From an optimization exercise on the open Yosys and OpenROAD flow, aimed at small area, a short achievable clock period and few clock cycles per item; shortcuts taken in it are not production practice.
At most, simulation tests tie the RTL to the original design; equivalence was not proved.
The series may have gaps, and a smaller design here may also do less where the tests do not look.
For runs 2 to 12, only the layout was checked, not whether the RTL still works.
In run 12 the design's own scripts or RTL, not TritonCTS, make the clock network.
The flow treats the clock pin as an ideal source. Dropping or thinning the clock tree relies on that and would not hold on a real chip.

### flow/run.sh
#!/bin/bash
# synth_recipe.tcl (not shown) runs the flow's synth.tcl, then flattens the netlist and writes it again
# the make line also repeats each setting of config.mk as NAME=value (left out here)
make -C /OpenROAD-flow-scripts/flow DESIGN_CONFIG=/design/flow/config.mk WORK_HOME=/design/flow/orfs CLKGATE_MAP_FILE= SYNTH_SCRIPT=/design/flow/synth_recipe.tcl finish
### flow/config.mk
export PLATFORM = sky130hd
export DESIGN_NAME = bin2bcd
export DESIGN_NICKNAME = bin2bcd
export VERILOG_FILES = /design/flow/design.v
export SDC_FILE = /design/flow/constraint.sdc
export NUM_CORES = 4
export LEC_CHECK = 0
export CAP_MARGIN = 20
export CORE_MARGIN = 2
export CORE_UTILIZATION = 40
export SLEW_MARGIN = 20
### flow/constraint.sdc
create_clock -name core_clock -period 5.0 [get_ports {clk}]
set_input_delay 1.0000 -clock core_clock [delete_from_list [all_inputs] [get_ports {clk}]]
set_output_delay 1.0000 -clock core_clock [all_outputs]
set_load 0.01 [all_outputs]
### flow/design.v
`timescale 1ns / 1ps
module bin2bcd(
    input clk,
    input reset,
    input start,               
    input [11:0] bin_in,       
    output reg [15:0] bcd_out,  
    output reg done             
);
    reg [11:0] bin_q;
    always @(posedge clk)
        bin_q <= bin_in;
    always @(posedge clk or posedge reset)
    begin
        if (reset)
            done <= 1'b0;
        else
            done <= start;
    end
    integer i;
    reg [27:0] d;
    always @(*)
    begin
        d = {16'd0, bin_q};
        for (i = 0; i < 12; i = i + 1) begin
            if (d[15:12] > 4) d[15:12] = d[15:12] + 4'd3;
            if (d[19:16] > 4) d[19:16] = d[19:16] + 4'd3;
            if (d[23:20] > 4) d[23:20] = d[23:20] + 4'd3;
            if (d[27:24] > 4) d[27:24] = d[27:24] + 4'd3;
            d = d << 1;
        end
        bcd_out = d[27:12];
    end
endmodule
==> run_1/cts_layout.png <==
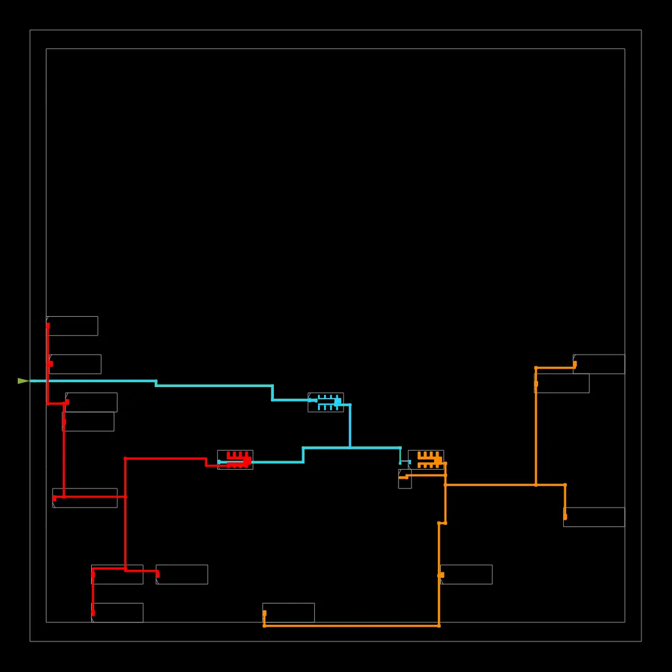
seq_cells: 13
H-tree depth: 1
Root Driver: clkbuf_8

==> run_1/met1.png <==
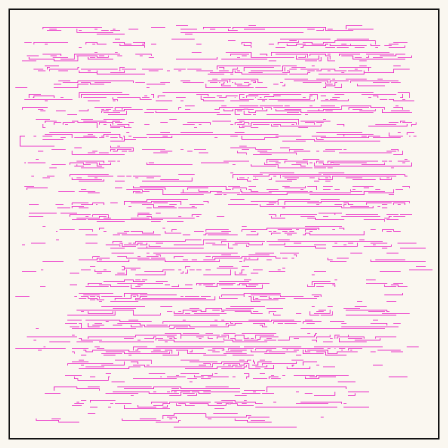
share of all routed wire = 43%
main direction = horizontal
wire length on this layer = 4,560 um
longest straight run = 42.8 um
via count: 3,929
total wire length: 10.6 mm

==> run_1/cell_classes.png <==
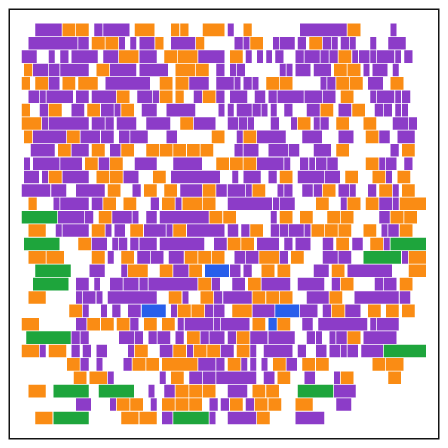
clock drivers and dummy loads -> blue  # cells 4
all other logic -> purple  # cells 359
flip-flops -> green  # cells 13
other buffers and delay cells -> orange  # cells 212
proportion of cell area occupied by registers: 0.0550
core area: 6720 um^2
Layout Utilization: 0.731

==> run_1/metal_stack.png <==
Two of the layers only.
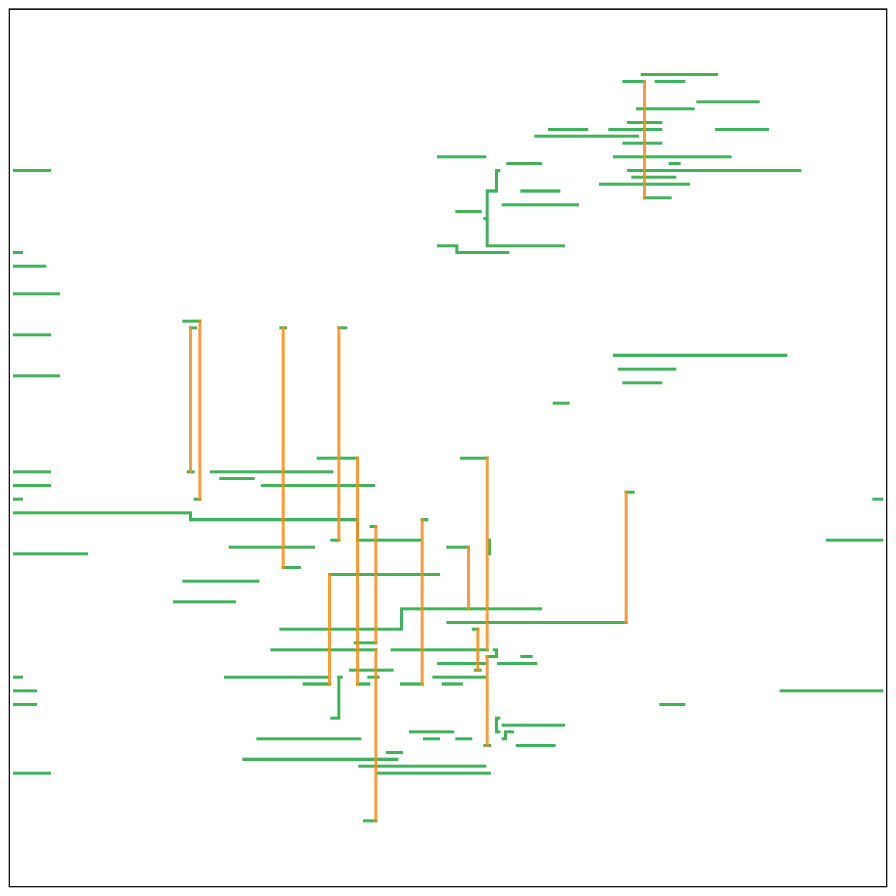
met3 -> green  # wire length 534 um
met4 -> orange  # wire length 218 um
GRT Overall Usage: 0.272
Routed WL per cell: 15.8 um

run 1: sequential cells by signal, summed over array words and instances (netlist names):
name,cells
done,1
bin_q,12
run 1: per-layer routing:
| metal | vias up | GRT usage | wire [um] |
|---|---|---|---|
| li1 | 1875 | - | - |
| met1 | 1860 | 0.346 | 4560 |
| met2 | 164 | 0.474 | 5250 |
| met3 | 30 | 0.0436 | 534 |
| met4 | 0 | 0.0696 | 217 |
| met5 | - | 0 | 0 |
run 1: cell type report:
class	instances	area (um^2)	share of cell area
multi-input combinational	342	2760	0.562
timing repair buffer	212	1670	0.339
sequential	13	270	0.0550
tap	80	100	0.0204
inverter	17	66.3	0.0135
clock buffer	3	41.3	0.00841
clock inverter	1	5.00	0.00102
run 1: placed cells by master (no fill, tap or decap), types with 10 or more instances in the layout:
cell type	count
inv_1	12
a21oi_1	24
o21ai_0	19
o211ai_1	10
nor2_1	38
clkdlybuf4s50_1	16
dfxtp_1	10
buf_2	11
nand3_1	17
buf_4	172
buf_6	10
nand2_1	41
run 1: stage by stage:
step	cells	setup slack [ps]	hold WS [ps]
after global routing	668	-2360	876
after CTS	663	-2020	869
final	668	-2050	872
after detailed placement	631	-2230	1140
after floorplan	399	-1740	729
after global placement	631	-2130	1140
==> key figures, run 1 <==
Run status
  • Status: failed layout checks
  • Failed Checks: setup timing

Yosys
  • Post-synth EDFFs: 0
  • Most frequent cell after synthesis: nor2_1
  • Yosys Warn Count: 1
  • Post-Synth XOR/XNOR Area: 0.0531
  • FF+latch count, synth: 13
  • Register area share after synthesis: 0.0963
  • Leading area contributor after synthesis: dfxtp_1
  • Synthesized cell area: 2760 um^2
  • Post-synth top area share: 0.0872
  • Main combinational cell family by area after synthesis: compound AO/OA/AOI/OAI gates
  • Synth top cells by count: nor2_1, nand2_1, a21oi_1
  • Post-synth ARST share: 0.0769
  • Compound-Gate Fraction of Synth Area: 0.357
  • Synth Area in Simple Gates: 0.284
  • Ranking of synthesized cells by area: dfxtp_1, nor2_1, ha_1
  • Synth cell types: 80
  • Synth Instances: 399
  • Syn avg cell area: 6.91 um^2
  • Top_reg_cell synth: dfxtp_1
  • Post-Syn Nets: 427
  • Synth Area in Adders: 0.0590
  • Multiplexer area fraction after synthesis: 0.0808

Route
  • Antenna viol nets, final: 0
  • # DRC: 0
  • DR iter-0 viols: 364
  • Pre-Repair DR Iteration Count: 5
  • Vias per std cell: 5.88

Global routing
  • Remaining Overflow, GRT: 0
  • Antenna violations before repair: 0
  • Pin count of the biggest net entering global routing: 24
  • Number of global-route vias before repair: 3,817
  • First-pass GRT wire length: 17.1 mm

Placement
  • DP HPWL: 7.26 mm
  • Area post-placement: 4410 um^2
  • # port buffers: 30
  • Gpl congestion: 0.942

Timing
  • TNS Setup: -22,280 ps
  • Max-slew violations: 0
  • Post-route setup slack: -2050 ps
  • Fmax: 142 MHz
  • Worst-Margin Slew: 605 ps
  • Final min period: 7050 ps
  • Endpoints failing setup: 12
  • RSZ-0062 raised after global routing: yes
  • Final Hold Fails: 0
  • Final period utilization: 1.41
  • Slew HR: 0.591

Worst setup path
  • Critical path's top delay family: compound AO/OA/AOI/OAI gates
  • Critical path class: flop to output port
  • Worst Path Buf+Inv: 5
  • WP data required: 4000 ps
  • Nature of the critical path endpoint: output port
  • Max incr delay on CP: 390 ps
  • Slowest CP cell: a2111oi_4
  • Origin of the worst setup path: bin_q[9]
  • Arr. time, crit path: 6050 ps
  • Crit-path max FO: 7
  • Worst path most repeated cell: ha_4
  • Startpoint Class: flop
  • Worst Setup EP: bcd_out[10]
  • Crit. path cell count: 32

Clock tree
  • Clk slew on worst S/H paths: 70 ps
  • Cts bufs inserted: 3
  • Resized cells post-CTS: 75
  • Clk sinks: 13
  • Clk buf depth: 2
  • Post-CTS Repair Setup Buffers: 29
  • CTS tree: built
  • Hold-fix buffers, CTS: 0

Layout
  • Final Cell Area: 4910 um^2
  • # fillers: 528
  • Share of cells above drive strength 1: 0.493
  • Number of nets in the layout: 617
  • Antenna diodes: 0
  • Syn-to-layout area delta: 78.2%

Job
  • Max Cap Viol: 0

Floorplan
  • Number of rows in the core area: 30
  • # IOs: 32
  • Die Span Y: 87.0 um
  • Die X: 87.0 um
  • Die ar.: 7570 um^2
  • Initial core utilization: 0.410

Hold path
  • Worst Hold Class: input port to asynchronous set/reset pin
Testbench counts for the RTL of run 1, summed over its fixed seeds: cycles 3,200, conversions 3,200.
==> run_1/clock_map.png <==
Scale bar: 20 um.
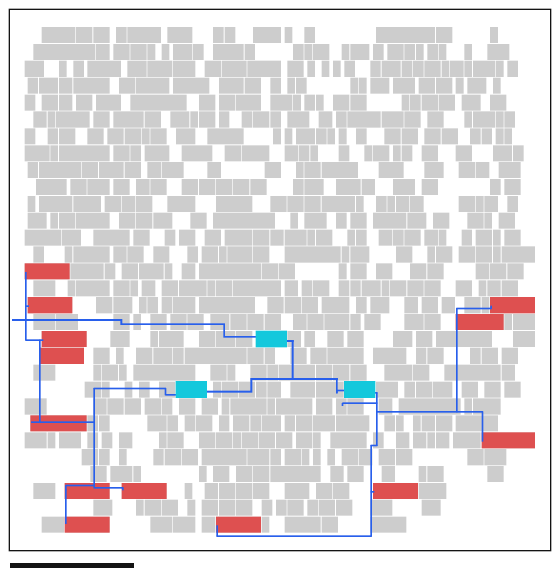

==> run 2, diff against run 1 <==
--- a/flow/design.v
+++ b/flow/design.v
@@ -17,16 +17,26 @@
         else
             done <= start;
     end
+    function [3:0] add3;
+        input [3:0] d;
+        reg ge5;
+        begin
+            ge5 = d[3] | (d[2] & (d[1] | d[0]));
+            add3[3] = ge5;
+            add3[2] = (d[2] & ~d[1] & ~d[0]) | (d[3] & d[0]);
+            add3[1] = (d[1] & (~d[2] | d[0])) | (d[3] & ~d[0]);
+            add3[0] = ge5 ? ~d[0] : d[0];
+        end
+    endfunction
     integer i;
     reg [27:0] d;
     always @(*)
     begin
         d = {16'd0, bin_q};
         for (i = 0; i < 12; i = i + 1) begin
-            if (d[15:12] > 4) d[15:12] = d[15:12] + 4'd3;
-            if (d[19:16] > 4) d[19:16] = d[19:16] + 4'd3;
-            if (d[23:20] > 4) d[23:20] = d[23:20] + 4'd3;
-            if (d[27:24] > 4) d[27:24] = d[27:24] + 4'd3;
+            if (i >= 3) d[15:12] = add3(d[15:12]);
+            if (i >= 6) d[19:16] = add3(d[19:16]);
+            if (i >= 9) d[23:20] = add3(d[23:20]);
             d = d << 1;
         end
         bcd_out = d[27:12];
==> run_2/clock_map.png <==
Scale bar: 20 um.
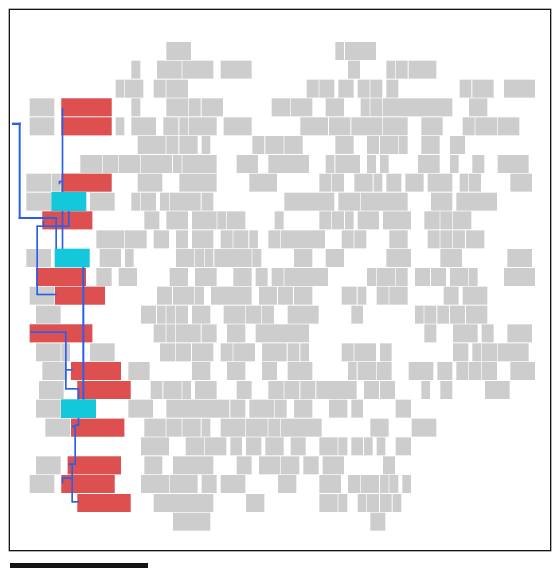
flip-flops -> red  # count 13
cells driving clock nets -> cyan  # count 3
clock wires -> blue  # length 140 um
routed clock nets = 4

==> run_2/cts_layout.png <==
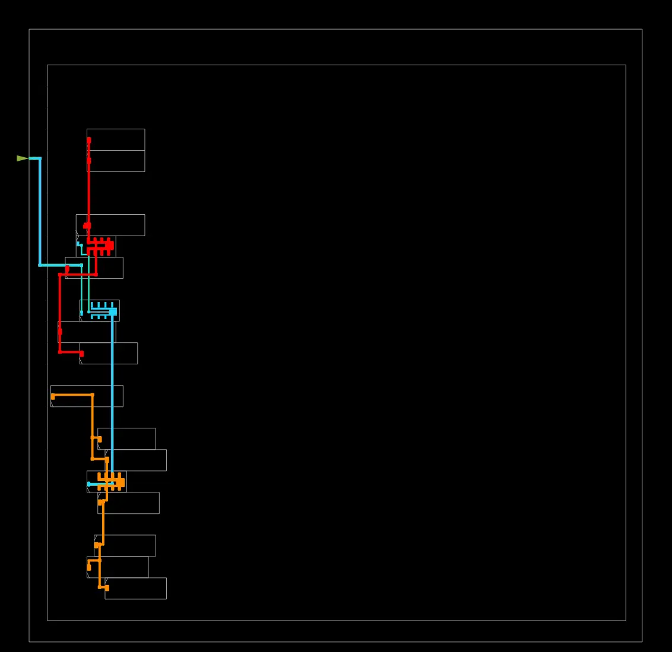
cts bufs inserted: 3
clk sinks: 13

==> run 2 against run 1 <==
  * The run now finishes clean
  * Flip-flop and latch count unchanged
  * Setup slack better by 2200 ps
  * Count of clock-buffer cells in the layout is 1 higher
  * Final cell count decreased by 39%
  * Critical endpoint unchanged
==> key figures, run 2 <==
Run status
  • Status: finished clean

Yosys
  • Synth Area in Adders: 0.0246
  • Post-synth EDFFs: 0
  • Register area share after synthesis: 0.121
  • Post-synth top area share: 0.110
  • Synth Area in Simple Gates: 0.350
  • Main combinational cell family by area after synthesis: compound AO/OA/AOI/OAI gates
  • Top_reg_cell synth: dfxtp_1
  • Yosys Warn Count: 1
  • Post-Synth XOR/XNOR Area: 0.0200
  • Synth Instances: 306
  • Syn avg cell area: 7.16 um^2
  • Ranking of synthesized cells by area: dfxtp_1, o21ai_0, nand3_1
  • Synth cell types: 80
  • Leading area contributor after synthesis: dfxtp_1
  • Multiplexer area fraction after synthesis: 0.0303
  • Post-synth ARST share: 0.0769
  • FF+latch count, synth: 13

Clock tree
  • Clk slew on worst S/H paths: 50 ps
  • Hold-fix buffers, CTS: 0
  • H-tree depth: 1
  • CTS tree: built
  • Root Driver: clkbuf_8

Route
  • Antenna viol nets, final: 0
  • Total wire length: 5.80 mm
  • Vias per std cell: 6.04
  • DR iter-0 viols: 225
  • # DRC: 0
  • Via count: 2,453
  • Pre-Repair DR Iteration Count: 4
  • Routed WL per cell: 14.3 um

Layout
  • Largest registers: bin_q (12), done (1)
  • Fin cells: 406
  • Reg area: 272 um^2
  • Biggest register: bin_q
  • Max FFs per register: 12
  • Antenna diodes: 0
  • Number of nets in the layout: 352
  • Multi-input gate area: 1880 um^2
  • Commonest cells after routing, fill and taps aside: clkdlybuf4s50_1, nand2_1, buf_4
  • Commonest non-fill, non-tap cell in the layout: clkdlybuf4s50_1
  • Layout Utilization: 0.545
  • Syn-to-layout area delta: 29.6%
  • Final Cell Area: 2840 um^2
  • Share of cells above drive strength 1: 0.226

Floorplan
  • # IOs: 32
  • Die X: 78.0 um
  • Core area: 5200 um^2
  • Number of rows in the core area: 26
  • Die Span Y: 78.0 um

Timing
  • Hold WS: 894 ps
  • Worst-Margin Slew: 620 ps
  • Post-route setup slack: 156 ps
  • TNS Setup: 0 ps
  • Endpoints failing setup: 0
  • Final period utilization: 0.969
  • Final min period: 4840 ps

Worst setup path
  • Critical path's top delay family: compound AO/OA/AOI/OAI gates
  • Worst Setup EP: bcd_out[10]
  • Worst path most repeated cell: buf_4
  • WP data required: 4000 ps
  • Startpoint Class: flop
  • Nature of the critical path endpoint: output port
  • Worst Path Buf+Inv: 4
  • Critical path class: flop to output port
  • Arr. time, crit path: 3840 ps
  • Max incr delay on CP: 550 ps
  • Crit. path cell count: 15

Global routing
  • Remaining Overflow, GRT: 0
  • GRT Overall Usage: 0.183
  • First-pass GRT wire length: 9.63 mm
  • Pin count of the biggest net entering global routing: 22
  • Antenna violations before repair: 0

Placement
  • DP HPWL: 4.17 mm
  • # port buffers: 30
  • Inst Count DP: 398
  • Gpl congestion: 0.849
  • Area post-placement: 2580 um^2
  • Dpl ws: 151 ps

Hold path
  • Worst Hold Class: input port to asynchronous set/reset pin

Job
  • Max Cap Viol: 0
[run 2: how the worst min path moves through the flow]
| stage | end | startpoint |
|---|---|---|
| 5_1_grt | done | reset |
| 3_3_place_gp | done | reset |
| 4_1_cts | done | reset |
| 3_5_place_dp | done | reset |
| 2_1_floorplan | done | reset |
| 6_report | done | reset |
[run 2: per-layer routing]
| metal | share of wire | routed length, um | global-route usage | vias up |
|---|---|---|---|---|
| li1 | - | - | - | 1234 |
| met1 | 0.47 | 2750 | 0.246 | 1149 |
| met2 | 0.48 | 2770 | 0.322 | 66 |
| met3 | 0.041 | 236 | 0.00814 | 4 |
| met4 | 0.0060 | 35 | 0.0421 | 0 |
| met5 | 0 | 0 | 0 | - |
[run 2: layout make-up]
| type | count | area share |
|---|---|---|
| timing repair buffer | 54 | 0.180 |
| clock buffer | 4 | 0.0159 |
| multi-input combinational | 255 | 0.664 |
| inverter | 10 | 0.0132 |
| tap | 70 | 0.0309 |
| sequential | 13 | 0.0957 |
[run 2: timing repair]
| item | 4_1_cts | 5_1_grt |
|---|---|---|
| buffers inserted | 1 | 3 |
| endpoints found under the setup margin | 5 | 12 |
| cloned | 0 | 0 |
| resized for setup | 6 | 41 |
| pin swaps | 1 | 7 |
==> run_2/met1.png <==
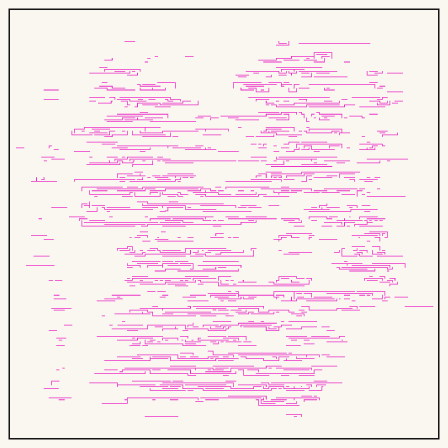

==> run 3, diff against run 2 <==
==> flow/design.v (replaced) <==
`timescale 1ns / 1ps
module bin2bcd(
    input clk,
    input reset,
    input start,               
    input [11:0] bin_in,       
    output reg [15:0] bcd_out,  
    output reg done             
);
    function [3:0] div5_step;    
        input [2:0] r;
        input b;
        reg [3:0] t;
        begin
            t = {r, b};          
            if (t >= 4'd5) div5_step = {1'b1, t[2:0] - 3'd5};
            else           div5_step = {1'b0, t[2:0]};
        end
    endfunction
    reg [8:0]  q1;
    reg [2:0]  r1;
    reg [3:0]  s;
    integer i;
    always @(*)
    begin : in_side
        r1 = 3'd0;
        q1 = 9'd0;
        for (i = 11; i >= 1; i = i - 1) begin
            s = div5_step(r1, bin_in[i]);
            if (i <= 9) q1[i-1] = s[3];
            r1 = s[2:0];
        end
    end
    reg [8:0] q1_q;      
    reg [2:0] r1_q;      
    reg       b0_q;      
    always @(posedge clk)
    begin
        q1_q <= q1;
        r1_q <= r1;
        b0_q <= bin_in[0];
    end
    always @(posedge clk or posedge reset)
    begin
        if (reset)
            done <= 1'b0;
        else
            done <= start;
    end
    reg [5:0] q2;
    reg [2:0] r2;
    reg [2:0] q3;
    reg [2:0] r3;
    reg [3:0] t;
    integer j;
    always @(*)
    begin
        r2 = 3'd0;
        q2 = 6'd0;
        for (j = 8; j >= 1; j = j - 1) begin
            t = div5_step(r2, q1_q[j]);
            if (j <= 6) q2[j-1] = t[3];
            r2 = t[2:0];
        end
        r3 = 3'd0;
        q3 = 3'd0;
        for (j = 5; j >= 1; j = j - 1) begin
            t = div5_step(r3, q2[j]);
            if (j <= 3) q3[j-1] = t[3];
            r3 = t[2:0];
        end
        bcd_out = {1'b0, q3, r3, q2[0], r2, q1_q[0], r1_q, b0_q};
    end
endmodule
==> run_3/met1.png <==
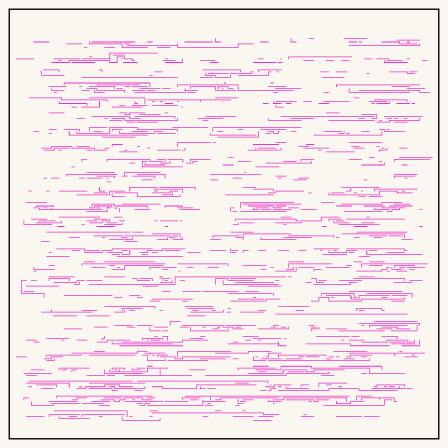
nets with wire on the layer = 432
longest straight run = 29.9 um
wire length on this layer = 3,290 um
main direction = horizontal
met1 Resource Use GR: 0.283
via count: 2,406

==> run 3 against run 2 <==
  * Core utilization increased by 33 points
  * Non-clock buffer count grew 114
  * Highest routed layer unchanged
  * Now fails the layout checks on setup timing
  * Critical path depth up 35
==> key figures, run 3 <==
Run status
  • Status: failed layout checks
  • Failed Checks: setup timing

Global routing
  • GRT Overall Usage: 0.212
  • Number of global-route vias before repair: 2,353
  • Pin count of the biggest net entering global routing: 9
  • Remaining Overflow, GRT: 0
  • Antenna violations before repair: 0
  • First-pass GRT wire length: 10.6 mm

Yosys
  • Post-synth ARST share: 0.0714
  • Post-Synth XOR/XNOR Area: 0.0632
  • Synth cell types: 59
  • Syn avg cell area: 8.61 um^2
  • FF+latch count, synth: 14
  • Post-Syn Nets: 309
  • Synth Instances: 255
  • Compound-Gate Fraction of Synth Area: 0.224
  • Synth Area in Adders: 0.222
  • Post-synth top area share: 0.222
  • Most frequent cell after synthesis: ha_1
  • Synth top cells by count: ha_1, inv_1, nor2_1
  • Post-synth EDFFs: 0
  • Synthesized cell area: 2200 um^2
  • Top_reg_cell synth: dfxtp_1
  • Synth Area in Simple Gates: 0.158
  • Register area share after synthesis: 0.130
  • Leading area contributor after synthesis: ha_1
  • Ranking of synthesized cells by area: ha_1, dfxtp_1, inv_1
  • Yosys Warn Count: 1
  • Multiplexer area fraction after synthesis: 0.122
  • Main combinational cell family by area after synthesis: compound AO/OA/AOI/OAI gates

Layout
  • Max FFs per register: 9
  • Biggest register: q1_q
  • Layout Utilization: 0.880
  • # fillers: 258
  • Share of cells above drive strength 1: 0.695
  • Final Cell Area: 4580 um^2
  • Number of nets in the layout: 478
  • Fin cells: 493
  • Commonest non-fill, non-tap cell in the layout: buf_4
  • Commonest cells after routing, fill and taps aside: buf_4, inv_1, buf_6
  • Antenna diodes: 0
  • Reg area: 288 um^2
  • Largest registers: q1_q (9), r1_q (3)
  • Syn-to-layout area delta: 109%
  • Multi-input gate area: 2600 um^2

Floorplan
  • Number of rows in the core area: 26
  • Initial core utilization: 0.422
  • Die ar.: 6100 um^2
  • Core area: 5200 um^2
  • Die X: 78.1 um
  • Die Span Y: 78.1 um
  • # IOs: 32

Worst setup path
  • Critical path class: input port to flop
  • Max incr delay on CP: 350 ps
  • Critical path's top delay family: compound AO/OA/AOI/OAI gates
  • Worst Path Buf+Inv: 6
  • Nature of the critical path endpoint: flop
  • Crit-path max FO: 3
  • Worst Setup EP: r1_q[1]
  • Crit. path cell count: 50
  • Startpoint Class: input port
  • WP data required: 5130 ps
  • Origin of the worst setup path: bin_in[9]
  • Arr. time, crit path: 9280 ps
  • Slowest CP cell: a221oi_4

Timing
  • Final min period: 9160 ps
  • Slew HR: 0.660
  • Final Hold Fails: 0
  • Worst-Margin Slew: 507 ps
  • Endpoints failing setup: 17
  • Post-route setup slack: -4160 ps
  • TNS Setup: -32,820 ps
  • RSZ-0062 raised after global routing: yes
  • Final period utilization: 1.83
  • Max-slew violations: 0
  • Fmax: 109 MHz

Route
  • Vias per std cell: 4.88
  • Pre-Repair DR Iteration Count: 7
  • DR iter-0 viols: 89
  • Total wire length: 7.33 mm
  • Antenna viol nets, final: 0
  • Routed WL per cell: 14.9 um
  • # DRC: 0

Placement
  • DP HPWL: 4.48 mm
  • Area post-placement: 3750 um^2
  • # port buffers: 30
  • Gpl congestion: 0.804
  • Inst Count DP: 448

Clock tree
  • CTS tree: built
  • Resized cells post-CTS: 109
  • Post-CTS Repair Setup Buffers: 26
  • H-tree depth: 1
  • Clk slew on worst S/H paths: 70 ps
  • Root Driver: clkbuf_8
  • Clk buf depth: 2
  • Hold-fix buffers, CTS: 0
  • Clk sinks: 14
  • Cts bufs inserted: 3

Hold path
  • Worst Hold Class: input port to asynchronous set/reset pin

Job
  • Max Cap Viol: 0
==> run_3/clock_map.png <==
Scale bar: 20 um.
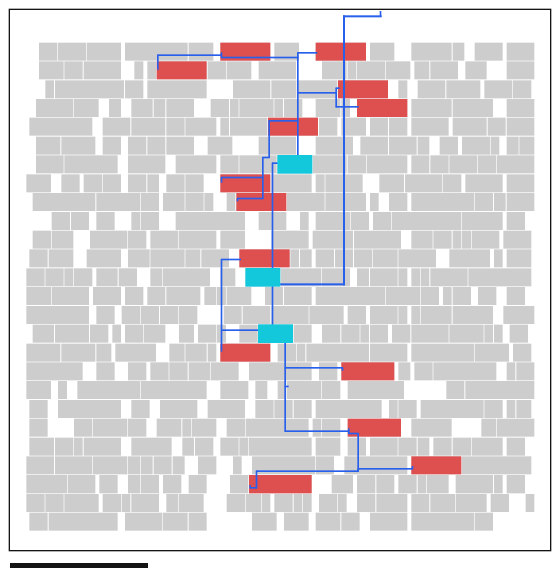

-- run 3: cell type report --
type / count / area share
inverters: 38 / 0.0325
clock buffers: 4 / 0.0120
repair buffers: 168 / 0.305
multi-input cells: 199 / 0.568
flip-flops and latches: 14 / 0.0628
well taps: 70 / 0.0191
-- run 3: layer usage --
layer / vias to the layer above / part of all wire / GRT usage
met4: 0 / 0.014 / 0.0509
met5: - / 0 / 0
met3: 8 / 0.016 / 0.0103
met2: 34 / 0.52 / 0.377
met1: 1138 / 0.45 / 0.283
li1: 1226 / - / -
-- run 3: per-stage QoR --
stage,worst slack (ps),hold WS [ps]
after floorplan,-4560,729
after global placement,-4880,1140
after detailed placement,-5080,1150
after CTS,-3950,882
after global routing,-4570,906
final,-4160,883
==> run_3/cell_classes.png <==
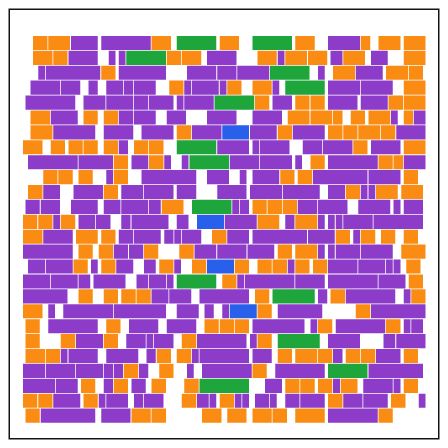

==> run 4, diff against run 3 <==
--- a/flow/design.v
+++ b/flow/design.v
@@ -10,11 +10,11 @@
     function [3:0] div5_step;    
         input [2:0] r;
         input b;
-        reg [3:0] t;
         begin
-            t = {r, b};          
-            if (t >= 4'd5) div5_step = {1'b1, t[2:0] - 3'd5};
-            else           div5_step = {1'b0, t[2:0]};
+            div5_step[3] = r[2] | (r[1] & (r[0] | b));
+            div5_step[2] = (r[1] & ~r[0] & ~b) | (r[2] & b);
+            div5_step[1] = (~r[2] & ~r[1] & r[0]) | (r[1] & r[0] & b) | (r[2] & ~b);
+            div5_step[0] = (~r[2] & ~r[1] & b) | (r[1] & r[0] & ~b) | (r[2] & ~b);
         end
     endfunction
     reg [8:0]  q1;
==> run_4/cell_classes.png <==
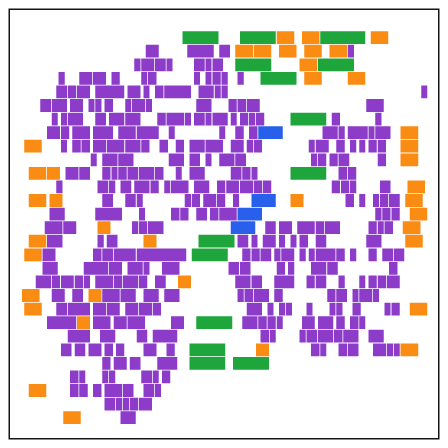
all other logic -> purple  # cells 343
clock drivers and dummy loads -> blue  # cells 4
other buffers and delay cells -> orange  # cells 39
flip-flops -> green  # cells 14
proportion of cell area occupied by registers: 0.0964
number of rows in the core area: 29
core area: 6420 um^2
Layout Utilization: 0.461
Final Cell Area: 2960 um^2

==> run 4 against run 3 <==
  * Now clean on timing, DRC and antenna
  * Final cell count decreased by 3.2%
  * Worst hold slack improved by 2.4 ps
  * Critical endpoint is now bcd_out[5]
  * Synthesized cell count rose by 58%
  * Synthesized area grew 22%
  * Sequential share of layout area rose by 3.4 points
  * Critical path type is now flop to output port
  * Design area is 35% lower
==> key figures, run 4 <==
Worst setup path
  • Critical path's top delay family: buffers and inverters
  • WP data required: 4000 ps
  • Origin of the worst setup path: q1_q[5]
  • Max incr delay on CP: 730 ps
  • Startpoint Class: flop
  • Nature of the critical path endpoint: output port
  • Slowest CP cell: dfxtp_1
  • Crit-path max FO: 20
  • Worst path most repeated cell: inv_1
  • Crit-path cells: inv_1 > and4_1 > o21ai_0 > a31oi_1 > a211oi_1 > buf_4 > inv_1 > mux2_2 > o311ai_0 > clkdlybuf4s50_1
  • Critical path class: flop to output port
  • Arr. time, crit path: 3410 ps
  • Worst Path Buf+Inv: 4

Layout
  • Multi-input gate area: 2100 um^2
  • Reg area: 285 um^2
  • # fillers: 673
  • Commonest cells after routing, fill and taps aside: nand2_1, nor2_1, a21oi_1
  • Max FFs per register: 9
  • Biggest register: q1_q
  • Largest registers: q1_q (9), r1_q (3)
  • Antenna diodes: 0
  • Number of nets in the layout: 416
  • Share of cells above drive strength 1: 0.0900
  • Fin cells: 477
  • Commonest non-fill, non-tap cell in the layout: nand2_1
  • Syn-to-layout area delta: 10.6%

Floorplan
  • Die ar.: 7360 um^2
  • Initial core utilization: 0.417
  • Die X: 85.8 um
  • # IOs: 32
  • Die Span Y: 85.8 um

Yosys
  • Synthesized cell area: 2680 um^2
  • Post-synth ARST share: 0.0714
  • Multiplexer area fraction after synthesis: 0.0341
  • Synth Area in Adders: 0.00374
  • Post-synth top area share: 0.0973
  • FF+latch count, synth: 14
  • Post-synth EDFFs: 0
  • Syn avg cell area: 6.64 um^2
  • Synth Instances: 403
  • Synth Area in Simple Gates: 0.295
  • Yosys Warn Count: 1
  • Ranking of synthesized cells by area: dfxtp_1, a21oi_1, nand2_1
  • Main combinational cell family by area after synthesis: compound AO/OA/AOI/OAI gates
  • Synth top cells by count: nand2_1, nor2_1, a21oi_1
  • Register area share after synthesis: 0.107
  • Compound-Gate Fraction of Synth Area: 0.423
  • Post-Syn Nets: 418
  • Synth cell types: 83
  • Top_reg_cell synth: dfxtp_1
  • Post-Synth XOR/XNOR Area: 0.0290
  • Leading area contributor after synthesis: dfxtp_1
  • Most frequent cell after synthesis: nand2_1

Clock tree
  • Cts bufs inserted: 3
  • Clk buf depth: 2
  • Post-CTS Repair Setup Buffers: 0
  • Resized cells post-CTS: 0
  • Hold-fix buffers, CTS: 0
  • H-tree depth: 1
  • Root Driver: clkbuf_8
  • Clk slew on worst S/H paths: 60 ps
  • Clk sinks: 14
  • CTS tree: built

Timing
  • Post-route setup slack: 591 ps
  • TNS Setup: 0 ps
  • RSZ-0062 raised after global routing: no
  • Final Hold Fails: 0
  • Slew HR: 0.444
  • Fmax: 227 MHz
  • Worst-Margin Slew: 831 ps
  • Hold WS: 885 ps
  • Max-slew violations: 0
  • Endpoints failing setup: 0
  • Final min period: 4410 ps
  • Final period utilization: 0.882

Placement
  • # port buffers: 30
  • DP HPWL: 4.82 mm
  • Dpl ws: 569 ps
  • Gpl congestion: 0.922
  • Area post-placement: 2900 um^2
  • Inst Count DP: 473

Global routing
  • Pin count of the biggest net entering global routing: 35
  • Met1 Resource Use GR: 0.277
  • Number of global-route vias before repair: 2,512
  • Remaining Overflow, GRT: 0
  • Layer with the highest usage: met2
  • M3 GR Usage: 0.00962
  • Antenna violations before repair: 0
  • First-pass GRT wire length: 11.7 mm
  • GRT Overall Usage: 0.185
  • GR Util met2: 0.291

Run status
  • Status: finished clean

Route
  • Met1 Wirelength: 3.33 mm
  • DR iter-0 viols: 279
  • Top layer in use: met4
  • Wire length on met3: 483 um
  • Total wire length: 6.88 mm
  • Antenna viol nets, final: 0
  • Vias per std cell: 6.32
  • Via count: 3,017
  • Pre-Repair DR Iteration Count: 19
  • Routed WL per cell: 14.4 um
  • # DRC: 0
  • Met2 routed WL: 3.00 mm

Job
  • Max Cap Viol: 0

Hold path
  • Worst Hold Class: input port to asynchronous set/reset pin
==> run_4/clock_map.png <==
Scale bar: 20 um.
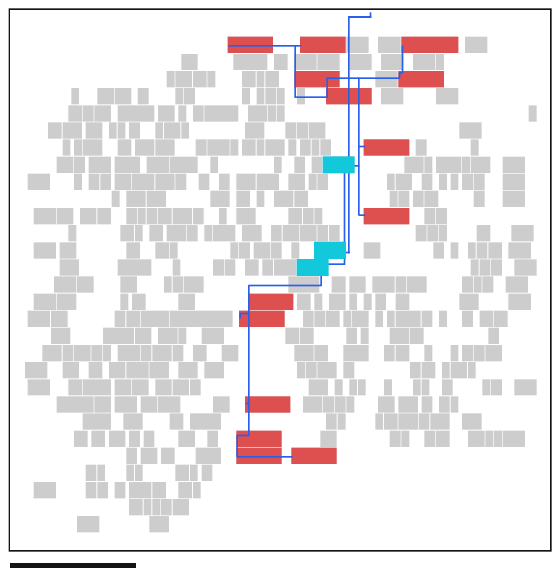
clock wires -> blue  # length 199 um
flip-flops -> red  # count 14
cells driving clock nets -> cyan  # count 3
routed clock nets = 4

-- run 4: cell count changes in the layout (fill, tap and decap cells not counted), sizes merged, moves of 7 or more --
cell / delta
o21ai: +24
buf: -140
mux2i: -9
nor3: +12
nand2: +36
o31ai: +8
ha: -39
nor2: +19
mux2: -7
inv: -24
clkdlybuf4s50: +13
xnor2: -8
a21oi: +24
-- run 4: path summary, 6_finish.rpt --
| path | end | slack [ps] | cells after the start |
|---|---|---|---|
| max in group asynchronous | done | 4030 | 2 |
| worst min-delay path | done | 890 | 2 |
| worst max-delay path | bcd_out[5] | 590 | 10 |
| min in group core_clock | done | 1200 | 1 |
-- run 4: final cells by class --
class                   count  share of cell area
well taps                  77              0.0326
inverters                  13              0.0165
repair buffers             39               0.124
clock buffers               4              0.0186
multi-input cells         330               0.712
flip-flops and latches     14              0.0964
-- run 4: logic make-up after synthesis --
kind of cell    count (synthesis)
simple gates                  153
xor+xnor                        8
mux                             8
fa+ha+maj                       1
compound gates                159
buf+inv                        59
other cells                     1
flops                          14
==> run_4/met1.png <==
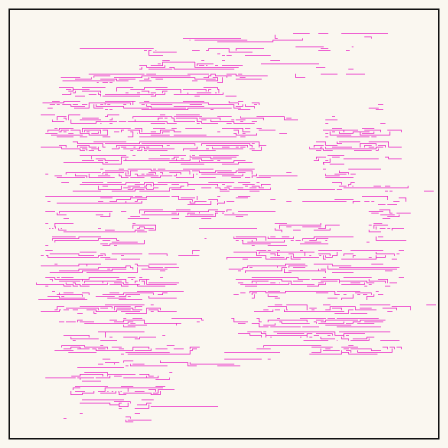

==> run 5, diff against run 4 <==
--- a/flow/config.mk
+++ b/flow/config.mk
@@ -8,4 +8,5 @@
 export CAP_MARGIN = 20
 export CORE_MARGIN = 2
 export CORE_UTILIZATION = 40
+export SETUP_SLACK_MARGIN = 1.5
 export SLEW_MARGIN = 20
==> run_5/met1.png <==
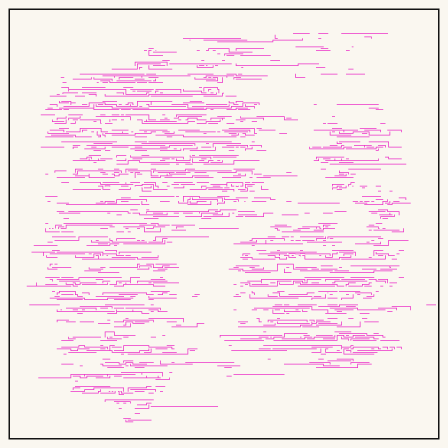
nets with wire on the layer = 392
main direction = horizontal
share of all routed wire = 45%
total wire length: 7.61 mm
met1 Resource Use GR: 0.283

==> run 5 against run 4 <==
  * Worst hold slack about the same
  * Design area grew 10%
  * Global-route usage grew 0.85 points
  * Critical path type is now input port to flop
==> key figures, run 5 <==
Yosys
  • Main combinational cell family by area after synthesis: compound AO/OA/AOI/OAI gates
  • FF+latch count, synth: 14
  • Register area share after synthesis: 0.107
  • Compound-Gate Fraction of Synth Area: 0.423
  • Top_reg_cell synth: dfxtp_1
  • Post-synth EDFFs: 0
  • Synthesized cell area: 2680 um^2
  • Most frequent cell after synthesis: nand2_1
  • Post-Syn Nets: 418
  • Synth cell types: 83
  • Synth Instances: 403
  • Post-Synth XOR/XNOR Area: 0.0290
  • Syn avg cell area: 6.64 um^2
  • Synth Area in Adders: 0.00374
  • Synth Area in Simple Gates: 0.295
  • Post-synth top area share: 0.0973
  • Synth top cells by count: nand2_1, nor2_1, a21oi_1
  • Multiplexer area fraction after synthesis: 0.0341
  • Leading area contributor after synthesis: dfxtp_1
  • Yosys Warn Count: 1
  • Post-synth ARST share: 0.0714
  • Ranking of synthesized cells by area: dfxtp_1, a21oi_1, nand2_1

Clock tree
  • H-tree depth: 1
  • Root Driver: clkbuf_8
  • Clk buf depth: 2
  • CTS tree: built
  • Cts bufs inserted: 3
  • Clk sinks: 14
  • Hold-fix buffers, CTS: 0
  • Clk slew on worst S/H paths: 60 ps

Timing
  • TNS Setup: 0 ps
  • Endpoints failing setup: 0
  • Fmax: 294 MHz
  • RSZ-0062 raised after global routing: yes
  • Max-slew violations: 0
  • Post-route setup slack: 1600 ps
  • Final Hold Fails: 0
  • Final min period: 3400 ps
  • Final period utilization: 0.680
  • Slew HR: 0.439
  • Hold WS: 885 ps
  • Worst-Margin Slew: 839 ps

Placement
  • DP HPWL: 4.82 mm
  • Dpl ws: 569 ps
  • Inst Count DP: 473
  • # port buffers: 30
  • Area post-placement: 2900 um^2
  • Gpl congestion: 0.922

Route
  • Via count: 3,183
  • Vias per std cell: 6.39
  • # DRC: 0
  • Pre-Repair DR Iteration Count: 23
  • DR iter-0 viols: 251
  • Routed WL per cell: 15.3 um
  • Antenna viol nets, final: 0

Global routing
  • First-pass GRT wire length: 12.2 mm
  • M3 GR Usage: 0.00962
  • Layer with the highest usage: met2
  • Antenna violations before repair: 0
  • GRT Overall Usage: 0.193
  • Pin count of the biggest net entering global routing: 35
  • Number of global-route vias before repair: 2,591
  • Remaining Overflow, GRT: 0
  • GR Util met2: 0.312

Layout
  • Number of nets in the layout: 437
  • # fillers: 645
  • Commonest cells after routing, fill and taps aside: nand2_1, nor2_1, a21oi_1
  • Max FFs per register: 9
  • Fin cells: 498
  • Commonest non-fill, non-tap cell in the layout: nand2_1
  • Share of cells above drive strength 1: 0.228
  • Antenna diodes: 0
  • Syn-to-layout area delta: 22.2%
  • Largest registers: q1_q (9), r1_q (3)
  • Biggest register: q1_q

Floorplan
  • # IOs: 32
  • Number of rows in the core area: 29
  • Die X: 85.8 um
  • Core area: 6420 um^2
  • Initial core utilization: 0.417
  • Die ar.: 7360 um^2
  • Die Span Y: 85.8 um

Hold path
  • Worst Hold Class: input port to asynchronous set/reset pin

Run status
  • Status: finished clean

Worst setup path
  • Crit-path max FO: 17
  • Critical path class: input port to flop
  • Nature of the critical path endpoint: flop
  • WP data required: 5160 ps
  • Arr. time, crit path: 3560 ps
  • Startpoint Class: input port

Job
  • Max Cap Viol: 0
==> run_5/cell_classes.png <==
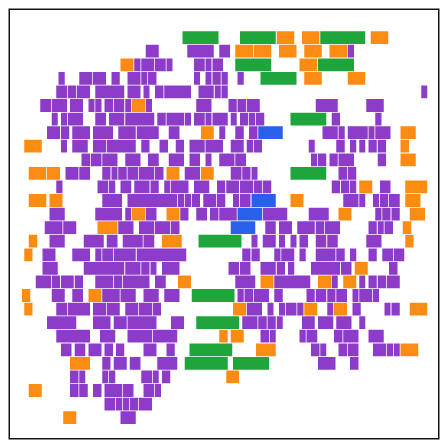
flip-flops -> green  # cells 14
all other logic -> purple  # cells 345
other buffers and delay cells -> orange  # cells 58
clock drivers and dummy loads -> blue  # cells 4
Layout Utilization: 0.509
Final Cell Area: 3270 um^2
proportion of cell area occupied by registers: 0.0930

[run 5: metal layers]
layer | wire [um] | up-vias
met5 | 0 | -
met4 | 106 | 0
met3 | 552 | 20
met2 | 3540 | 150
met1 | 3410 | 1452
li1 | - | 1561
[run 5: timing repair]
item | 4_1_cts | 5_1_grt
gates cloned | 0 | 2
endpoints found under the setup margin | 15 | 11
buffers inserted | 9 | 10
gates resized for setup | 53 | 50
pin swaps | 3 | 11
[run 5: final cells by class]
class                      instances  area, um^2  area share
clock buffer                       4        55.1      0.0168
inverter                          13        51.3      0.0157
multi-input combinational        332        2280       0.698
sequential                        14         304      0.0930
tap                               77        96.3      0.0295
timing repair buffer              58         480       0.147
[run 5: worst paths after layout]
path	endpoint	slack (ps)	from
min	done	880	reset
max	r1_q[0]	1600	bin_in[7]
min in group core_clock	q1_q[8]	1160	bin_in[9]
max in group asynchronous	done	4030	reset
[run 5: critical path, cell delays in order]
cell and delay, ps:
clkbuf_4 250, nand2b_1 280, o21ai_0 240, a32oi_4 360, nor2_4 110, buf_4 160
a21oi_2 180, nand3_1 100, a31o_1 240, o211a_1 250, and2_1 180, a221oi_2 210
==> run 6, diff against run 5 <==
--- a/flow/config.mk
+++ b/flow/config.mk
@@ -5,6 +5,7 @@
 export SDC_FILE = /design/flow/constraint.sdc
 export NUM_CORES = 4
 export LEC_CHECK = 0
+export ABC_CLOCK_PERIOD_IN_PS = 2500
 export CAP_MARGIN = 20
 export CORE_MARGIN = 2
 export CORE_UTILIZATION = 40
==> run_6/registers.png <==
Other sequential cells in the stronger gray, the rest of the logic in the fainter gray.
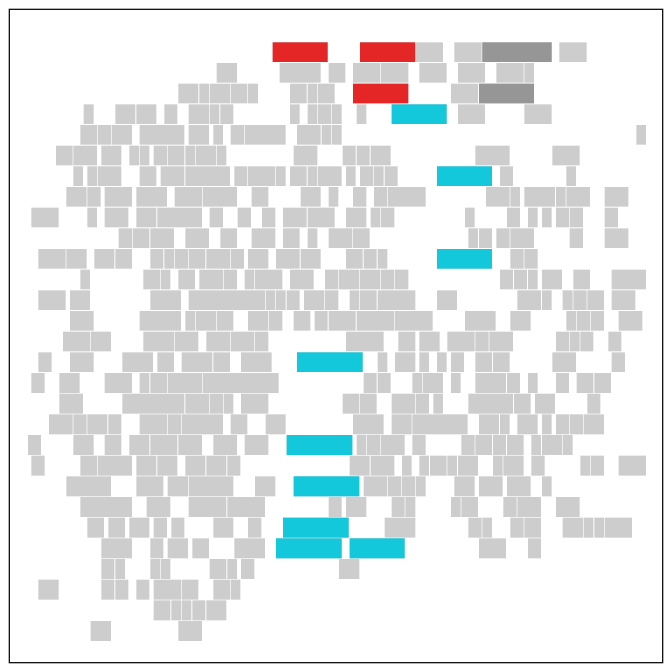
r1_q -> red  # flops 3
q1_q -> cyan  # flops 9
Reg area: 304 um^2

==> run_6/clock_map.png <==
Scale bar: 20 um.
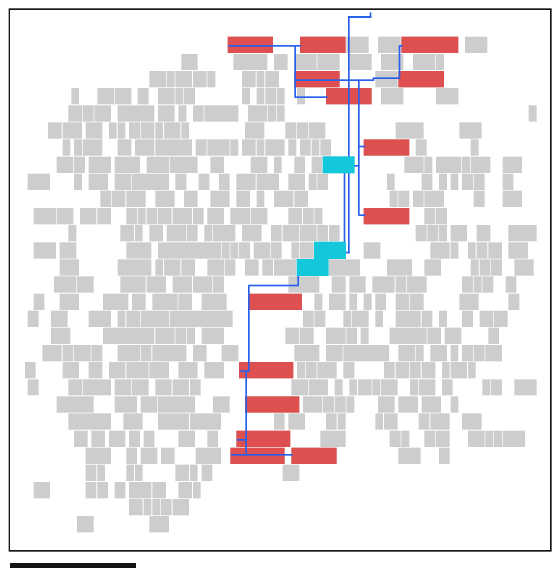
flip-flops -> red  # count 14
cells driving clock nets -> cyan  # count 3
clock wires -> blue  # length 200 um
routed clock nets = 4

==> run 6 against run 5 <==
  * Count of clock-buffer cells in the layout did not move
  * Critical endpoint unchanged
  * Final cell count unchanged
  * Critical path depth stayed put
  * Still clean on timing, DRC and antenna
  * First-iteration DRC count unchanged
  * Via count unchanged
==> key figures, run 6 <==
Clock tree
  • Hold-fix buffers, CTS: 0
  • Clk slew on worst S/H paths: 60 ps
  • Clk sinks: 14
  • Clk buf depth: 2
  • H-tree depth: 1
  • CTS tree: built
  • Cts bufs inserted: 3
  • Root Driver: clkbuf_8

Worst setup path
  • Worst Setup EP: r1_q[0]
  • Critical path's top delay family: compound AO/OA/AOI/OAI gates
  • Max incr delay on CP: 360 ps
  • Origin of the worst setup path: bin_in[7]
  • Crit. path cell count: 12
  • Arr. time, crit path: 3560 ps
  • Startpoint Class: input port
  • Worst Path Buf+Inv: 2
  • Crit-path max FO: 17
  • Critical path class: input port to flop
  • Crit-path cells: clkbuf_4 > nand2b_1 > o21ai_0 > a32oi_4 > nor2_4 > buf_4 > a21oi_2 > nand3_1 > a31o_1 > o211a_1 > and2_1 > a221oi_2
  • Nature of the critical path endpoint: flop
  • WP data required: 5160 ps
  • Slowest CP cell: a32oi_4

Global routing
  • M3 GR Usage: 0.00962
  • GRT Overall Usage: 0.193
  • Pin count of the biggest net entering global routing: 35
  • Antenna violations before repair: 0
  • Number of global-route vias before repair: 2,591
  • Met1 Resource Use GR: 0.283
  • GR Util met2: 0.312
  • First-pass GRT wire length: 12.2 mm
  • Layer with the highest usage: met2
  • Remaining Overflow, GRT: 0

Floorplan
  • Core area: 6420 um^2
  • Die Span Y: 85.8 um
  • Die ar.: 7360 um^2
  • Initial core utilization: 0.417
  • # IOs: 32
  • Die X: 85.8 um
  • Number of rows in the core area: 29

Timing
  • Max-slew violations: 0
  • Worst-Margin Slew: 839 ps
  • Slew HR: 0.439
  • RSZ-0062 raised after global routing: yes
  • Fmax: 294 MHz
  • Final period utilization: 0.680
  • Final min period: 3400 ps
  • Endpoints failing setup: 0
  • TNS Setup: 0 ps
  • Hold WS: 885 ps
  • Final Hold Fails: 0

Route
  • Top layer in use: met4
  • Vias per std cell: 6.39
  • Routed WL per cell: 15.3 um
  • # DRC: 0
  • Antenna viol nets, final: 0
  • Total wire length: 7.61 mm
  • DR iter-0 viols: 251
  • Wire length on met3: 552 um
  • Met2 routed WL: 3.54 mm
  • Pre-Repair DR Iteration Count: 23
  • Via count: 3,183
  • Met1 Wirelength: 3.41 mm

Layout
  • Antenna diodes: 0
  • Biggest register: q1_q
  • Commonest cells after routing, fill and taps aside: nand2_1, nor2_1, a21oi_1
  • Commonest non-fill, non-tap cell in the layout: nand2_1
  • Max FFs per register: 9
  • Layout Utilization: 0.509
  • Fin cells: 498
  • Number of nets in the layout: 437
  • Syn-to-layout area delta: 22.2%
  • Share of cells above drive strength 1: 0.228
  • Largest registers: q1_q (9), r1_q (3)

Yosys
  • Synth Instances: 403
  • Post-synth EDFFs: 0
  • Post-Synth XOR/XNOR Area: 0.0290
  • Register area share after synthesis: 0.107
  • Post-synth ARST share: 0.0714
  • Most frequent cell after synthesis: nand2_1
  • Syn avg cell area: 6.64 um^2
  • Top_reg_cell synth: dfxtp_1
  • Yosys Warn Count: 1
  • Synth cell types: 83
  • Synthesized cell area: 2680 um^2
  • Compound-Gate Fraction of Synth Area: 0.423
  • Post-synth top area share: 0.0973
  • Synth Area in Adders: 0.00374
  • Post-Syn Nets: 418
  • Synth Area in Simple Gates: 0.295
  • Main combinational cell family by area after synthesis: compound AO/OA/AOI/OAI gates
  • Multiplexer area fraction after synthesis: 0.0341
  • Ranking of synthesized cells by area: dfxtp_1, a21oi_1, nand2_1
  • Synth top cells by count: nand2_1, nor2_1, a21oi_1
  • Leading area contributor after synthesis: dfxtp_1
  • FF+latch count, synth: 14

Placement
  • Gpl congestion: 0.922
  • Inst Count DP: 473
  • # port buffers: 30
  • DP HPWL: 4.82 mm

Hold path
  • Worst Hold Class: input port to asynchronous set/reset pin

Run status
  • Status: finished clean

Job
  • Max Cap Viol: 0
run 6: per-stage QoR:
stage | cell area [um^2] | setup WS (ps)
2_1_floorplan | 2680 | 1640
3_5_place_dp | 2900 | 569
5_1_grt | 3270 | 1420
6_report | 3270 | 1600
3_3_place_gp | 2900 | 675
4_1_cts | 3110 | 1420
run 6: what timing repair did:
item,CTS,global route
endpoints found under the hold margin,0,0
resized for setup,53,50
endpoints found under the setup margin,15,11
pin swaps,3,11
setup buffers,9,10
cloned,0,2
run 6: final cells by class:
type                            count  area [um^2]
Fill cell                         645         3150
Multi-Input combinational cell    332         2280
Timing Repair Buffer               58          480
Sequential cell                    14          304
Tap cell                           77         96.3
Clock buffer                        4         55.1
Inverter                           13         51.3
==> run_6/cts_layout.png <==
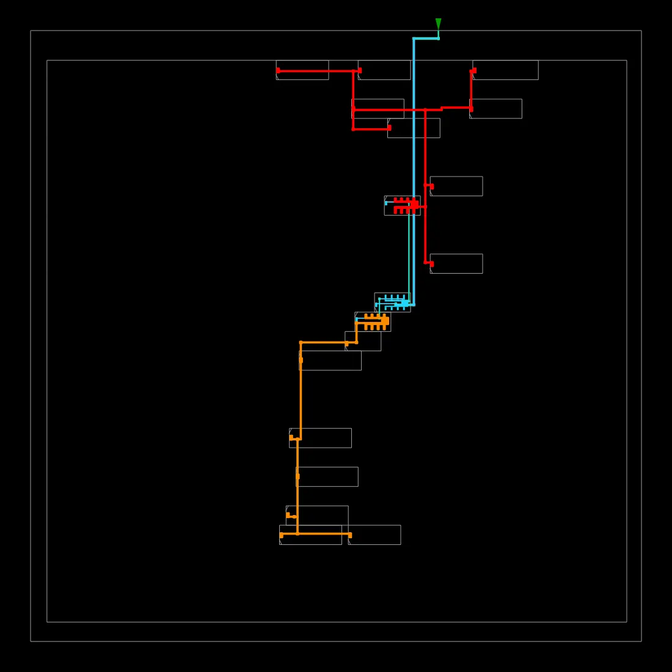

==> run 7, diff against run 6 <==
--- a/flow/config.mk
+++ b/flow/config.mk
@@ -5,7 +5,7 @@
 export SDC_FILE = /design/flow/constraint.sdc
 export NUM_CORES = 4
 export LEC_CHECK = 0
-export ABC_CLOCK_PERIOD_IN_PS = 2500
+export ABC_AREA = 1
 export CAP_MARGIN = 20
 export CORE_MARGIN = 2
 export CORE_UTILIZATION = 40
==> run_7/cts_layout.png <==
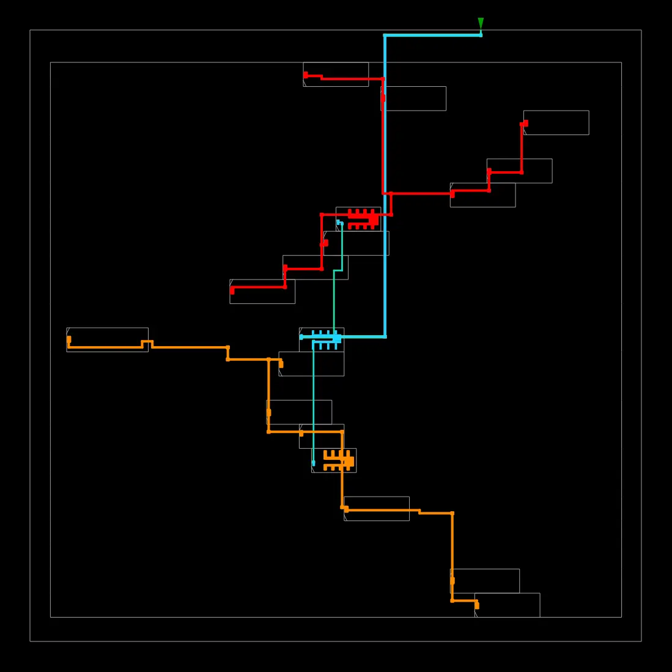
seq_cells: 14
clk sinks: 14

==> run 7 against run 6 <==
  * Largest cell class unchanged
  * Final cell count decreased by 18%
  * Design area decreased by 23%
  * Count of clock-buffer cells in the layout unchanged
  * Global-route usage decreased by 2.1 points
  * Die area decreased by 35%
  * Highest routed layer unchanged
  * Sequential share of layout area increased by 2.1 points
==> key figures, run 7 <==
Yosys
  • Post-Syn Nets: 335
  • Most frequent cell after synthesis: nand2_1
  • Top_reg_cell synth: dfxtp_1
  • Syn avg cell area: 5.27 um^2
  • Yosys Warn Count: 1
  • Post-synth top area share: 0.203
  • Synth top cells by count: nand2_1, inv_1, nor2_1
  • FF+latch count, synth: 14
  • Leading area contributor after synthesis: nand2_1
  • Ranking of synthesized cells by area: nand2_1, dfxtp_1, inv_1
  • Synth Instances: 320
  • Post-synth EDFFs: 0
  • Post-synth ARST share: 0.0714
  • Synth cell types: 29
  • Synthesized cell area: 1690 um^2
  • Register area share after synthesis: 0.169

Clock tree
  • H-tree depth: 1
  • Clk buf depth: 2
  • Root Driver: clkbuf_8
  • Hold-fix buffers, CTS: 0
  • Clk slew on worst S/H paths: 60 ps
  • Cts bufs inserted: 3
  • CTS tree: built
  • Post-CTS Repair Setup Buffers: 5
  • Resized cells post-CTS: 70

Worst setup path
  • Slowest CP cell: dfxtp_2
  • Origin of the worst setup path: q1_q[8]
  • Arr. time, crit path: 2810 ps
  • Crit-path max FO: 4
  • Max incr delay on CP: 330 ps
  • Nature of the critical path endpoint: output port
  • Startpoint Class: flop
  • Critical path class: flop to output port
  • Worst Path Buf+Inv: 8
  • Crit-path cells: inv_2 > nor2_4 > inv_2 > nor2_4 > inv_2 > nor2_2 > inv_2 > nand3_4 > o31ai_4 > nand2_1 > nand3_1 > o21a_1 > nor2_2 > inv_2 > o21ai_4 > buf_4 > buf_4 > o22ai_4 > nor2_2 > nor2_1 > a31oi_1 > buf_2
  • Critical path's top delay family: simple AND/OR/NAND/NOR gates
  • WP data required: 4000 ps
  • Worst path most repeated cell: inv_2
  • Crit. path cell count: 22

Layout
  • Commonest cells after routing, fill and taps aside: nand2_1, inv_1, nand2_2
  • Share of cells above drive strength 1: 0.414
  • Antenna diodes: 0
  • Number of nets in the layout: 376
  • Commonest non-fill, non-tap cell in the layout: nand2_1
  • Fin cells: 410
  • Largest registers: q1_q (9), r1_q (3)
  • Max FFs per register: 9
  • Biggest register: q1_q
  • Syn-to-layout area delta: 49.6%
  • Layout Utilization: 0.626

Route
  • Wire length on met3: 112 um
  • Met1 Wirelength: 2.02 mm
  • # DRC: 0
  • Pre-Repair DR Iteration Count: 4
  • Routed WL per cell: 10.7 um
  • Antenna viol nets, final: 0
  • Top layer in use: met4
  • Vias per std cell: 5.00
  • Via count: 2,049
  • Met2 routed WL: 2.18 mm
  • DR iter-0 viols: 46
  • Total wire length: 4.37 mm

Floorplan
  • Die Span Y: 68.9 um
  • Die X: 68.9 um
  • # IOs: 32
  • Initial core utilization: 0.419
  • Core area: 4030 um^2
  • Die ar.: 4750 um^2
  • Number of rows in the core area: 23

Global routing
  • First-pass GRT wire length: 6.41 mm
  • Antenna violations before repair: 0
  • Number of global-route vias before repair: 1,623
  • Met1 Resource Use GR: 0.226
  • GR Util met2: 0.282
  • M3 GR Usage: 0.0276
  • GRT Overall Usage: 0.172
  • Layer with the highest usage: met2
  • Pin count of the biggest net entering global routing: 9
  • Remaining Overflow, GRT: 0

Placement
  • DP HPWL: 2.98 mm
  • Gpl congestion: 0.828
  • # port buffers: 30
  • Inst Count DP: 396
  • Dpl ws: 782 ps

Timing
  • Final Hold Fails: 0
  • Fmax: 263 MHz
  • RSZ-0062 raised after global routing: yes
  • TNS Setup: 0 ps
  • Post-route setup slack: 1190 ps
  • Endpoints failing setup: 0
  • Max-slew violations: 0
  • Final period utilization: 0.761
  • Final min period: 3810 ps

Job
  • Max Cap Viol: 0

Run status
  • Status: finished clean

Hold path
  • Worst Hold Class: input port to asynchronous set/reset pin
==> run_7/clock_map.png <==
Scale bar: 20 um.
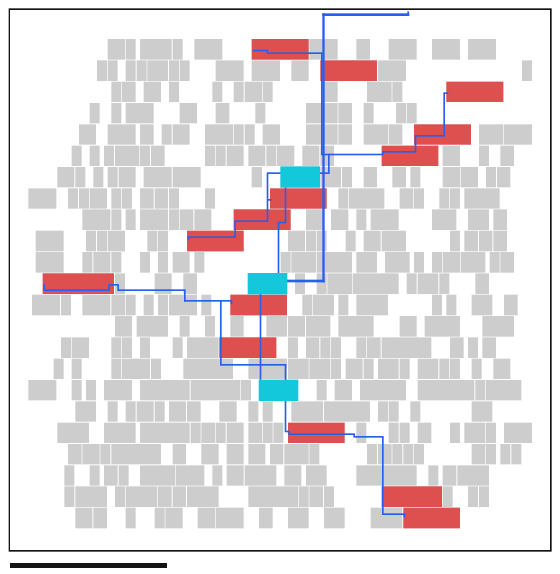
clock wires -> blue  # length 240 um
cells driving clock nets -> cyan  # count 3
flip-flops -> red  # count 14
routed clock nets = 4

==> run 7: cell count changes in the layout (fill, tap and decap cells not counted), sizes merged, moves of 8 or more <==
cell	previous run	this run
nand2	41	103
inv	13	61
nand3	8	39
a21oi	32	7
nor3	17	2
buf	33	20
o21ai	37	24
a211oi	9	0
nor2b	8	0
==> run 7: cells by family after synthesis <==
logic type,after synthesis,share of synthesized area
simple gates,194,0.524
buf+inv,65,0.151
compound gates,46,0.154
flops,14,0.169
other cells,1,0.00222
==> run 7: final cells by class <==
cell class	count	area [um^2]
clock buffers	4	55.1
fillers	402	1510
inverters	61	231
multi-input cells	241	1570
flip-flops and latches	14	287
well taps	50	62.6
repair buffers	40	320
==> run 7: worst max path at each step <==
stage                             end
after floorplan           bcd_out[11]
after global placement    bcd_out[11]
after detailed placement  bcd_out[11]
after CTS                  bcd_out[5]
after global routing      bcd_out[10]
final                      bcd_out[9]
==> run 7: stage by stage <==
step	hold slack [ps]	instance area [um^2]
2_1_floorplan	729	1690
3_3_place_gp	1140	2020
3_5_place_dp	1140	2020
4_1_cts	874	2210
5_1_grt	892	2520
6_report	880	2520
==> run_7/cell_classes.png <==
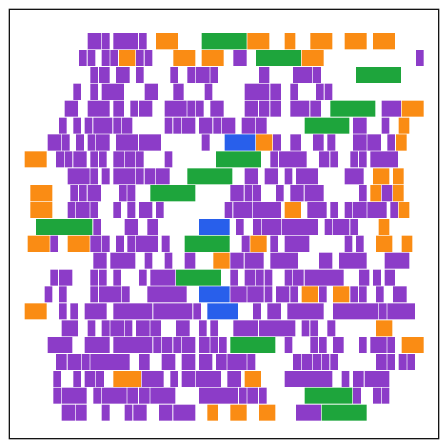

==> run 8, diff against run 7 <==
--- a/flow/config.mk
+++ b/flow/config.mk
@@ -9,5 +9,4 @@
 export CAP_MARGIN = 20
 export CORE_MARGIN = 2
 export CORE_UTILIZATION = 40
-export SETUP_SLACK_MARGIN = 1.5
 export SLEW_MARGIN = 20
==> run_8/cell_classes.png <==
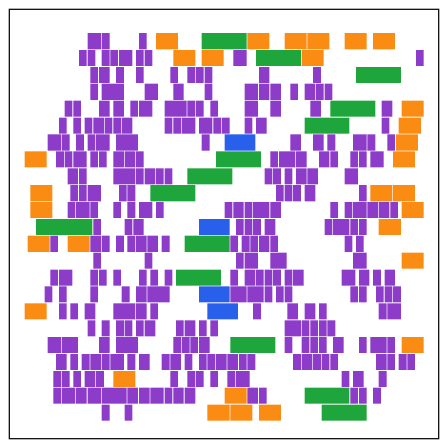
clock drivers and dummy loads -> blue  # cells 4
all other logic -> purple  # cells 302
other buffers and delay cells -> orange  # cells 30
flip-flops -> green  # cells 14
proportion of cell area occupied by registers: 0.137
Final Cell Area: 2080 um^2
Layout Utilization: 0.516
core area: 4030 um^2

==> run_8/met1.png <==
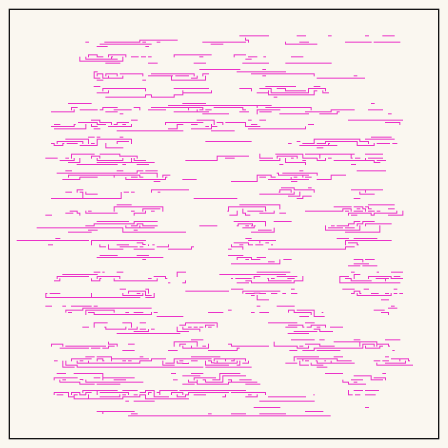
wire length on this layer = 1,970 um
nets with wire on the layer = 328
longest straight run = 32.5 um
main direction = horizontal
via count: 1,891
met1 Resource Use GR: 0.228
total wire length: 3.53 mm

==> run 8 against run 7 <==
  * Synthesized cell count unchanged
  * Still clean on timing, DRC and antenna
  * Global-route usage decreased by 1.2 points
  * Routed wire length decreased by 19%
  * Via count decreased by 7.7%
  * Critical path depth decreased by 2
  * Maximum frequency decreased by 16%
  * Synthesized area unchanged
  * Die area unchanged
==> key figures, run 8 <==
Run status
  • Status: finished clean

Worst setup path
  • Critical path class: flop to output port
  • Crit-path max FO: 4
  • Crit-path cells: inv_1 > nor2_1 > inv_1 > nor2_1 > inv_1 > nor2_1 > inv_1 > o21ai_1 > nor2_1 > o21a_1 > nor2_1 > inv_1 > o21ai_0 > inv_1 > nor2_1 > inv_1 > o22ai_1 > inv_1 > o21ai_0 > clkdlybuf4s50_1
  • Slowest CP cell: clkdlybuf4s50_1
  • WP data required: 4000 ps
  • Max incr delay on CP: 550 ps
  • Arr. time, crit path: 3520 ps
  • Worst path most repeated cell: inv_1
  • Nature of the critical path endpoint: output port

Placement
  • Dpl ws: 782 ps
  • Gpl congestion: 0.828

Layout
  • Non-clock inverter count: 61
  • Largest cell class: multi-input combinational cells
  • Antenna diodes: 0
  • Non-clock buffers, area share: 0.144
  • Share of cells above drive strength 1: 0.123
  • Largest registers: q1_q (9), r1_q (3)
  • Multi-input gate area: 1150 um^2
  • Number of nets in the layout: 366
  • Multi-input gate count: 241
  • Syn-to-layout area delta: 23.2%
  • Fraction of area in multi-input gates: 0.551
  • Clkbuf count: 4
  • Clock network share of area: 0.0265
  • Commonest non-fill, non-tap cell in the layout: nand2_1
  • Reg area: 285 um^2
  • Seq_cells: 14

Job
  • Max Cap Viol: 0

Timing
  • Final Hold Fails: 0
  • Fmax: 221 MHz
  • TNS Setup: 0 ps
  • Endpoints failing setup: 0
  • Hold WS: 883 ps
  • RSZ-0062 raised after global routing: no
  • Final min period: 4520 ps
  • Max-slew violations: 0
  • Post-route setup slack: 483 ps

Floorplan
  • Die X: 68.9 um
  • Initial core utilization: 0.419
  • Number of rows in the core area: 23
  • Tap Cells: 50

Clock tree
  • Root Driver: clkbuf_8
  • Cts bufs inserted: 3
  • Hold-fix buffers, CTS: 0
  • Resized cells post-CTS: 0
  • Clk slew on worst S/H paths: 60 ps
  • Post-CTS Repair Setup Buffers: 0
  • CTS tree: built
  • Clk sinks: 14
  • H-tree depth: 1

Route
  • DR iter-0 viols: 71
  • Pre-Repair DR Iteration Count: 4
  • Routed WL per cell: 8.84 um
  • Antenna viol nets, final: 0
  • # DRC: 0

Global routing
  • GRT Overall Usage: 0.160
  • First-pass GRT wire length: 5.98 mm
  • Antenna violations before repair: 0
  • Number of global-route vias before repair: 1,520

Yosys
  • Top_reg_cell synth: dfxtp_1
  • Post-synth top area share: 0.203
  • FF+latch count, synth: 14
  • Post-Syn Nets: 335
  • Syn avg cell area: 5.27 um^2
  • Post-synth ARST share: 0.0714
  • Leading area contributor after synthesis: nand2_1
  • Yosys Warn Count: 1
  • Synthesized cell area: 1690 um^2
  • Synth top cells by count: nand2_1, inv_1, nor2_1
  • Synth Instances: 320
  • Post-synth EDFFs: 0
  • Synth cell types: 29
[run 8: cell count changes in the layout (fill, tap and decap cells not counted), sizes merged]
cell / previous run / this run
clkbuf: 7 / 4
dlymetal6s2s: 1 / 0
buf: 20 / 0
clkdlybuf4s50: 16 / 30
[run 8: final timing paths]
kind | endpoint | cells after the start | start | slack [ps]
max | bcd_out[11] | 20 | q1_q[8] | 480
min | done | 2 | reset | 880
max in group asynchronous | done | 2 | reset | 4030
min in group core_clock | done | 1 | start | 1190
[run 8: kinds of logic after synthesis]
logic type	share of synthesized area
flip-flops	0.169
other	0.00222
AO/OA/AOI/OAI	0.154
AND/OR/NAND/NOR	0.524
buffers and inverters	0.151
[run 8: routing by layer]
| layer | part of all wire | track usage | wire length [um] | up-vias |
|---|---|---|---|---|
| met5 | 0 | 0 | 0 | - |
| met1 | 0.56 | 0.228 | 1970 | 797 |
| li1 | - | - | - | 1071 |
| met2 | 0.41 | 0.243 | 1460 | 21 |
| met3 | 0.019 | 0.0211 | 68 | 2 |
| met4 | 0.0099 | 0.0613 | 35 | 0 |
[run 8: through the flow]
stage,area (um^2),instances
finish,2080,400
global route,2080,400
CTS,2080,400
detailed placement,2020,396
global placement,2020,396
floorplan,1690,320
==> run_8/clock_map.png <==
Scale bar: 20 um.
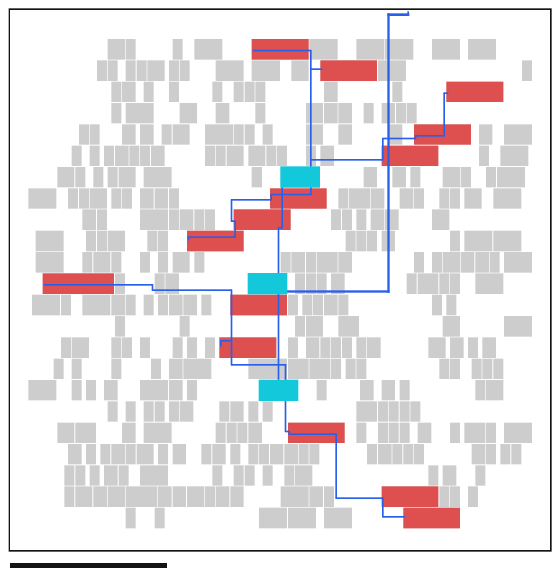

## Run 9: files that changed since run 8, shown whole
removed: flow/run.sh
==> flow/design.v <==
`timescale 1ns / 1ps
module bin2bcd(
    input clk,
    input reset,
    input start,               
    input [11:0] bin_in,       
    output reg [15:0] bcd_out,  
    output reg done             
);
    wire [11:0] x = bin_in;
    wire [13:0] s;          
    wire i_27, i_28, i_29, i_30, i_31, i_32, i_33, i_34, i_35, i_36, i_37, i_38, i_39, i_40, i_41, i_42, i_43, i_44, i_45, i_46, i_47, i_48, i_49, i_50, i_51, i_52, i_53, i_54, i_55, i_56, i_57, i_58, i_59, i_60, i_61, i_62, i_63, i_64, i_65, i_66, i_67, i_68, i_69, i_70, i_71, i_72, i_73, i_74, i_75, i_76, i_77, i_78, i_79, i_80, i_82, i_83, i_85, i_87, i_89, i_90, i_91, i_92, i_93, i_94, i_95, i_97, i_98, i_99, i_100, i_101, i_102, i_103, i_104, i_105, i_106, i_107, i_109, i_110, i_112, i_113, i_115;
    assign i_27 = ~x[9]& x[11];
    assign i_28 = x[8]& ~x[10];
    assign i_29 = i_27 & ~i_28;
    assign i_30 = x[9]& ~x[11];
    assign i_31 = ~x[8]& x[10];
    assign i_32 = i_30 & ~i_31;
    assign i_33 = ~i_29 & ~i_32;
    assign i_34 = ~x[7]& ~i_33;
    assign i_35 = ~x[10]& i_27;
    assign i_36 = x[10]& ~i_27;
    assign i_37 = ~x[8]& ~i_30;
    assign i_38 = i_36 & ~i_37;
    assign i_39 = ~i_35 & ~i_38;
    assign i_40 = x[8]& ~i_39;
    assign i_41 = ~x[8]& i_39;
    assign i_42 = ~i_40 & ~i_41;
    assign i_43 = i_34 & ~i_42;
    assign i_44 = ~i_33 & ~i_43;
    assign i_45 = i_36 & i_37;
    assign i_46 = x[8]& i_35;
    assign i_47 = ~i_45 & ~i_46;
    assign i_48 = ~i_44 & i_47;
    assign i_49 = ~x[7]& ~i_48;
    assign i_50 = ~i_42 & ~i_49;
    assign i_51 = ~i_34 & ~i_50;
    assign i_52 = ~x[6]& i_51;
    assign i_53 = x[7]& i_48;
    assign i_54 = ~i_49 & ~i_53;
    assign i_55 = x[7]& ~i_47;
    assign i_56 = ~i_43 & ~i_55;
    assign i_57 = i_52 & i_54;
    assign i_58 = i_51 & ~i_57;
    assign i_59 = i_56 & ~i_58;
    assign i_60 = ~x[6]& ~i_59;
    assign i_61 = i_54 & ~i_60;
    assign i_62 = ~i_52 & ~i_61;
    assign i_63 = ~x[5]& i_62;
    assign i_64 = x[6]& i_59;
    assign i_65 = ~i_60 & ~i_64;
    assign i_66 = i_63 & i_65;
    assign i_67 = x[6]& ~i_56;
    assign i_68 = ~i_57 & ~i_67;
    assign i_69 = x[5]& ~i_68;
    assign i_70 = ~i_66 & ~i_69;
    assign i_71 = i_62 & ~i_66;
    assign i_72 = i_68 & ~i_71;
    assign i_73 = ~x[5]& ~i_72;
    assign i_74 = i_65 & ~i_73;
    assign i_75 = ~i_63 & ~i_74;
    assign i_76 = ~x[4]& i_75;
    assign i_77 = x[5]& i_72;
    assign i_78 = ~i_73 & ~i_77;
    assign i_79 = i_76 & i_78;
    assign i_80 = i_75 & ~i_79;
    assign s[7]= ~i_70 | i_80;
    assign i_82 = ~x[4]& s[7];
    assign i_83 = x[4]& ~s[7];
    assign s[4]= i_82 | i_83;
    assign i_85 = i_78 & ~i_82;
    assign s[5]= ~i_76 & ~i_85;
    assign i_87 = x[4]& ~i_70;
    assign s[6]= i_79 | i_87;
    assign i_89 = x[11]& ~i_35;
    assign i_90 = i_48 & i_89;
    assign i_91 = i_59 & i_90;
    assign i_92 = ~i_48 & ~i_89;
    assign i_93 = ~i_38 & i_90;
    assign i_94 = i_59 & ~i_92;
    assign i_95 = ~i_39 & ~i_94;
    assign s[12]= i_93 | i_95;
    assign i_97 = i_59 & s[12];
    assign i_98 = i_92 & ~i_97;
    assign i_99 = ~i_91 & ~i_98;
    assign i_100 = ~i_59 & ~s[12];
    assign i_101 = ~i_97 & ~i_100;
    assign i_102 = i_72 & ~i_99;
    assign i_103 = i_101 & i_102;
    assign i_104 = ~i_99 & ~i_103;
    assign i_105 = ~i_39 & i_94;
    assign i_106 = ~i_90 & ~i_105;
    assign i_107 = ~i_91 & ~i_106;
    assign s[11]= i_104 | i_107;
    assign i_109 = ~i_72 & ~s[11];
    assign i_110 = i_72 & s[11];
    assign s[8]= i_109 | i_110;
    assign i_112 = ~i_101 & ~i_102;
    assign i_113 = i_72 & i_107;
    assign s[9]= i_112 | i_113;
    assign i_115 = ~i_72 & i_107;
    assign s[10]= i_103 | i_115;
    assign s[13]= i_89 & ~i_93;
    assign s[0]= x[0];
    assign s[1]= x[1];
    assign s[2]= x[2];
    assign s[3]= x[3];
    reg [13:0] s_q;
    always @(posedge clk)
        s_q <= s;
    always @(posedge clk or posedge reset)
    begin
        if (reset)
            done <= 1'b0;
        else
            done <= start;
    end
    wire [13:0] y = s_q;
    wire [15:0] o;
    wire o_32, o_33, o_34, o_35, o_36, o_37, o_38, o_39, o_40, o_41, o_42, o_43, o_44, o_45, o_46, o_47, o_48, o_49, o_50, o_51, o_52, o_53, o_54, o_55, o_56, o_57, o_58, o_60, o_61, o_63, o_64, o_66, o_68, o_69, o_70, o_71, o_72, o_73, o_74, o_75, o_76, o_77, o_78, o_79, o_80, o_81, o_82, o_83, o_84, o_85, o_86, o_87, o_88, o_89, o_90, o_91, o_92, o_93, o_94, o_96, o_97, o_99, o_100, o_102, o_104, o_105, o_106, o_107, o_108, o_109, o_110, o_111, o_112, o_113, o_114, o_115, o_116, o_118, o_119, o_120, o_121, o_122, o_124, o_125, o_127, o_128, o_130;
    assign o_32 = ~y[3]& y[5];
    assign o_33 = y[4]& ~o_32;
    assign o_34 = ~y[3]& y[6];
    assign o_35 = ~o_33 & ~o_34;
    assign o_36 = ~y[2]& ~o_35;
    assign o_37 = ~y[4]& o_32;
    assign o_38 = y[5]& ~o_37;
    assign o_39 = ~y[6]& ~o_38;
    assign o_40 = ~y[3]& ~o_39;
    assign o_41 = y[3]& o_39;
    assign o_42 = ~o_40 & ~o_41;
    assign o_43 = o_36 & o_42;
    assign o_44 = y[3]& y[6];
    assign o_45 = ~o_37 & ~o_44;
    assign o_46 = y[2]& ~o_45;
    assign o_47 = ~o_43 & ~o_46;
    assign o_48 = ~o_36 & ~o_42;
    assign o_49 = ~y[2]& ~o_45;
    assign o_50 = ~o_48 & ~o_49;
    assign o_51 = ~y[1]& ~o_50;
    assign o_52 = ~o_35 & ~o_43;
    assign o_53 = o_45 & ~o_52;
    assign o_54 = ~y[2]& ~o_53;
    assign o_55 = y[2]& o_53;
    assign o_56 = ~o_54 & ~o_55;
    assign o_57 = o_51 & o_56;
    assign o_58 = ~o_50 & ~o_57;
    assign o[4]= ~o_47 | o_58;
    assign o_60 = ~y[1]& o[4];
    assign o_61 = y[1]& ~o[4];
    assign o[1]= o_60 | o_61;
    assign o_63 = ~o_51 & ~o_56;
    assign o_64 = ~y[1]& ~o_47;
    assign o[2]= o_63 | o_64;
    assign o_66 = y[1]& ~o_47;
    assign o[3]= o_57 | o_66;
    assign o_68 = ~y[7]& y[9];
    assign o_69 = y[8]& ~o_68;
    assign o_70 = ~y[7]& y[10];
    assign o_71 = ~o_69 & ~o_70;
    assign o_72 = o_39 & ~o_71;
    assign o_73 = ~y[8]& o_68;
    assign o_74 = y[9]& ~o_73;
    assign o_75 = ~y[10]& ~o_74;
    assign o_76 = ~y[7]& ~o_75;
    assign o_77 = y[7]& o_75;
    assign o_78 = ~o_76 & ~o_77;
    assign o_79 = o_72 & o_78;
    assign o_80 = y[7]& y[10];
    assign o_81 = ~o_73 & ~o_80;
    assign o_82 = ~o_39 & ~o_81;
    assign o_83 = ~o_79 & ~o_82;
    assign o_84 = ~o_72 & ~o_78;
    assign o_85 = o_39 & ~o_81;
    assign o_86 = ~o_84 & ~o_85;
    assign o_87 = o_53 & ~o_86;
    assign o_88 = ~o_71 & ~o_79;
    assign o_89 = o_81 & ~o_88;
    assign o_90 = o_39 & ~o_89;
    assign o_91 = ~o_39 & o_89;
    assign o_92 = ~o_90 & ~o_91;
    assign o_93 = o_87 & o_92;
    assign o_94 = ~o_86 & ~o_93;
    assign o[8]= ~o_83 | o_94;
    assign o_96 = o_53 & o[8];
    assign o_97 = ~o_53 & ~o[8];
    assign o[5]= o_96 | o_97;
    assign o_99 = o_53 & ~o_83;
    assign o_100 = ~o_87 & ~o_92;
    assign o[6]= o_99 | o_100;
    assign o_102 = ~o_53 & ~o_83;
    assign o[7]= o_93 | o_102;
    assign o_104 = y[11]& ~y[13];
    assign o_105 = ~y[11]& y[13];
    assign o_106 = y[12]& ~o_105;
    assign o_107 = o_75 & o_106;
    assign o_108 = ~o_104 & o_107;
    assign o_109 = ~y[12]& o_105;
    assign o_110 = ~o_75 & o_109;
    assign o_111 = ~o_108 & ~o_110;
    assign o_112 = o_105 & ~o_110;
    assign o_113 = ~o_104 & ~o_112;
    assign o_114 = ~o_107 & ~o_113;
    assign o_115 = o_89 & o_114;
    assign o_116 = o_106 & ~o_108;
    assign o[13]= o_109 | o_116;
    assign o_118 = o_75 & o[13];
    assign o_119 = ~o_75 & ~o[13];
    assign o_120 = ~o_118 & ~o_119;
    assign o_121 = o_115 & o_120;
    assign o_122 = o_114 & ~o_121;
    assign o[12]= ~o_111 | o_122;
    assign o_124 = o_89 & o[12];
    assign o_125 = ~o_89 & ~o[12];
    assign o[9]= o_124 | o_125;
    assign o_127 = ~o_115 & ~o_120;
    assign o_128 = o_89 & ~o_111;
    assign o[10]= o_127 | o_128;
    assign o_130 = ~o_89 & ~o_111;
    assign o[11]= o_121 | o_130;
    assign o[14]= y[13]& ~o_109;
    assign o[15]= 1'b0;
    assign o[0]= y[0];
    always @(*)
        bcd_out = o;
endmodule
==> flow/flow/run.sh <==
#!/bin/bash
# Own flow: the standard layout (standard.sh), with these changes:
#  - synthesis maps the logic with its own ABC scripts: flow/abc_in.script for
#    the logic before the registers, flow/abc_out.script for the logic after
#    them (flow/my_synth.tcl); Yosys does not extract half/full adders
#    (ADDER_MAP_FILE empty); everything else in synthesis is the standard
#    script (synth_recipe.tcl);
#  - ports are buffered with sky130_fd_sc_hd__buf_1 instead of the default buffer.
# Each tool's output goes to a log file of its own in the work folder.
set -euo pipefail
W=$(pwd)
F=$W/flow
export MY_ABC_IN=$F/abc_in.script
export MY_ABC_OUT=$F/abc_out.script
export FLOW_SYNTH_TCL=$W/synth_recipe.tcl
make -C "$FLOW_HOME" DESIGN_CONFIG="$W/config.mk" WORK_HOME="$W/orfs" CLKGATE_MAP_FILE= \
  SYNTH_SCRIPT="$F/my_synth.tcl" ADDER_MAP_FILE= synth > "$W/synth.log" 2>&1
export BUFFER_PORTS_ARGS="-buffer_cell sky130_fd_sc_hd__buf_1"
bash standard.sh > "$W/layout.log" 2>&1
==> flow/flow/abc_in.script <==
strash
dch
map -D 2500
topo
stime -c
==> flow/flow/abc_out.script <==
strash
dch
map -D 1750
topo
stime -c
==> flow/flow/my_synth.tcl <==
# The standard synthesis script (synth_recipe.tcl), with only ABC's mapping
# scripts replaced. The logic in the input cone of the output ports (after the
# registers) is mapped with MY_ABC_OUT, the rest (before the registers) with
# MY_ABC_IN. Yosys's -import skips commands that already exist, so this abc
# wrapper is the one synth.tcl calls.
proc abc {args} {
  set i [lsearch -exact $args -script]
  set a_out $args
  set a_in $args
  if {$i >= 0} {
    lset a_out [expr {$i + 1}] $::env(MY_ABC_OUT)
    lset a_in [expr {$i + 1}] $::env(MY_ABC_IN)
  }
  yosys select -set my_out_cone o:* %cie*
  yosys abc {*}$a_out @my_out_cone
  yosys select -clear
  yosys abc {*}$a_in
}
source $::env(FLOW_SYNTH_TCL)
==> flow/standard.sh <==
#!/bin/bash
# synth_recipe.tcl (not shown) runs the flow's synth.tcl, then flattens the netlist and writes it again
# the make line also repeats each setting of config.mk as NAME=value (left out here)
make -C /OpenROAD-flow-scripts/flow DESIGN_CONFIG=/design/flow/config.mk WORK_HOME=/design/flow/orfs CLKGATE_MAP_FILE= SYNTH_SCRIPT=/design/flow/synth_recipe.tcl "${@:-finish}"
==> flow/config.mk <==
export PLATFORM = sky130hd
export DESIGN_NAME = bin2bcd
export DESIGN_NICKNAME = bin2bcd
export VERILOG_FILES = /design/flow/design.v
export SDC_FILE = /design/flow/constraint.sdc
export NUM_CORES = 4
export LEC_CHECK = 0
export CAP_MARGIN = 20
export CORE_AREA = 2.3 2.72 59.8 59.84
export DIE_AREA = 0 0 62 62
export SLEW_MARGIN = 20
==> run_9/clock_map.png <==
Scale bar: 20 um.
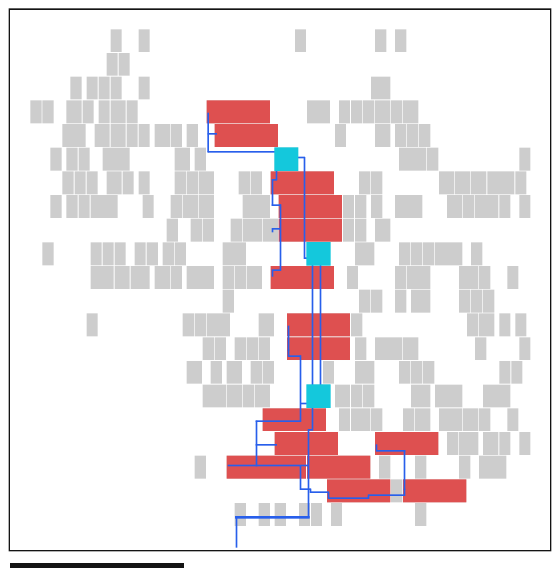
cells driving clock nets -> cyan  # count 3
flip-flops -> red  # count 15
clock wires -> blue  # length 168 um
routed clock nets = 4

==> run_9/met1.png <==
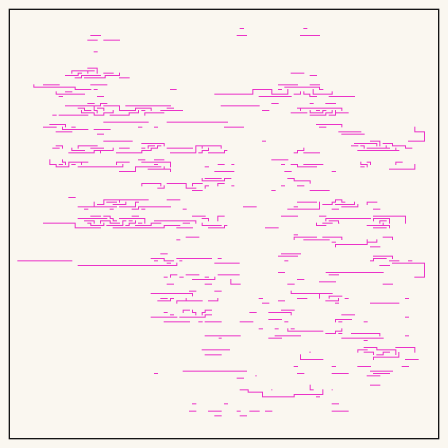
nets with wire on the layer = 212
main direction = horizontal
longest straight run = 14.3 um
share of all routed wire = 46%
wire length on this layer = 862 um
total wire length: 1.86 mm
via count: 1,142
met1 Resource Use GR: 0.114

==> run 9 against run 8 <==
  * Synthesized cell count fell by 42%
  * Via count is 40% lower
  * Largest cell class unchanged
  * Highest routed layer is now met3
  * Count of clock-buffer cells in the layout shrank 1
  * First-iteration DRC count shrank 58%
  * Worst hold slack got worse by 380 ps
  * Maximum frequency grew 15%
  * Critical endpoint is now s_q[5]
  * Die area is 19% lower
  * Flip-flop and latch count increased by 1
==> key figures, run 9 <==
Run status
  • Status: finished clean

Worst setup path
  • Worst path most repeated cell: nand2_1
  • Startpoint Class: input port
  • Worst Path Buf+Inv: 5
  • Critical path's top delay family: simple AND/OR/NAND/NOR gates
  • Max incr delay on CP: 230 ps
  • Critical path class: input port to flop
  • Crit-path max FO: 4
  • Nature of the critical path endpoint: flop
  • Crit. path cell count: 26
  • Worst Setup EP: s_q[5]
  • Arr. time, crit path: 4100 ps
  • Slowest CP cell: o21ai_0

Timing
  • RSZ-0062 raised after global routing: no
  • Endpoints failing setup: 0
  • Post-route setup slack: 1060 ps
  • Final min period: 3940 ps
  • Final Hold Fails: 0
  • Max-slew violations: 0

Job
  • Max Cap Viol: 0

Clock tree
  • Post-CTS Repair Setup Buffers: 0
  • Cts bufs inserted: 3
  • Clk buf depth: 2
  • H-tree depth: 1
  • Hold-fix buffers, CTS: 0
  • Clk sinks: 15

Yosys
  • Post-synth EDFFs: 0
  • Yosys Warn Count: 1
  • Syn avg cell area: 5.97 um^2
  • Synthesized cell area: 1120 um^2
  • Post-synth top area share: 0.251
  • Post-Syn Nets: 202
  • Leading area contributor after synthesis: dfxtp_1
  • Top_reg_cell synth: dfxtp_1
  • Synth top cells by count: clkinv_1, nand2_1, nor2_1
  • Synth cell types: 22
  • FF+latch count, synth: 15
  • Post-synth ARST share: 0.0667
  • Synth Instances: 187
  • Register area share after synthesis: 0.273
  • Ranking of synthesized cells by area: dfxtp_1, clkinv_1, nand2_1
  • Most frequent cell after synthesis: clkinv_1

Layout
  • Number of nets in the layout: 235
  • Final Cell Area: 1300 um^2
  • Commonest non-fill, non-tap cell in the layout: clkinv_1
  • Biggest register: s_q
  • Share of cells above drive strength 1: 0.0365
  • Max FFs per register: 14
  • Commonest cells after routing, fill and taps aside: clkinv_1, nand2_1, buf_1

Floorplan
  • Core area: 3280 um^2
  • # IOs: 32
  • Initial core utilization: 0.340
  • Die ar.: 3840 um^2
  • Die X: 62 um

Global routing
  • Remaining Overflow, GRT: 0
  • First-pass GRT wire length: 3.19 mm
  • Pin count of the biggest net entering global routing: 10
  • Antenna violations before repair: 0
  • Number of global-route vias before repair: 932

Placement
  • Gpl congestion: 0.803
  • Inst Count DP: 261
  • # port buffers: 30

Route
  • Antenna viol nets, final: 0
  • Vias per std cell: 4.31
  • Pre-Repair DR Iteration Count: 3

Hold path
  • Worst Hold Class: input port to asynchronous set/reset pin
-- run 9: cell type report --
class | instances | area (um^2)
tap | 46 | 57.6
clock inverter | 1 | 5.00
timing repair buffer | 30 | 113
sequential | 15 | 305
inverter | 44 | 165
multi-input combinational | 126 | 632
fill | 365 | 1980
clock buffer | 3 | 22.5
-- run 9: worst min-delay path by stage --
stage                      end  slack, ps  cells after the start
after CTS                 done        490                      2
after global placement    done        810                      2
final                     done        510                      2
after detailed placement  done        810                      2
after floorplan           done        720                      1
after global routing      done        480                      2
-- run 9: kinds of logic after synthesis --
logic type | share of synthesized area
AO/OA/AOI/OAI | 0.226
XOR/XNOR | 0.0862
buffers and inverters | 0.161
flip-flops | 0.273
other | 0.00336
AND/OR/NAND/NOR | 0.250
-- run 9: routing by layer --
layer,vias to the layer above,wire length (um),global-route usage
met3,0,60,0.0186
li1,649,-,-
met4,0,0,0.0729
met1,474,862,0.114
met5,-,0,0
met2,19,935,0.199
==> run_9/cts_layout.png <==
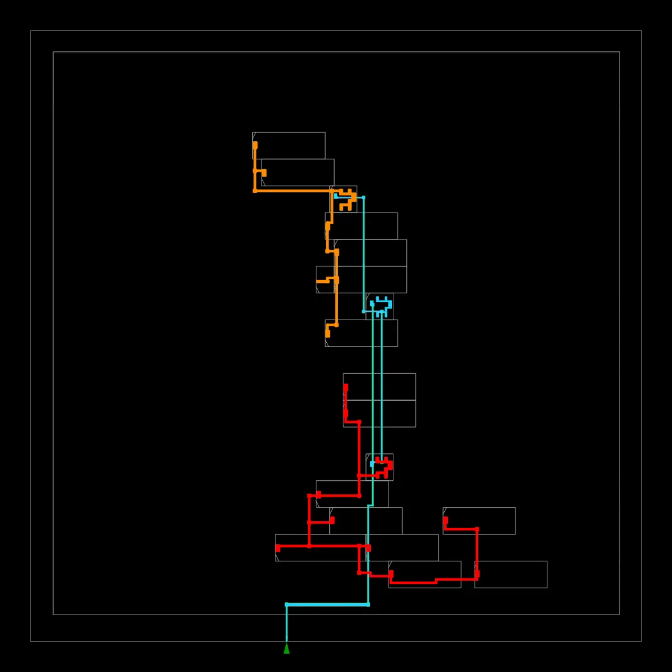

==> run 10, diff against run 9 <==
==> flow/flow/abc_in.script (replaced) <==
strash
dch
map -D 1750
topo
stime -c
==> flow/flow/abc_out.script (replaced) <==
strash
dch
map -D 2250
topo
stime -c
==> run_10/cts_layout.png <==
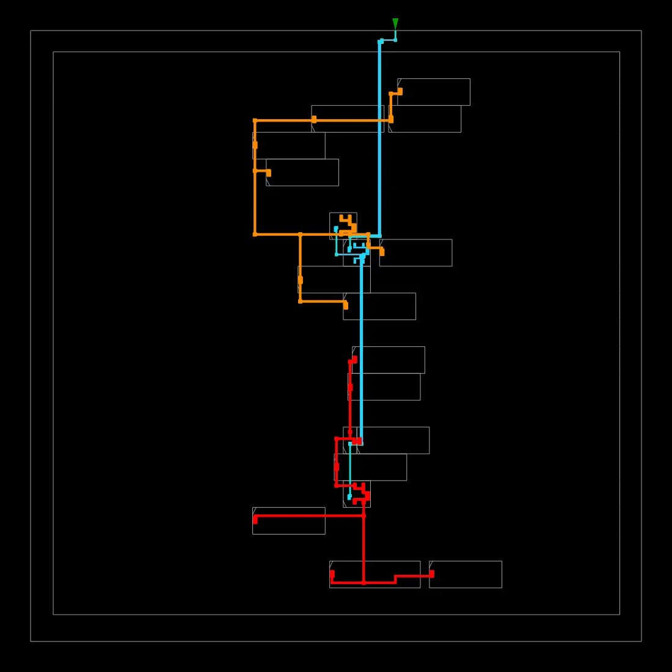
seq_cells: 15
clk sinks: 15
Root Driver: clkbuf_4

==> run 10 against run 9 <==
  * Still clean
  * Count of clock-buffer cells in the layout is 1 higher
  * Sequential share of layout area is 0.85 points lower
  * Core utilization is 1.5 points higher
  * Critical path depth is 11 lower
  * First-iteration DRC count is 3.3% lower
  * Setup slack better by 47 ps
  * Flip-flop and latch count stayed put
  * Maximum frequency is 1.2% higher
  * Die area stayed put
  * Critical path type is now flop to output port
==> key figures, run 10 <==
Route
  • # DRC: 0
  • Pre-Repair DR Iteration Count: 4
  • Vias per std cell: 4.54
  • Met2 routed WL: 809 um
  • Met1 Wirelength: 1.05 mm
  • Wire length on met3: 51 um
  • Total wire length: 1.95 mm
  • Top layer in use: met4
  • Antenna viol nets, final: 0
  • Routed WL per cell: 7.18 um
  • Via count: 1,234
  • DR iter-0 viols: 29

Global routing
  • Layer with the highest usage: met2
  • Antenna violations before repair: 0
  • M3 GR Usage: 0.00621
  • Number of global-route vias before repair: 941
  • Met1 Resource Use GR: 0.149
  • First-pass GRT wire length: 3.42 mm
  • Remaining Overflow, GRT: 0
  • GR Util met2: 0.188
  • Pin count of the biggest net entering global routing: 9
  • GRT Overall Usage: 0.113

Worst setup path
  • Max incr delay on CP: 480 ps
  • Startpoint Class: flop
  • Arr. time, crit path: 2890 ps
  • Critical path class: flop to output port
  • Worst path most repeated cell: nor2_1
  • Crit-path max FO: 5
  • Slowest CP cell: o21ai_0
  • Crit-path cells: clkinv_1 > nor2_1 > clkinv_1 > nor2_1 > nor2_1 > nor2_1 > xor2_1 > and2_2 > o21ai_0 > nor2_1 > nand2_1 > clkinv_1 > o21ai_0 > xor2_1 > buf_1
  • Nature of the critical path endpoint: output port
  • WP data required: 4000 ps

Hold path
  • Worst Hold Class: input port to asynchronous set/reset pin

Clock tree
  • Clk buf depth: 2
  • Post-CTS Repair Setup Buffers: 0
  • Hold-fix buffers, CTS: 0
  • Clk slew on worst S/H paths: 80 ps
  • H-tree depth: 1
  • Cts bufs inserted: 3
  • CTS tree: built
  • Resized cells post-CTS: 0

Yosys
  • FF+latch count, synth: 15
  • Post-synth top area share: 0.240
  • Synthesized cell area: 1170 um^2
  • Post-synth ARST share: 0.0667
  • Synth Instances: 194
  • Post-synth EDFFs: 0
  • Most frequent cell after synthesis: clkinv_1
  • Synth cell types: 24
  • Compound-Gate Fraction of Synth Area: 0.253
  • Syn avg cell area: 6.02 um^2
  • Ranking of synthesized cells by area: dfxtp_1, clkinv_1, nor2_1
  • Top_reg_cell synth: dfxtp_1
  • Multiplexer area fraction after synthesis: 0
  • Yosys Warn Count: 1
  • Synth Area in Simple Gates: 0.284
  • Register area share after synthesis: 0.262
  • Main combinational cell family by area after synthesis: simple AND/OR/NAND/NOR gates
  • Synth Area in Adders: 0
  • Post-Syn Nets: 209
  • Post-Synth XOR/XNOR Area: 0.0600
  • Leading area contributor after synthesis: dfxtp_1
  • Synth top cells by count: clkinv_1, nor2_1, nand2_1

Floorplan
  • Initial core utilization: 0.355
  • Die ar.: 3840 um^2
  • Core area: 3280 um^2
  • Tap Cells: 46
  • Die X: 62 um
  • # IOs: 32
  • Number of rows in the core area: 21
  • Die Span Y: 62 um

Layout
  • Buffers excl. clock: 30
  • Commonest non-fill, non-tap cell in the layout: clkinv_1
  • Clock network share of area: 0.0195
  • Proportion of cell area occupied by registers: 0.226
  • Max FFs per register: 14
  • Multi-input gate area: 701 um^2
  • Non-clock inverter count: 39
  • Syn-to-layout area delta: 15.5%
  • Number of nets in the layout: 242
  • Share of cells above drive strength 1: 0.0442
  • Layout Utilization: 0.411
  • Multi-input gate count: 138
  • Antenna diodes: 0
  • # fillers: 369
  • Clkbuf count: 4
  • Reg area: 305 um^2
  • Largest registers: s_q (14), done (1)
  • Final Cell Area: 1350 um^2
  • Commonest cells after routing, fill and taps aside: clkinv_1, nor2_1, buf_1
  • Fin cells: 272
  • Biggest register: s_q
  • Fraction of area in multi-input gates: 0.519
  • Largest cell class: multi-input combinational cells
  • Non-clock buffers, area share: 0.0835

Timing
  • Post-route setup slack: 1110 ps
  • Final period utilization: 0.778
  • Final Hold Fails: 0
  • Hold WS: 515 ps
  • Final min period: 3890 ps
  • Endpoints failing setup: 0
  • RSZ-0062 raised after global routing: no
  • Slew HR: 0.598
  • TNS Setup: 0 ps
  • Max-slew violations: 0
  • Worst-Margin Slew: 597 ps
  • Fmax: 257 MHz

Placement
  • Area post-placement: 1320 um^2
  • DP HPWL: 1.73 mm
  • Gpl congestion: 0.893
  • Dpl ws: 1230 ps
  • Inst Count DP: 268
  • # port buffers: 30

Job
  • Max Cap Viol: 0

Run status
  • Status: finished clean
==> run_10/clock_map.png <==
Scale bar: 20 um.
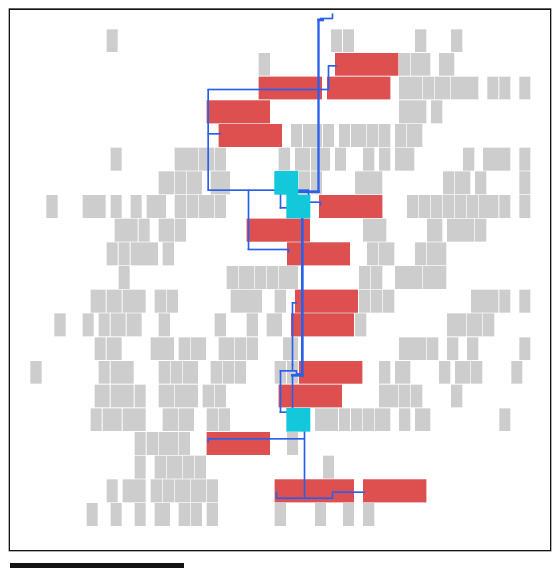
cells driving clock nets -> cyan  # count 3
clock wires -> blue  # length 163 um
flip-flops -> red  # count 15
routed clock nets = 4

[run 10: cell types whose count changed after synthesis, moves of 3 or more]
cell	change
xor2_1	-4
a21oi_1	+5
clkinv_1	-5
and2_2	+3
nand2_1	-10
nor2_1	+11
[run 10: how the worst max path moves through the flow]
stage                    start          to  slack [ps]  cells past startpoint
floorplan               s_q[9]  bcd_out[9]        1510                     14
global placement    bin_in[11]      s_q[7]        1290                     15
detailed placement  bin_in[11]      s_q[7]        1230                     15
CTS                     s_q[9]  bcd_out[9]        1060                     15
global route            s_q[9]  bcd_out[9]         650                     15
finish                  s_q[9]  bcd_out[9]        1110                     15
[run 10: worst max-delay path: cells and delay by family, from the launching register on]
kind / cells / cell delay, ps
XOR/XNOR: 2 / 280
flip-flops: 1 / 320
AO/OA/AOI/OAI: 2 / 700
AND/OR/NAND/NOR: 7 / 940
buffers and inverters: 4 / 350
==> run_10/met1.png <==
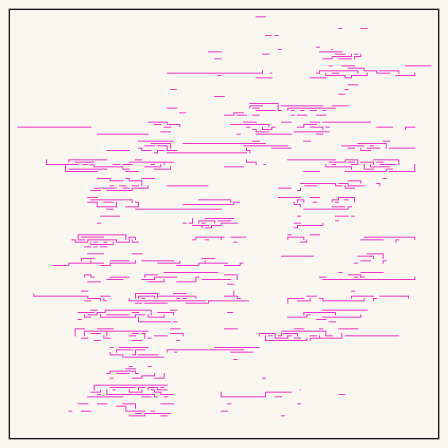

==> run 11, diff against run 10 <==
==> flow/flow/abc_in.script (replaced) <==
strash
dch
map -D 2000
topo
stime -c
==> flow/flow/abc_out.script (replaced) <==
strash
dch
map -D 2000
topo
stime -c
==> run_11/met1.png <==
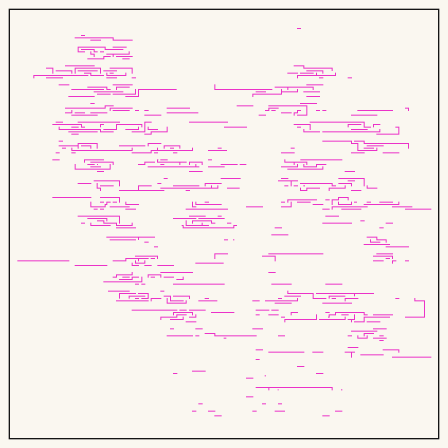
nets with wire on the layer = 213
wire length on this layer = 987 um
main direction = horizontal
share of all routed wire = 49%
longest straight run = 11.0 um
via count: 1,211
total wire length: 2.01 mm
met1 Resource Use GR: 0.133

==> run 11 against run 10 <==
  * First-iteration DRC count fell by 34%
  * Count of clock-buffer cells in the layout did not move
  * Routed wire length rose by 2.9%
  * Critical path depth rose by 5
  * Sequential share of layout area rose by 0.38 points
  * Global-route usage rose by 0.20 points
  * Largest cell class unchanged
  * Design area fell by 1.7%
==> key figures, run 11 <==
Worst setup path
  • Startpoint Class: input port
  • Worst path most repeated cell: nand2_1
  • Critical path class: input port to flop
  • Arr. time, crit path: 4000 ps
  • Crit-path cells: buf_1 > clkinv_1 > o21ai_0 > nand2_1 > nand2_1 > nand2_1 > and3_2 > o21bai_1 > nand2_1 > a21oi_1 > o21ai_0 > nand2_1 > nand2_1 > a21oi_1 > o31ai_1 > a21oi_1 > o21ai_0 > a21oi_1 > o21ai_0 > a21oi_1
  • Slowest CP cell: a21oi_1
  • WP data required: 5200 ps
  • Critical path's top delay family: compound AO/OA/AOI/OAI gates
  • Max incr delay on CP: 260 ps
  • Worst Path Buf+Inv: 2
  • Nature of the critical path endpoint: flop
  • Crit-path max FO: 6

Placement
  • DP HPWL: 1.77 mm
  • Area post-placement: 1300 um^2
  • # port buffers: 30
  • Inst Count DP: 267
  • Dpl ws: 944 ps
  • Gpl congestion: 0.822

Floorplan
  • # IOs: 32
  • Initial core utilization: 0.349
  • Number of rows in the core area: 21
  • Die X: 62 um
  • Die Span Y: 62 um
  • Core area: 3280 um^2
  • Die ar.: 3840 um^2

Clock tree
  • Post-CTS Repair Setup Buffers: 0
  • Hold-fix buffers, CTS: 0
  • Resized cells post-CTS: 0
  • Clk sinks: 15
  • H-tree depth: 1
  • CTS tree: built
  • Clk buf depth: 2
  • Cts bufs inserted: 3
  • Root Driver: clkbuf_4
  • Clk slew on worst S/H paths: 80 ps

Yosys
  • Leading area contributor after synthesis: dfxtp_1
  • Synthesized cell area: 1140 um^2
  • Synth cell types: 25
  • Ranking of synthesized cells by area: dfxtp_1, clkinv_1, nand2_1
  • Post-synth EDFFs: 0
  • Yosys Warn Count: 1
  • Top_reg_cell synth: dfxtp_1
  • Post-synth ARST share: 0.0667
  • Synth top cells by count: clkinv_1, nand2_1, nor2_1
  • Post-synth top area share: 0.245
  • FF+latch count, synth: 15
  • Most frequent cell after synthesis: clkinv_1
  • Register area share after synthesis: 0.267
  • Synth Instances: 193
  • Syn avg cell area: 5.93 um^2
  • Post-Syn Nets: 208

Layout
  • Share of cells above drive strength 1: 0.0311
  • Antenna diodes: 0
  • Commonest non-fill, non-tap cell in the layout: clkinv_1
  • Number of nets in the layout: 241
  • Layout Utilization: 0.404
  • Largest registers: s_q (14), done (1)
  • Max FFs per register: 14
  • Fin cells: 271
  • Biggest register: s_q
  • Syn-to-layout area delta: 15.8%
  • Commonest cells after routing, fill and taps aside: clkinv_1, nand2_1, nor2_1
  • Final Cell Area: 1330 um^2

Route
  • Top layer in use: met4
  • Wire length on met3: 64 um
  • Antenna viol nets, final: 0
  • DR iter-0 viols: 19
  • # DRC: 0
  • Vias per std cell: 4.47
  • Met2 routed WL: 931 um
  • Pre-Repair DR Iteration Count: 4
  • Routed WL per cell: 7.41 um
  • Met1 Wirelength: 986 um

Global routing
  • Pin count of the biggest net entering global routing: 9
  • GRT Overall Usage: 0.115
  • Remaining Overflow, GRT: 0
  • Antenna violations before repair: 0
  • First-pass GRT wire length: 3.31 mm
  • Number of global-route vias before repair: 923

Timing
  • Endpoints failing setup: 0
  • RSZ-0062 raised after global routing: no
  • Hold WS: 516 ps
  • Final Hold Fails: 0
  • TNS Setup: 0 ps
  • Final min period: 3800 ps
  • Max-slew violations: 0
  • Final period utilization: 0.760
  • Fmax: 263 MHz
  • Post-route setup slack: 1200 ps

Job
  • Max Cap Viol: 0

Run status
  • Status: finished clean

Hold path
  • Worst Hold Class: input port to asynchronous set/reset pin
==> run_11/cts_layout.png <==
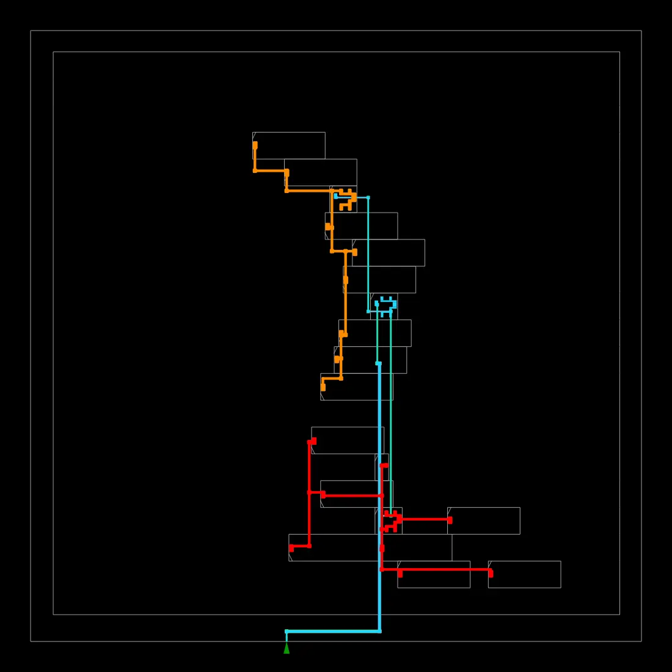

==> run 11: changes by cell type after synthesis, sizes merged, moves of 2 or more <==
cell	delta
nor2	-2
a21oi	+3
nand2	+4
and2	-3
clkinv	+4
nand3	-4
==> run 11: final cells by class <==
cell class / count / area (um^2)
inverters: 43 / 161
clock buffers: 4 / 26.3
well taps: 46 / 57.6
fillers: 371 / 1960
flip-flops and latches: 15 / 305
repair buffers: 30 / 113
multi-input cells: 133 / 663
==> run 11: final timing paths <==
kind,from,to,cells past startpoint
max in group asynchronous,reset,done,2
worst max-delay path,bin_in[9],s_q[5],20
worst min-delay path,reset,done,2
min in group core_clock,bin_in[1],s_q[1],1
==> run 11: cell families after synthesis <==
group / share of synthesized area
buf+inv: 0.154
simple gates: 0.245
xor+xnor: 0.0689
compound gates: 0.262
other cells: 0.00328
flops: 0.267
==> run 11: routing by layer <==
layer,up-vias,track usage
met5,-,0
met4,0,0.0821
met3,2,0.0186
met2,21,0.192
met1,500,0.133
li1,688,-
==> run_11/clock_map.png <==
Scale bar: 20 um.
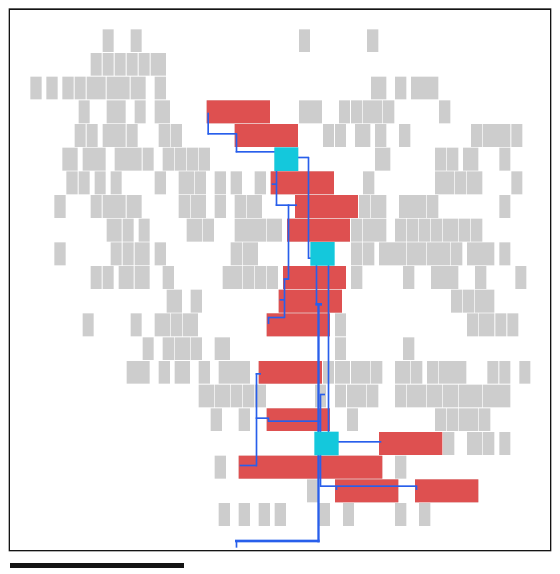

==> run 12, diff against run 11 <==
--- a/flow/flow/run.sh
+++ b/flow/flow/run.sh
@@ -5,15 +5,20 @@
 #    them (flow/my_synth.tcl); Yosys does not extract half/full adders
 #    (ADDER_MAP_FILE empty); everything else in synthesis is the standard
 #    script (synth_recipe.tcl);
-#  - ports are buffered with sky130_fd_sc_hd__buf_1 instead of the default buffer.
+#  - ports are buffered with sky130_fd_sc_hd__buf_1 instead of the default buffer;
+#  - after CTS, the clock tree is flattened to one buffer that drives all the
+#    flip-flops (flow/flat_cts.tcl): the design has only 15 of them.
 # Each tool's output goes to a log file of its own in the work folder.
 set -euo pipefail
 W=$(pwd)
 F=$W/flow
+R=$W/orfs/results/$FLOW_PLATFORM/bin2bcd/base
 export MY_ABC_IN=$F/abc_in.script
 export MY_ABC_OUT=$F/abc_out.script
 export FLOW_SYNTH_TCL=$W/synth_recipe.tcl
 make -C "$FLOW_HOME" DESIGN_CONFIG="$W/config.mk" WORK_HOME="$W/orfs" CLKGATE_MAP_FILE= \
   SYNTH_SCRIPT="$F/my_synth.tcl" ADDER_MAP_FILE= synth > "$W/synth.log" 2>&1
 export BUFFER_PORTS_ARGS="-buffer_cell sky130_fd_sc_hd__buf_1"
+bash standard.sh cts > "$W/layout_to_cts.log" 2>&1
+CTS_ODB=$R/4_cts.odb CLK_NET=clk ROOT_BUF=sky130_fd_sc_hd__clkbuf_8 openroad -no_init -exit "$F/flat_cts.tcl" > "$W/flat_cts.log" 2>&1
 bash standard.sh > "$W/layout.log" 2>&1
==> flow/flow/abc_out.script (replaced) <==
strash
dch
map -D 1750
topo
stime -c
==> flow/flow/flat_cts.tcl (new file) <==
# Flatten the clock tree that CTS built into a single buffer: every clock sink
# is driven by the root clock buffer (the one the clock port drives); the
# other clock buffers and CTS's dummy clock loads are removed. Then the
# placement is legalised again.
read_db $::env(CTS_ODB)
set block [ord::get_db_block]
set clk [$block findNet $::env(CLK_NET)]
set root ""
foreach it [$clk getITerms] {
  if {[$it isInputSignal] || [[$it getMTerm] getSigType] eq "CLOCK" || [$it getIoType] eq "INPUT"} { set root [$it getInst] }
}
if {$root eq ""} { error "no root clock buffer" }
set rootnet ""
foreach it [$root getITerms] {
  if {[$it getIoType] eq "OUTPUT"} { set rootnet [$it getNet] }
}
puts "root buffer [$root getName] ([[$root getMaster] getName]) drives [$rootnet getName]"
set removed 0
set again 1
while {$again} {
  set again 0
  foreach it [$rootnet getITerms] {
    set inst [$it getInst]
    if {$inst eq $root} { continue }
    set m [[$inst getMaster] getName]
    if {![string match "sky130_fd_sc_hd__clkbuf_*" $m] && ![string match "sky130_fd_sc_hd__clkinv*" $m] && ![string match "sky130_fd_sc_hd__buf_*" $m] && ![string match "sky130_fd_sc_hd__inv*" $m]} { continue }
    # a buffer in the tree: move its sinks to the root net
    set out ""
    foreach jt [$inst getITerms] { if {[$jt getIoType] eq "OUTPUT"} { set out [$jt getNet] } }
    if {$out ne "" && $out ne "NULL"} {
      foreach jt [$out getITerms] {
        if {[$jt getInst] eq $inst} { continue }
        $jt disconnect
        $jt connect $rootnet
      }
      odb::dbNet_destroy $out
    }
    puts "removed [$inst getName] ($m)"
    odb::dbInst_destroy $inst
    incr removed
    set again 1
    break
  }
}
if {[info exists ::env(ROOT_BUF)]} {
  set master [[ord::get_db] findMaster $::env(ROOT_BUF)]
  $root swapMaster $master
  puts "root buffer is now $::env(ROOT_BUF)"
}
set n 0
foreach it [$rootnet getITerms] { incr n }
puts "removed $removed clock tree cells; root net has $n pins"
detailed_placement
check_placement
write_db $::env(CTS_ODB)
==> run_12/clock_map.png <==
Scale bar: 20 um.
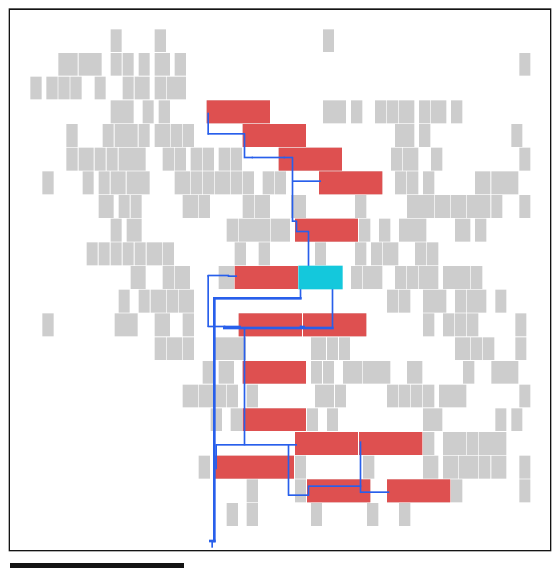
clock wires -> blue  # length 158 um
cells driving clock nets -> cyan  # count 1
flip-flops -> red  # count 15
routed clock nets = 2

==> run 12 against run 11 <==
  * Core utilization shrank 0.23 points
  * Die area did not move
  * Still clean
  * Count of clock-buffer cells in the layout shrank 3
  * Largest cell class unchanged
==> key figures, run 12 <==
Run status
  • Status: finished clean

Global routing
  • Antenna violations before repair: 0
  • M3 GR Usage: 0.00621
  • Remaining Overflow, GRT: 0
  • Layer with the highest usage: met2
  • Pin count of the biggest net entering global routing: 16
  • First-pass GRT wire length: 3.33 mm
  • GRT Overall Usage: 0.122
  • Number of global-route vias before repair: 906
  • GR Util met2: 0.207

Yosys
  • Post-Syn Nets: 209
  • Yosys Warn Count: 1
  • Top_reg_cell synth: dfxtp_1
  • Synth cell types: 24
  • Synthesized cell area: 1150 um^2
  • Post-synth top area share: 0.244
  • FF+latch count, synth: 15
  • Synth Instances: 194
  • Ranking of synthesized cells by area: dfxtp_1, clkinv_1, nand2_1
  • Post-synth ARST share: 0.0667
  • Register area share after synthesis: 0.266
  • Leading area contributor after synthesis: dfxtp_1
  • Post-synth EDFFs: 0
  • Most frequent cell after synthesis: clkinv_1
  • Syn avg cell area: 5.93 um^2
  • Synth top cells by count: clkinv_1, nand2_1, nor2_1

Timing
  • Post-route setup slack: 1110 ps
  • Final Hold Fails: 0
  • TNS Setup: 0 ps
  • Final period utilization: 0.778
  • Hold WS: 640 ps
  • Fmax: 257 MHz
  • Slew HR: 0.651
  • Max-slew violations: 0
  • RSZ-0062 raised after global routing: no
  • Final min period: 3890 ps
  • Endpoints failing setup: 0
  • Worst-Margin Slew: 519 ps

Floorplan
  • Die ar.: 3840 um^2
  • Die X: 62 um
  • # IOs: 32
  • Die Span Y: 62 um
  • Core area: 3280 um^2
  • Initial core utilization: 0.350
  • Number of rows in the core area: 21

Route
  • Top layer in use: met4
  • Antenna viol nets, final: 0
  • Pre-Repair DR Iteration Count: 4
  • Routed WL per cell: 7.28 um
  • Met1 Wirelength: 993 um
  • Wire length on met3: 83 um
  • # DRC: 0
  • Met2 routed WL: 852 um
  • Vias per std cell: 4.48
  • DR iter-0 viols: 56

Placement
  • Area post-placement: 1310 um^2
  • DP HPWL: 1.72 mm
  • Inst Count DP: 268
  • # port buffers: 30
  • Dpl ws: 962 ps
  • Gpl congestion: 0.836

Worst setup path
  • Crit-path max FO: 6
  • Max incr delay on CP: 260 ps
  • Arr. time, crit path: 3980 ps
  • Worst path most repeated cell: nand2_1
  • WP data required: 5080 ps
  • Nature of the critical path endpoint: flop
  • Startpoint Class: input port
  • Slowest CP cell: a21oi_1
  • Critical path class: input port to flop
  • Crit-path cells: buf_1 > clkinv_1 > o21ai_0 > nand2_1 > nand2_1 > nand2_1 > and3_2 > o21bai_1 > nand2_1 > a21oi_1 > o21ai_0 > nand2_1 > nand2_1 > a21oi_1 > o31ai_1 > a21oi_1 > o21ai_0 > a21oi_1 > o21ai_0 > a21oi_1

Clock tree
  • Resized cells post-CTS: 0
  • Clk slew on worst S/H paths: 90 ps
  • Clk sinks: 15
  • Hold-fix buffers, CTS: 0
  • Post-CTS Repair Setup Buffers: 0

Layout
  • Antenna diodes: 0
  • Share of cells above drive strength 1: 0.0224
  • Syn-to-layout area delta: 14.7%
  • Largest registers: s_q (14), done (1)
  • Number of nets in the layout: 240
  • Max FFs per register: 14
  • Commonest cells after routing, fill and taps aside: clkinv_1, nand2_1, buf_1
  • Layout Utilization: 0.402
  • Commonest non-fill, non-tap cell in the layout: clkinv_1
  • Biggest register: s_q
  • Final Cell Area: 1320 um^2
  • Fin cells: 269

Hold path
  • Worst Hold Class: input port to asynchronous set/reset pin

Job
  • Max Cap Viol: 0
==> run_12/met1.png <==
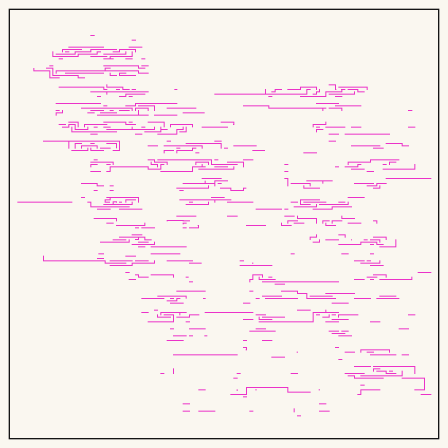
nets with wire on the layer = 216
main direction = horizontal
share of all routed wire = 51%
via count: 1,205
met1 Resource Use GR: 0.166
total wire length: 1.96 mm

[run 12: worst paths after layout]
check,startpoint,to,slack [ps]
max in group asynchronous,reset,done,4280
hold / removal,reset,done,640
setup / recovery,bin_in[9],s_q[5],1110
min in group core_clock,bin_in[2],s_q[2],940
[run 12: kinds of logic (layout without fill, tap and decap cells)]
group	count (synthesis)	count (layout)	synth area share
other cells	1	1	0.00326
buf+inv	45	74	0.153
flops	15	15	0.266
simple gates	72	72	0.248
compound gates	52	52	0.261
xor+xnor	9	9	0.0686
[run 12: area by class of cell]
| type | count | area, um^2 |
|---|---|---|
| fillers | 378 | 1970 |
| multi-input cells | 134 | 668 |
| flip-flops and latches | 15 | 305 |
| inverters | 43 | 161 |
| repair buffers | 30 | 113 |
| well taps | 46 | 57.6 |
| clock buffers | 1 | 13.8 |
[run 12: critical path: cells and delay by family]
family	cells	cell delay, ps
AO/OA/AOI/OAI	11	1860
AND/OR/NAND/NOR	7	880
buffers and inverters	2	240

==> gallery <==
Clock tree branches.
(a)
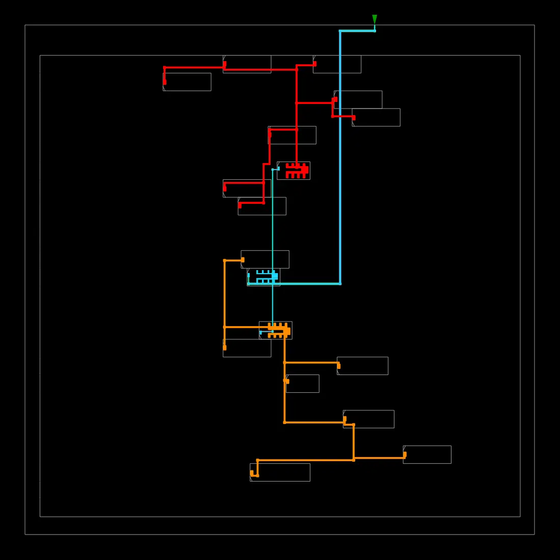
(b)
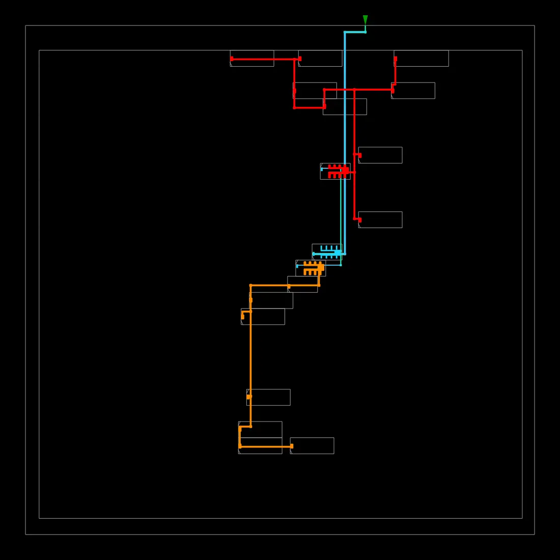
(c)
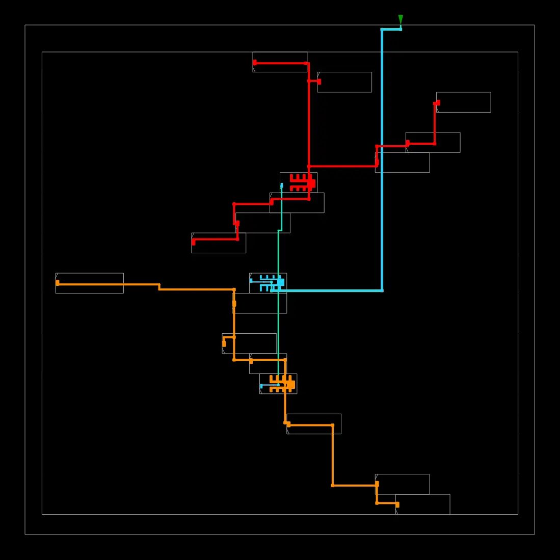
(b) -> run 4
(a) -> run 3
(c) -> run 8


==> screenshots <==
Where the registers sit.
Other sequential cells in the stronger gray, the rest of the logic in the fainter gray.
shot_01.png
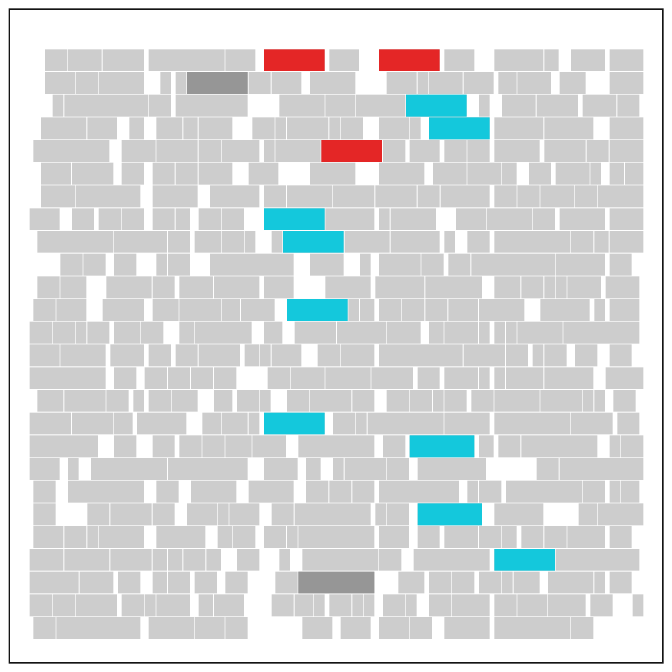
shot_02.png
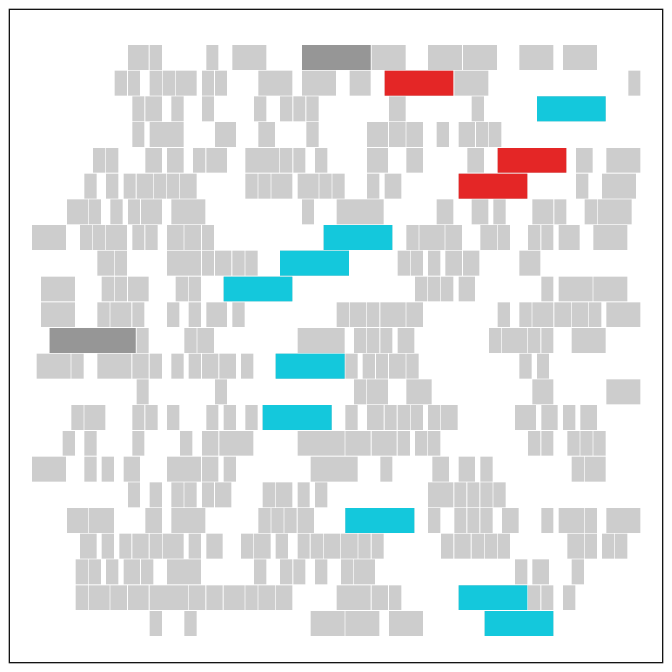
shot_03.png
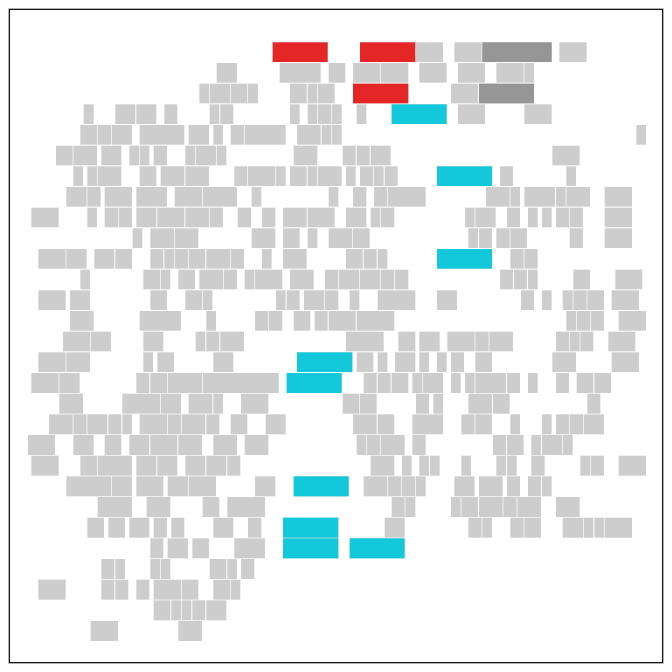
- fewest cells: shot_02.png
- shot_02.png = run 8
- shot_01.png = run 3
- shot_03.png = run 4

Key to shot_01.png:
q1_q -> cyan  # flops 9
r1_q -> red  # flops 3

## port drivers added, routing unchanged
The results above use ideal ports. As a check the final layouts listed here were re-extracted and re-timed, cells and wires unchanged. Step 1: set_driving_cell puts a clkbuf_16 on clk and a buf_2 on each other input, an assumption about the parent block. Step 2 times the ports against the registers' clock, not the clock port: input delays grow and output delays shrink by t, the midpoint of the rising clock arrivals with the driver on. a / b / c = ideal / step 1 / step 2; a / b = the first two.
| run | t, ns | slack for setup (ns) | worst hold slack (ns) | clock arrival spread, ns | pins driven straight from the clock port |
|---|---|---|---|---|---|
| run 1 | 0.279 | -2.048 / -2.073 / -1.794 | 0.872 / 0.868 / 1.147 | 0.007 / 0.006 | 1 |
| run 2 | 0.253 | 0.156 / 0.136 / 0.389 | 0.894 / 0.895 / 1.148 | 0.000 / 0.000 | 1 |
| run 3 | 0.273 | -4.158 / -4.169 / -4.442 | 0.883 / 0.875 / 1.148 | 0.004 / 0.004 | 1 |
| run 4 | 0.262 | 0.591 / 0.568 / 0.503 | 0.885 / 0.886 / 1.147 | 0.003 / 0.003 | 1 |
| run 5 | 0.262 | 1.599 / 1.579 / 1.338 | 0.885 / 0.886 / 1.147 | 0.003 / 0.003 | 1 |
| run 6 | 0.262 | 1.599 / 1.579 / 1.338 | 0.885 / 0.886 / 1.147 | 0.003 / 0.003 | 1 |
| run 7 | 0.267 | 1.194 / 1.169 / 1.405 | 0.880 / 0.875 / 1.142 | 0.004 / 0.004 | 1 |
| run 8 | 0.268 | 0.483 / 0.456 / 0.724 | 0.883 / 0.877 / 1.144 | 0.001 / 0.001 | 1 |
| run 9 | 0.292 | 1.064 / 1.063 / 0.770 | 0.508 / 0.508 / 0.801 | 0.007 / 0.007 | 1 |
| run 10 | 0.291 | 1.111 / 1.092 / 1.213 | 0.515 / 0.516 / 0.807 | 0.002 / 0.002 | 1 |
| run 11 | 0.290 | 1.201 / 1.200 / 0.910 | 0.516 / 0.515 / 0.805 | 0.002 / 0.002 | 1 |
| run 12 | 0.168 | 1.108 / 1.110 / 0.943 | 0.640 / 0.637 / 0.804 | 0.001 / 0.001 | 1 |
The setup slack of run 9, which loses most, moves by -0.001 ns with the drivers and by -0.294 ns with both steps.
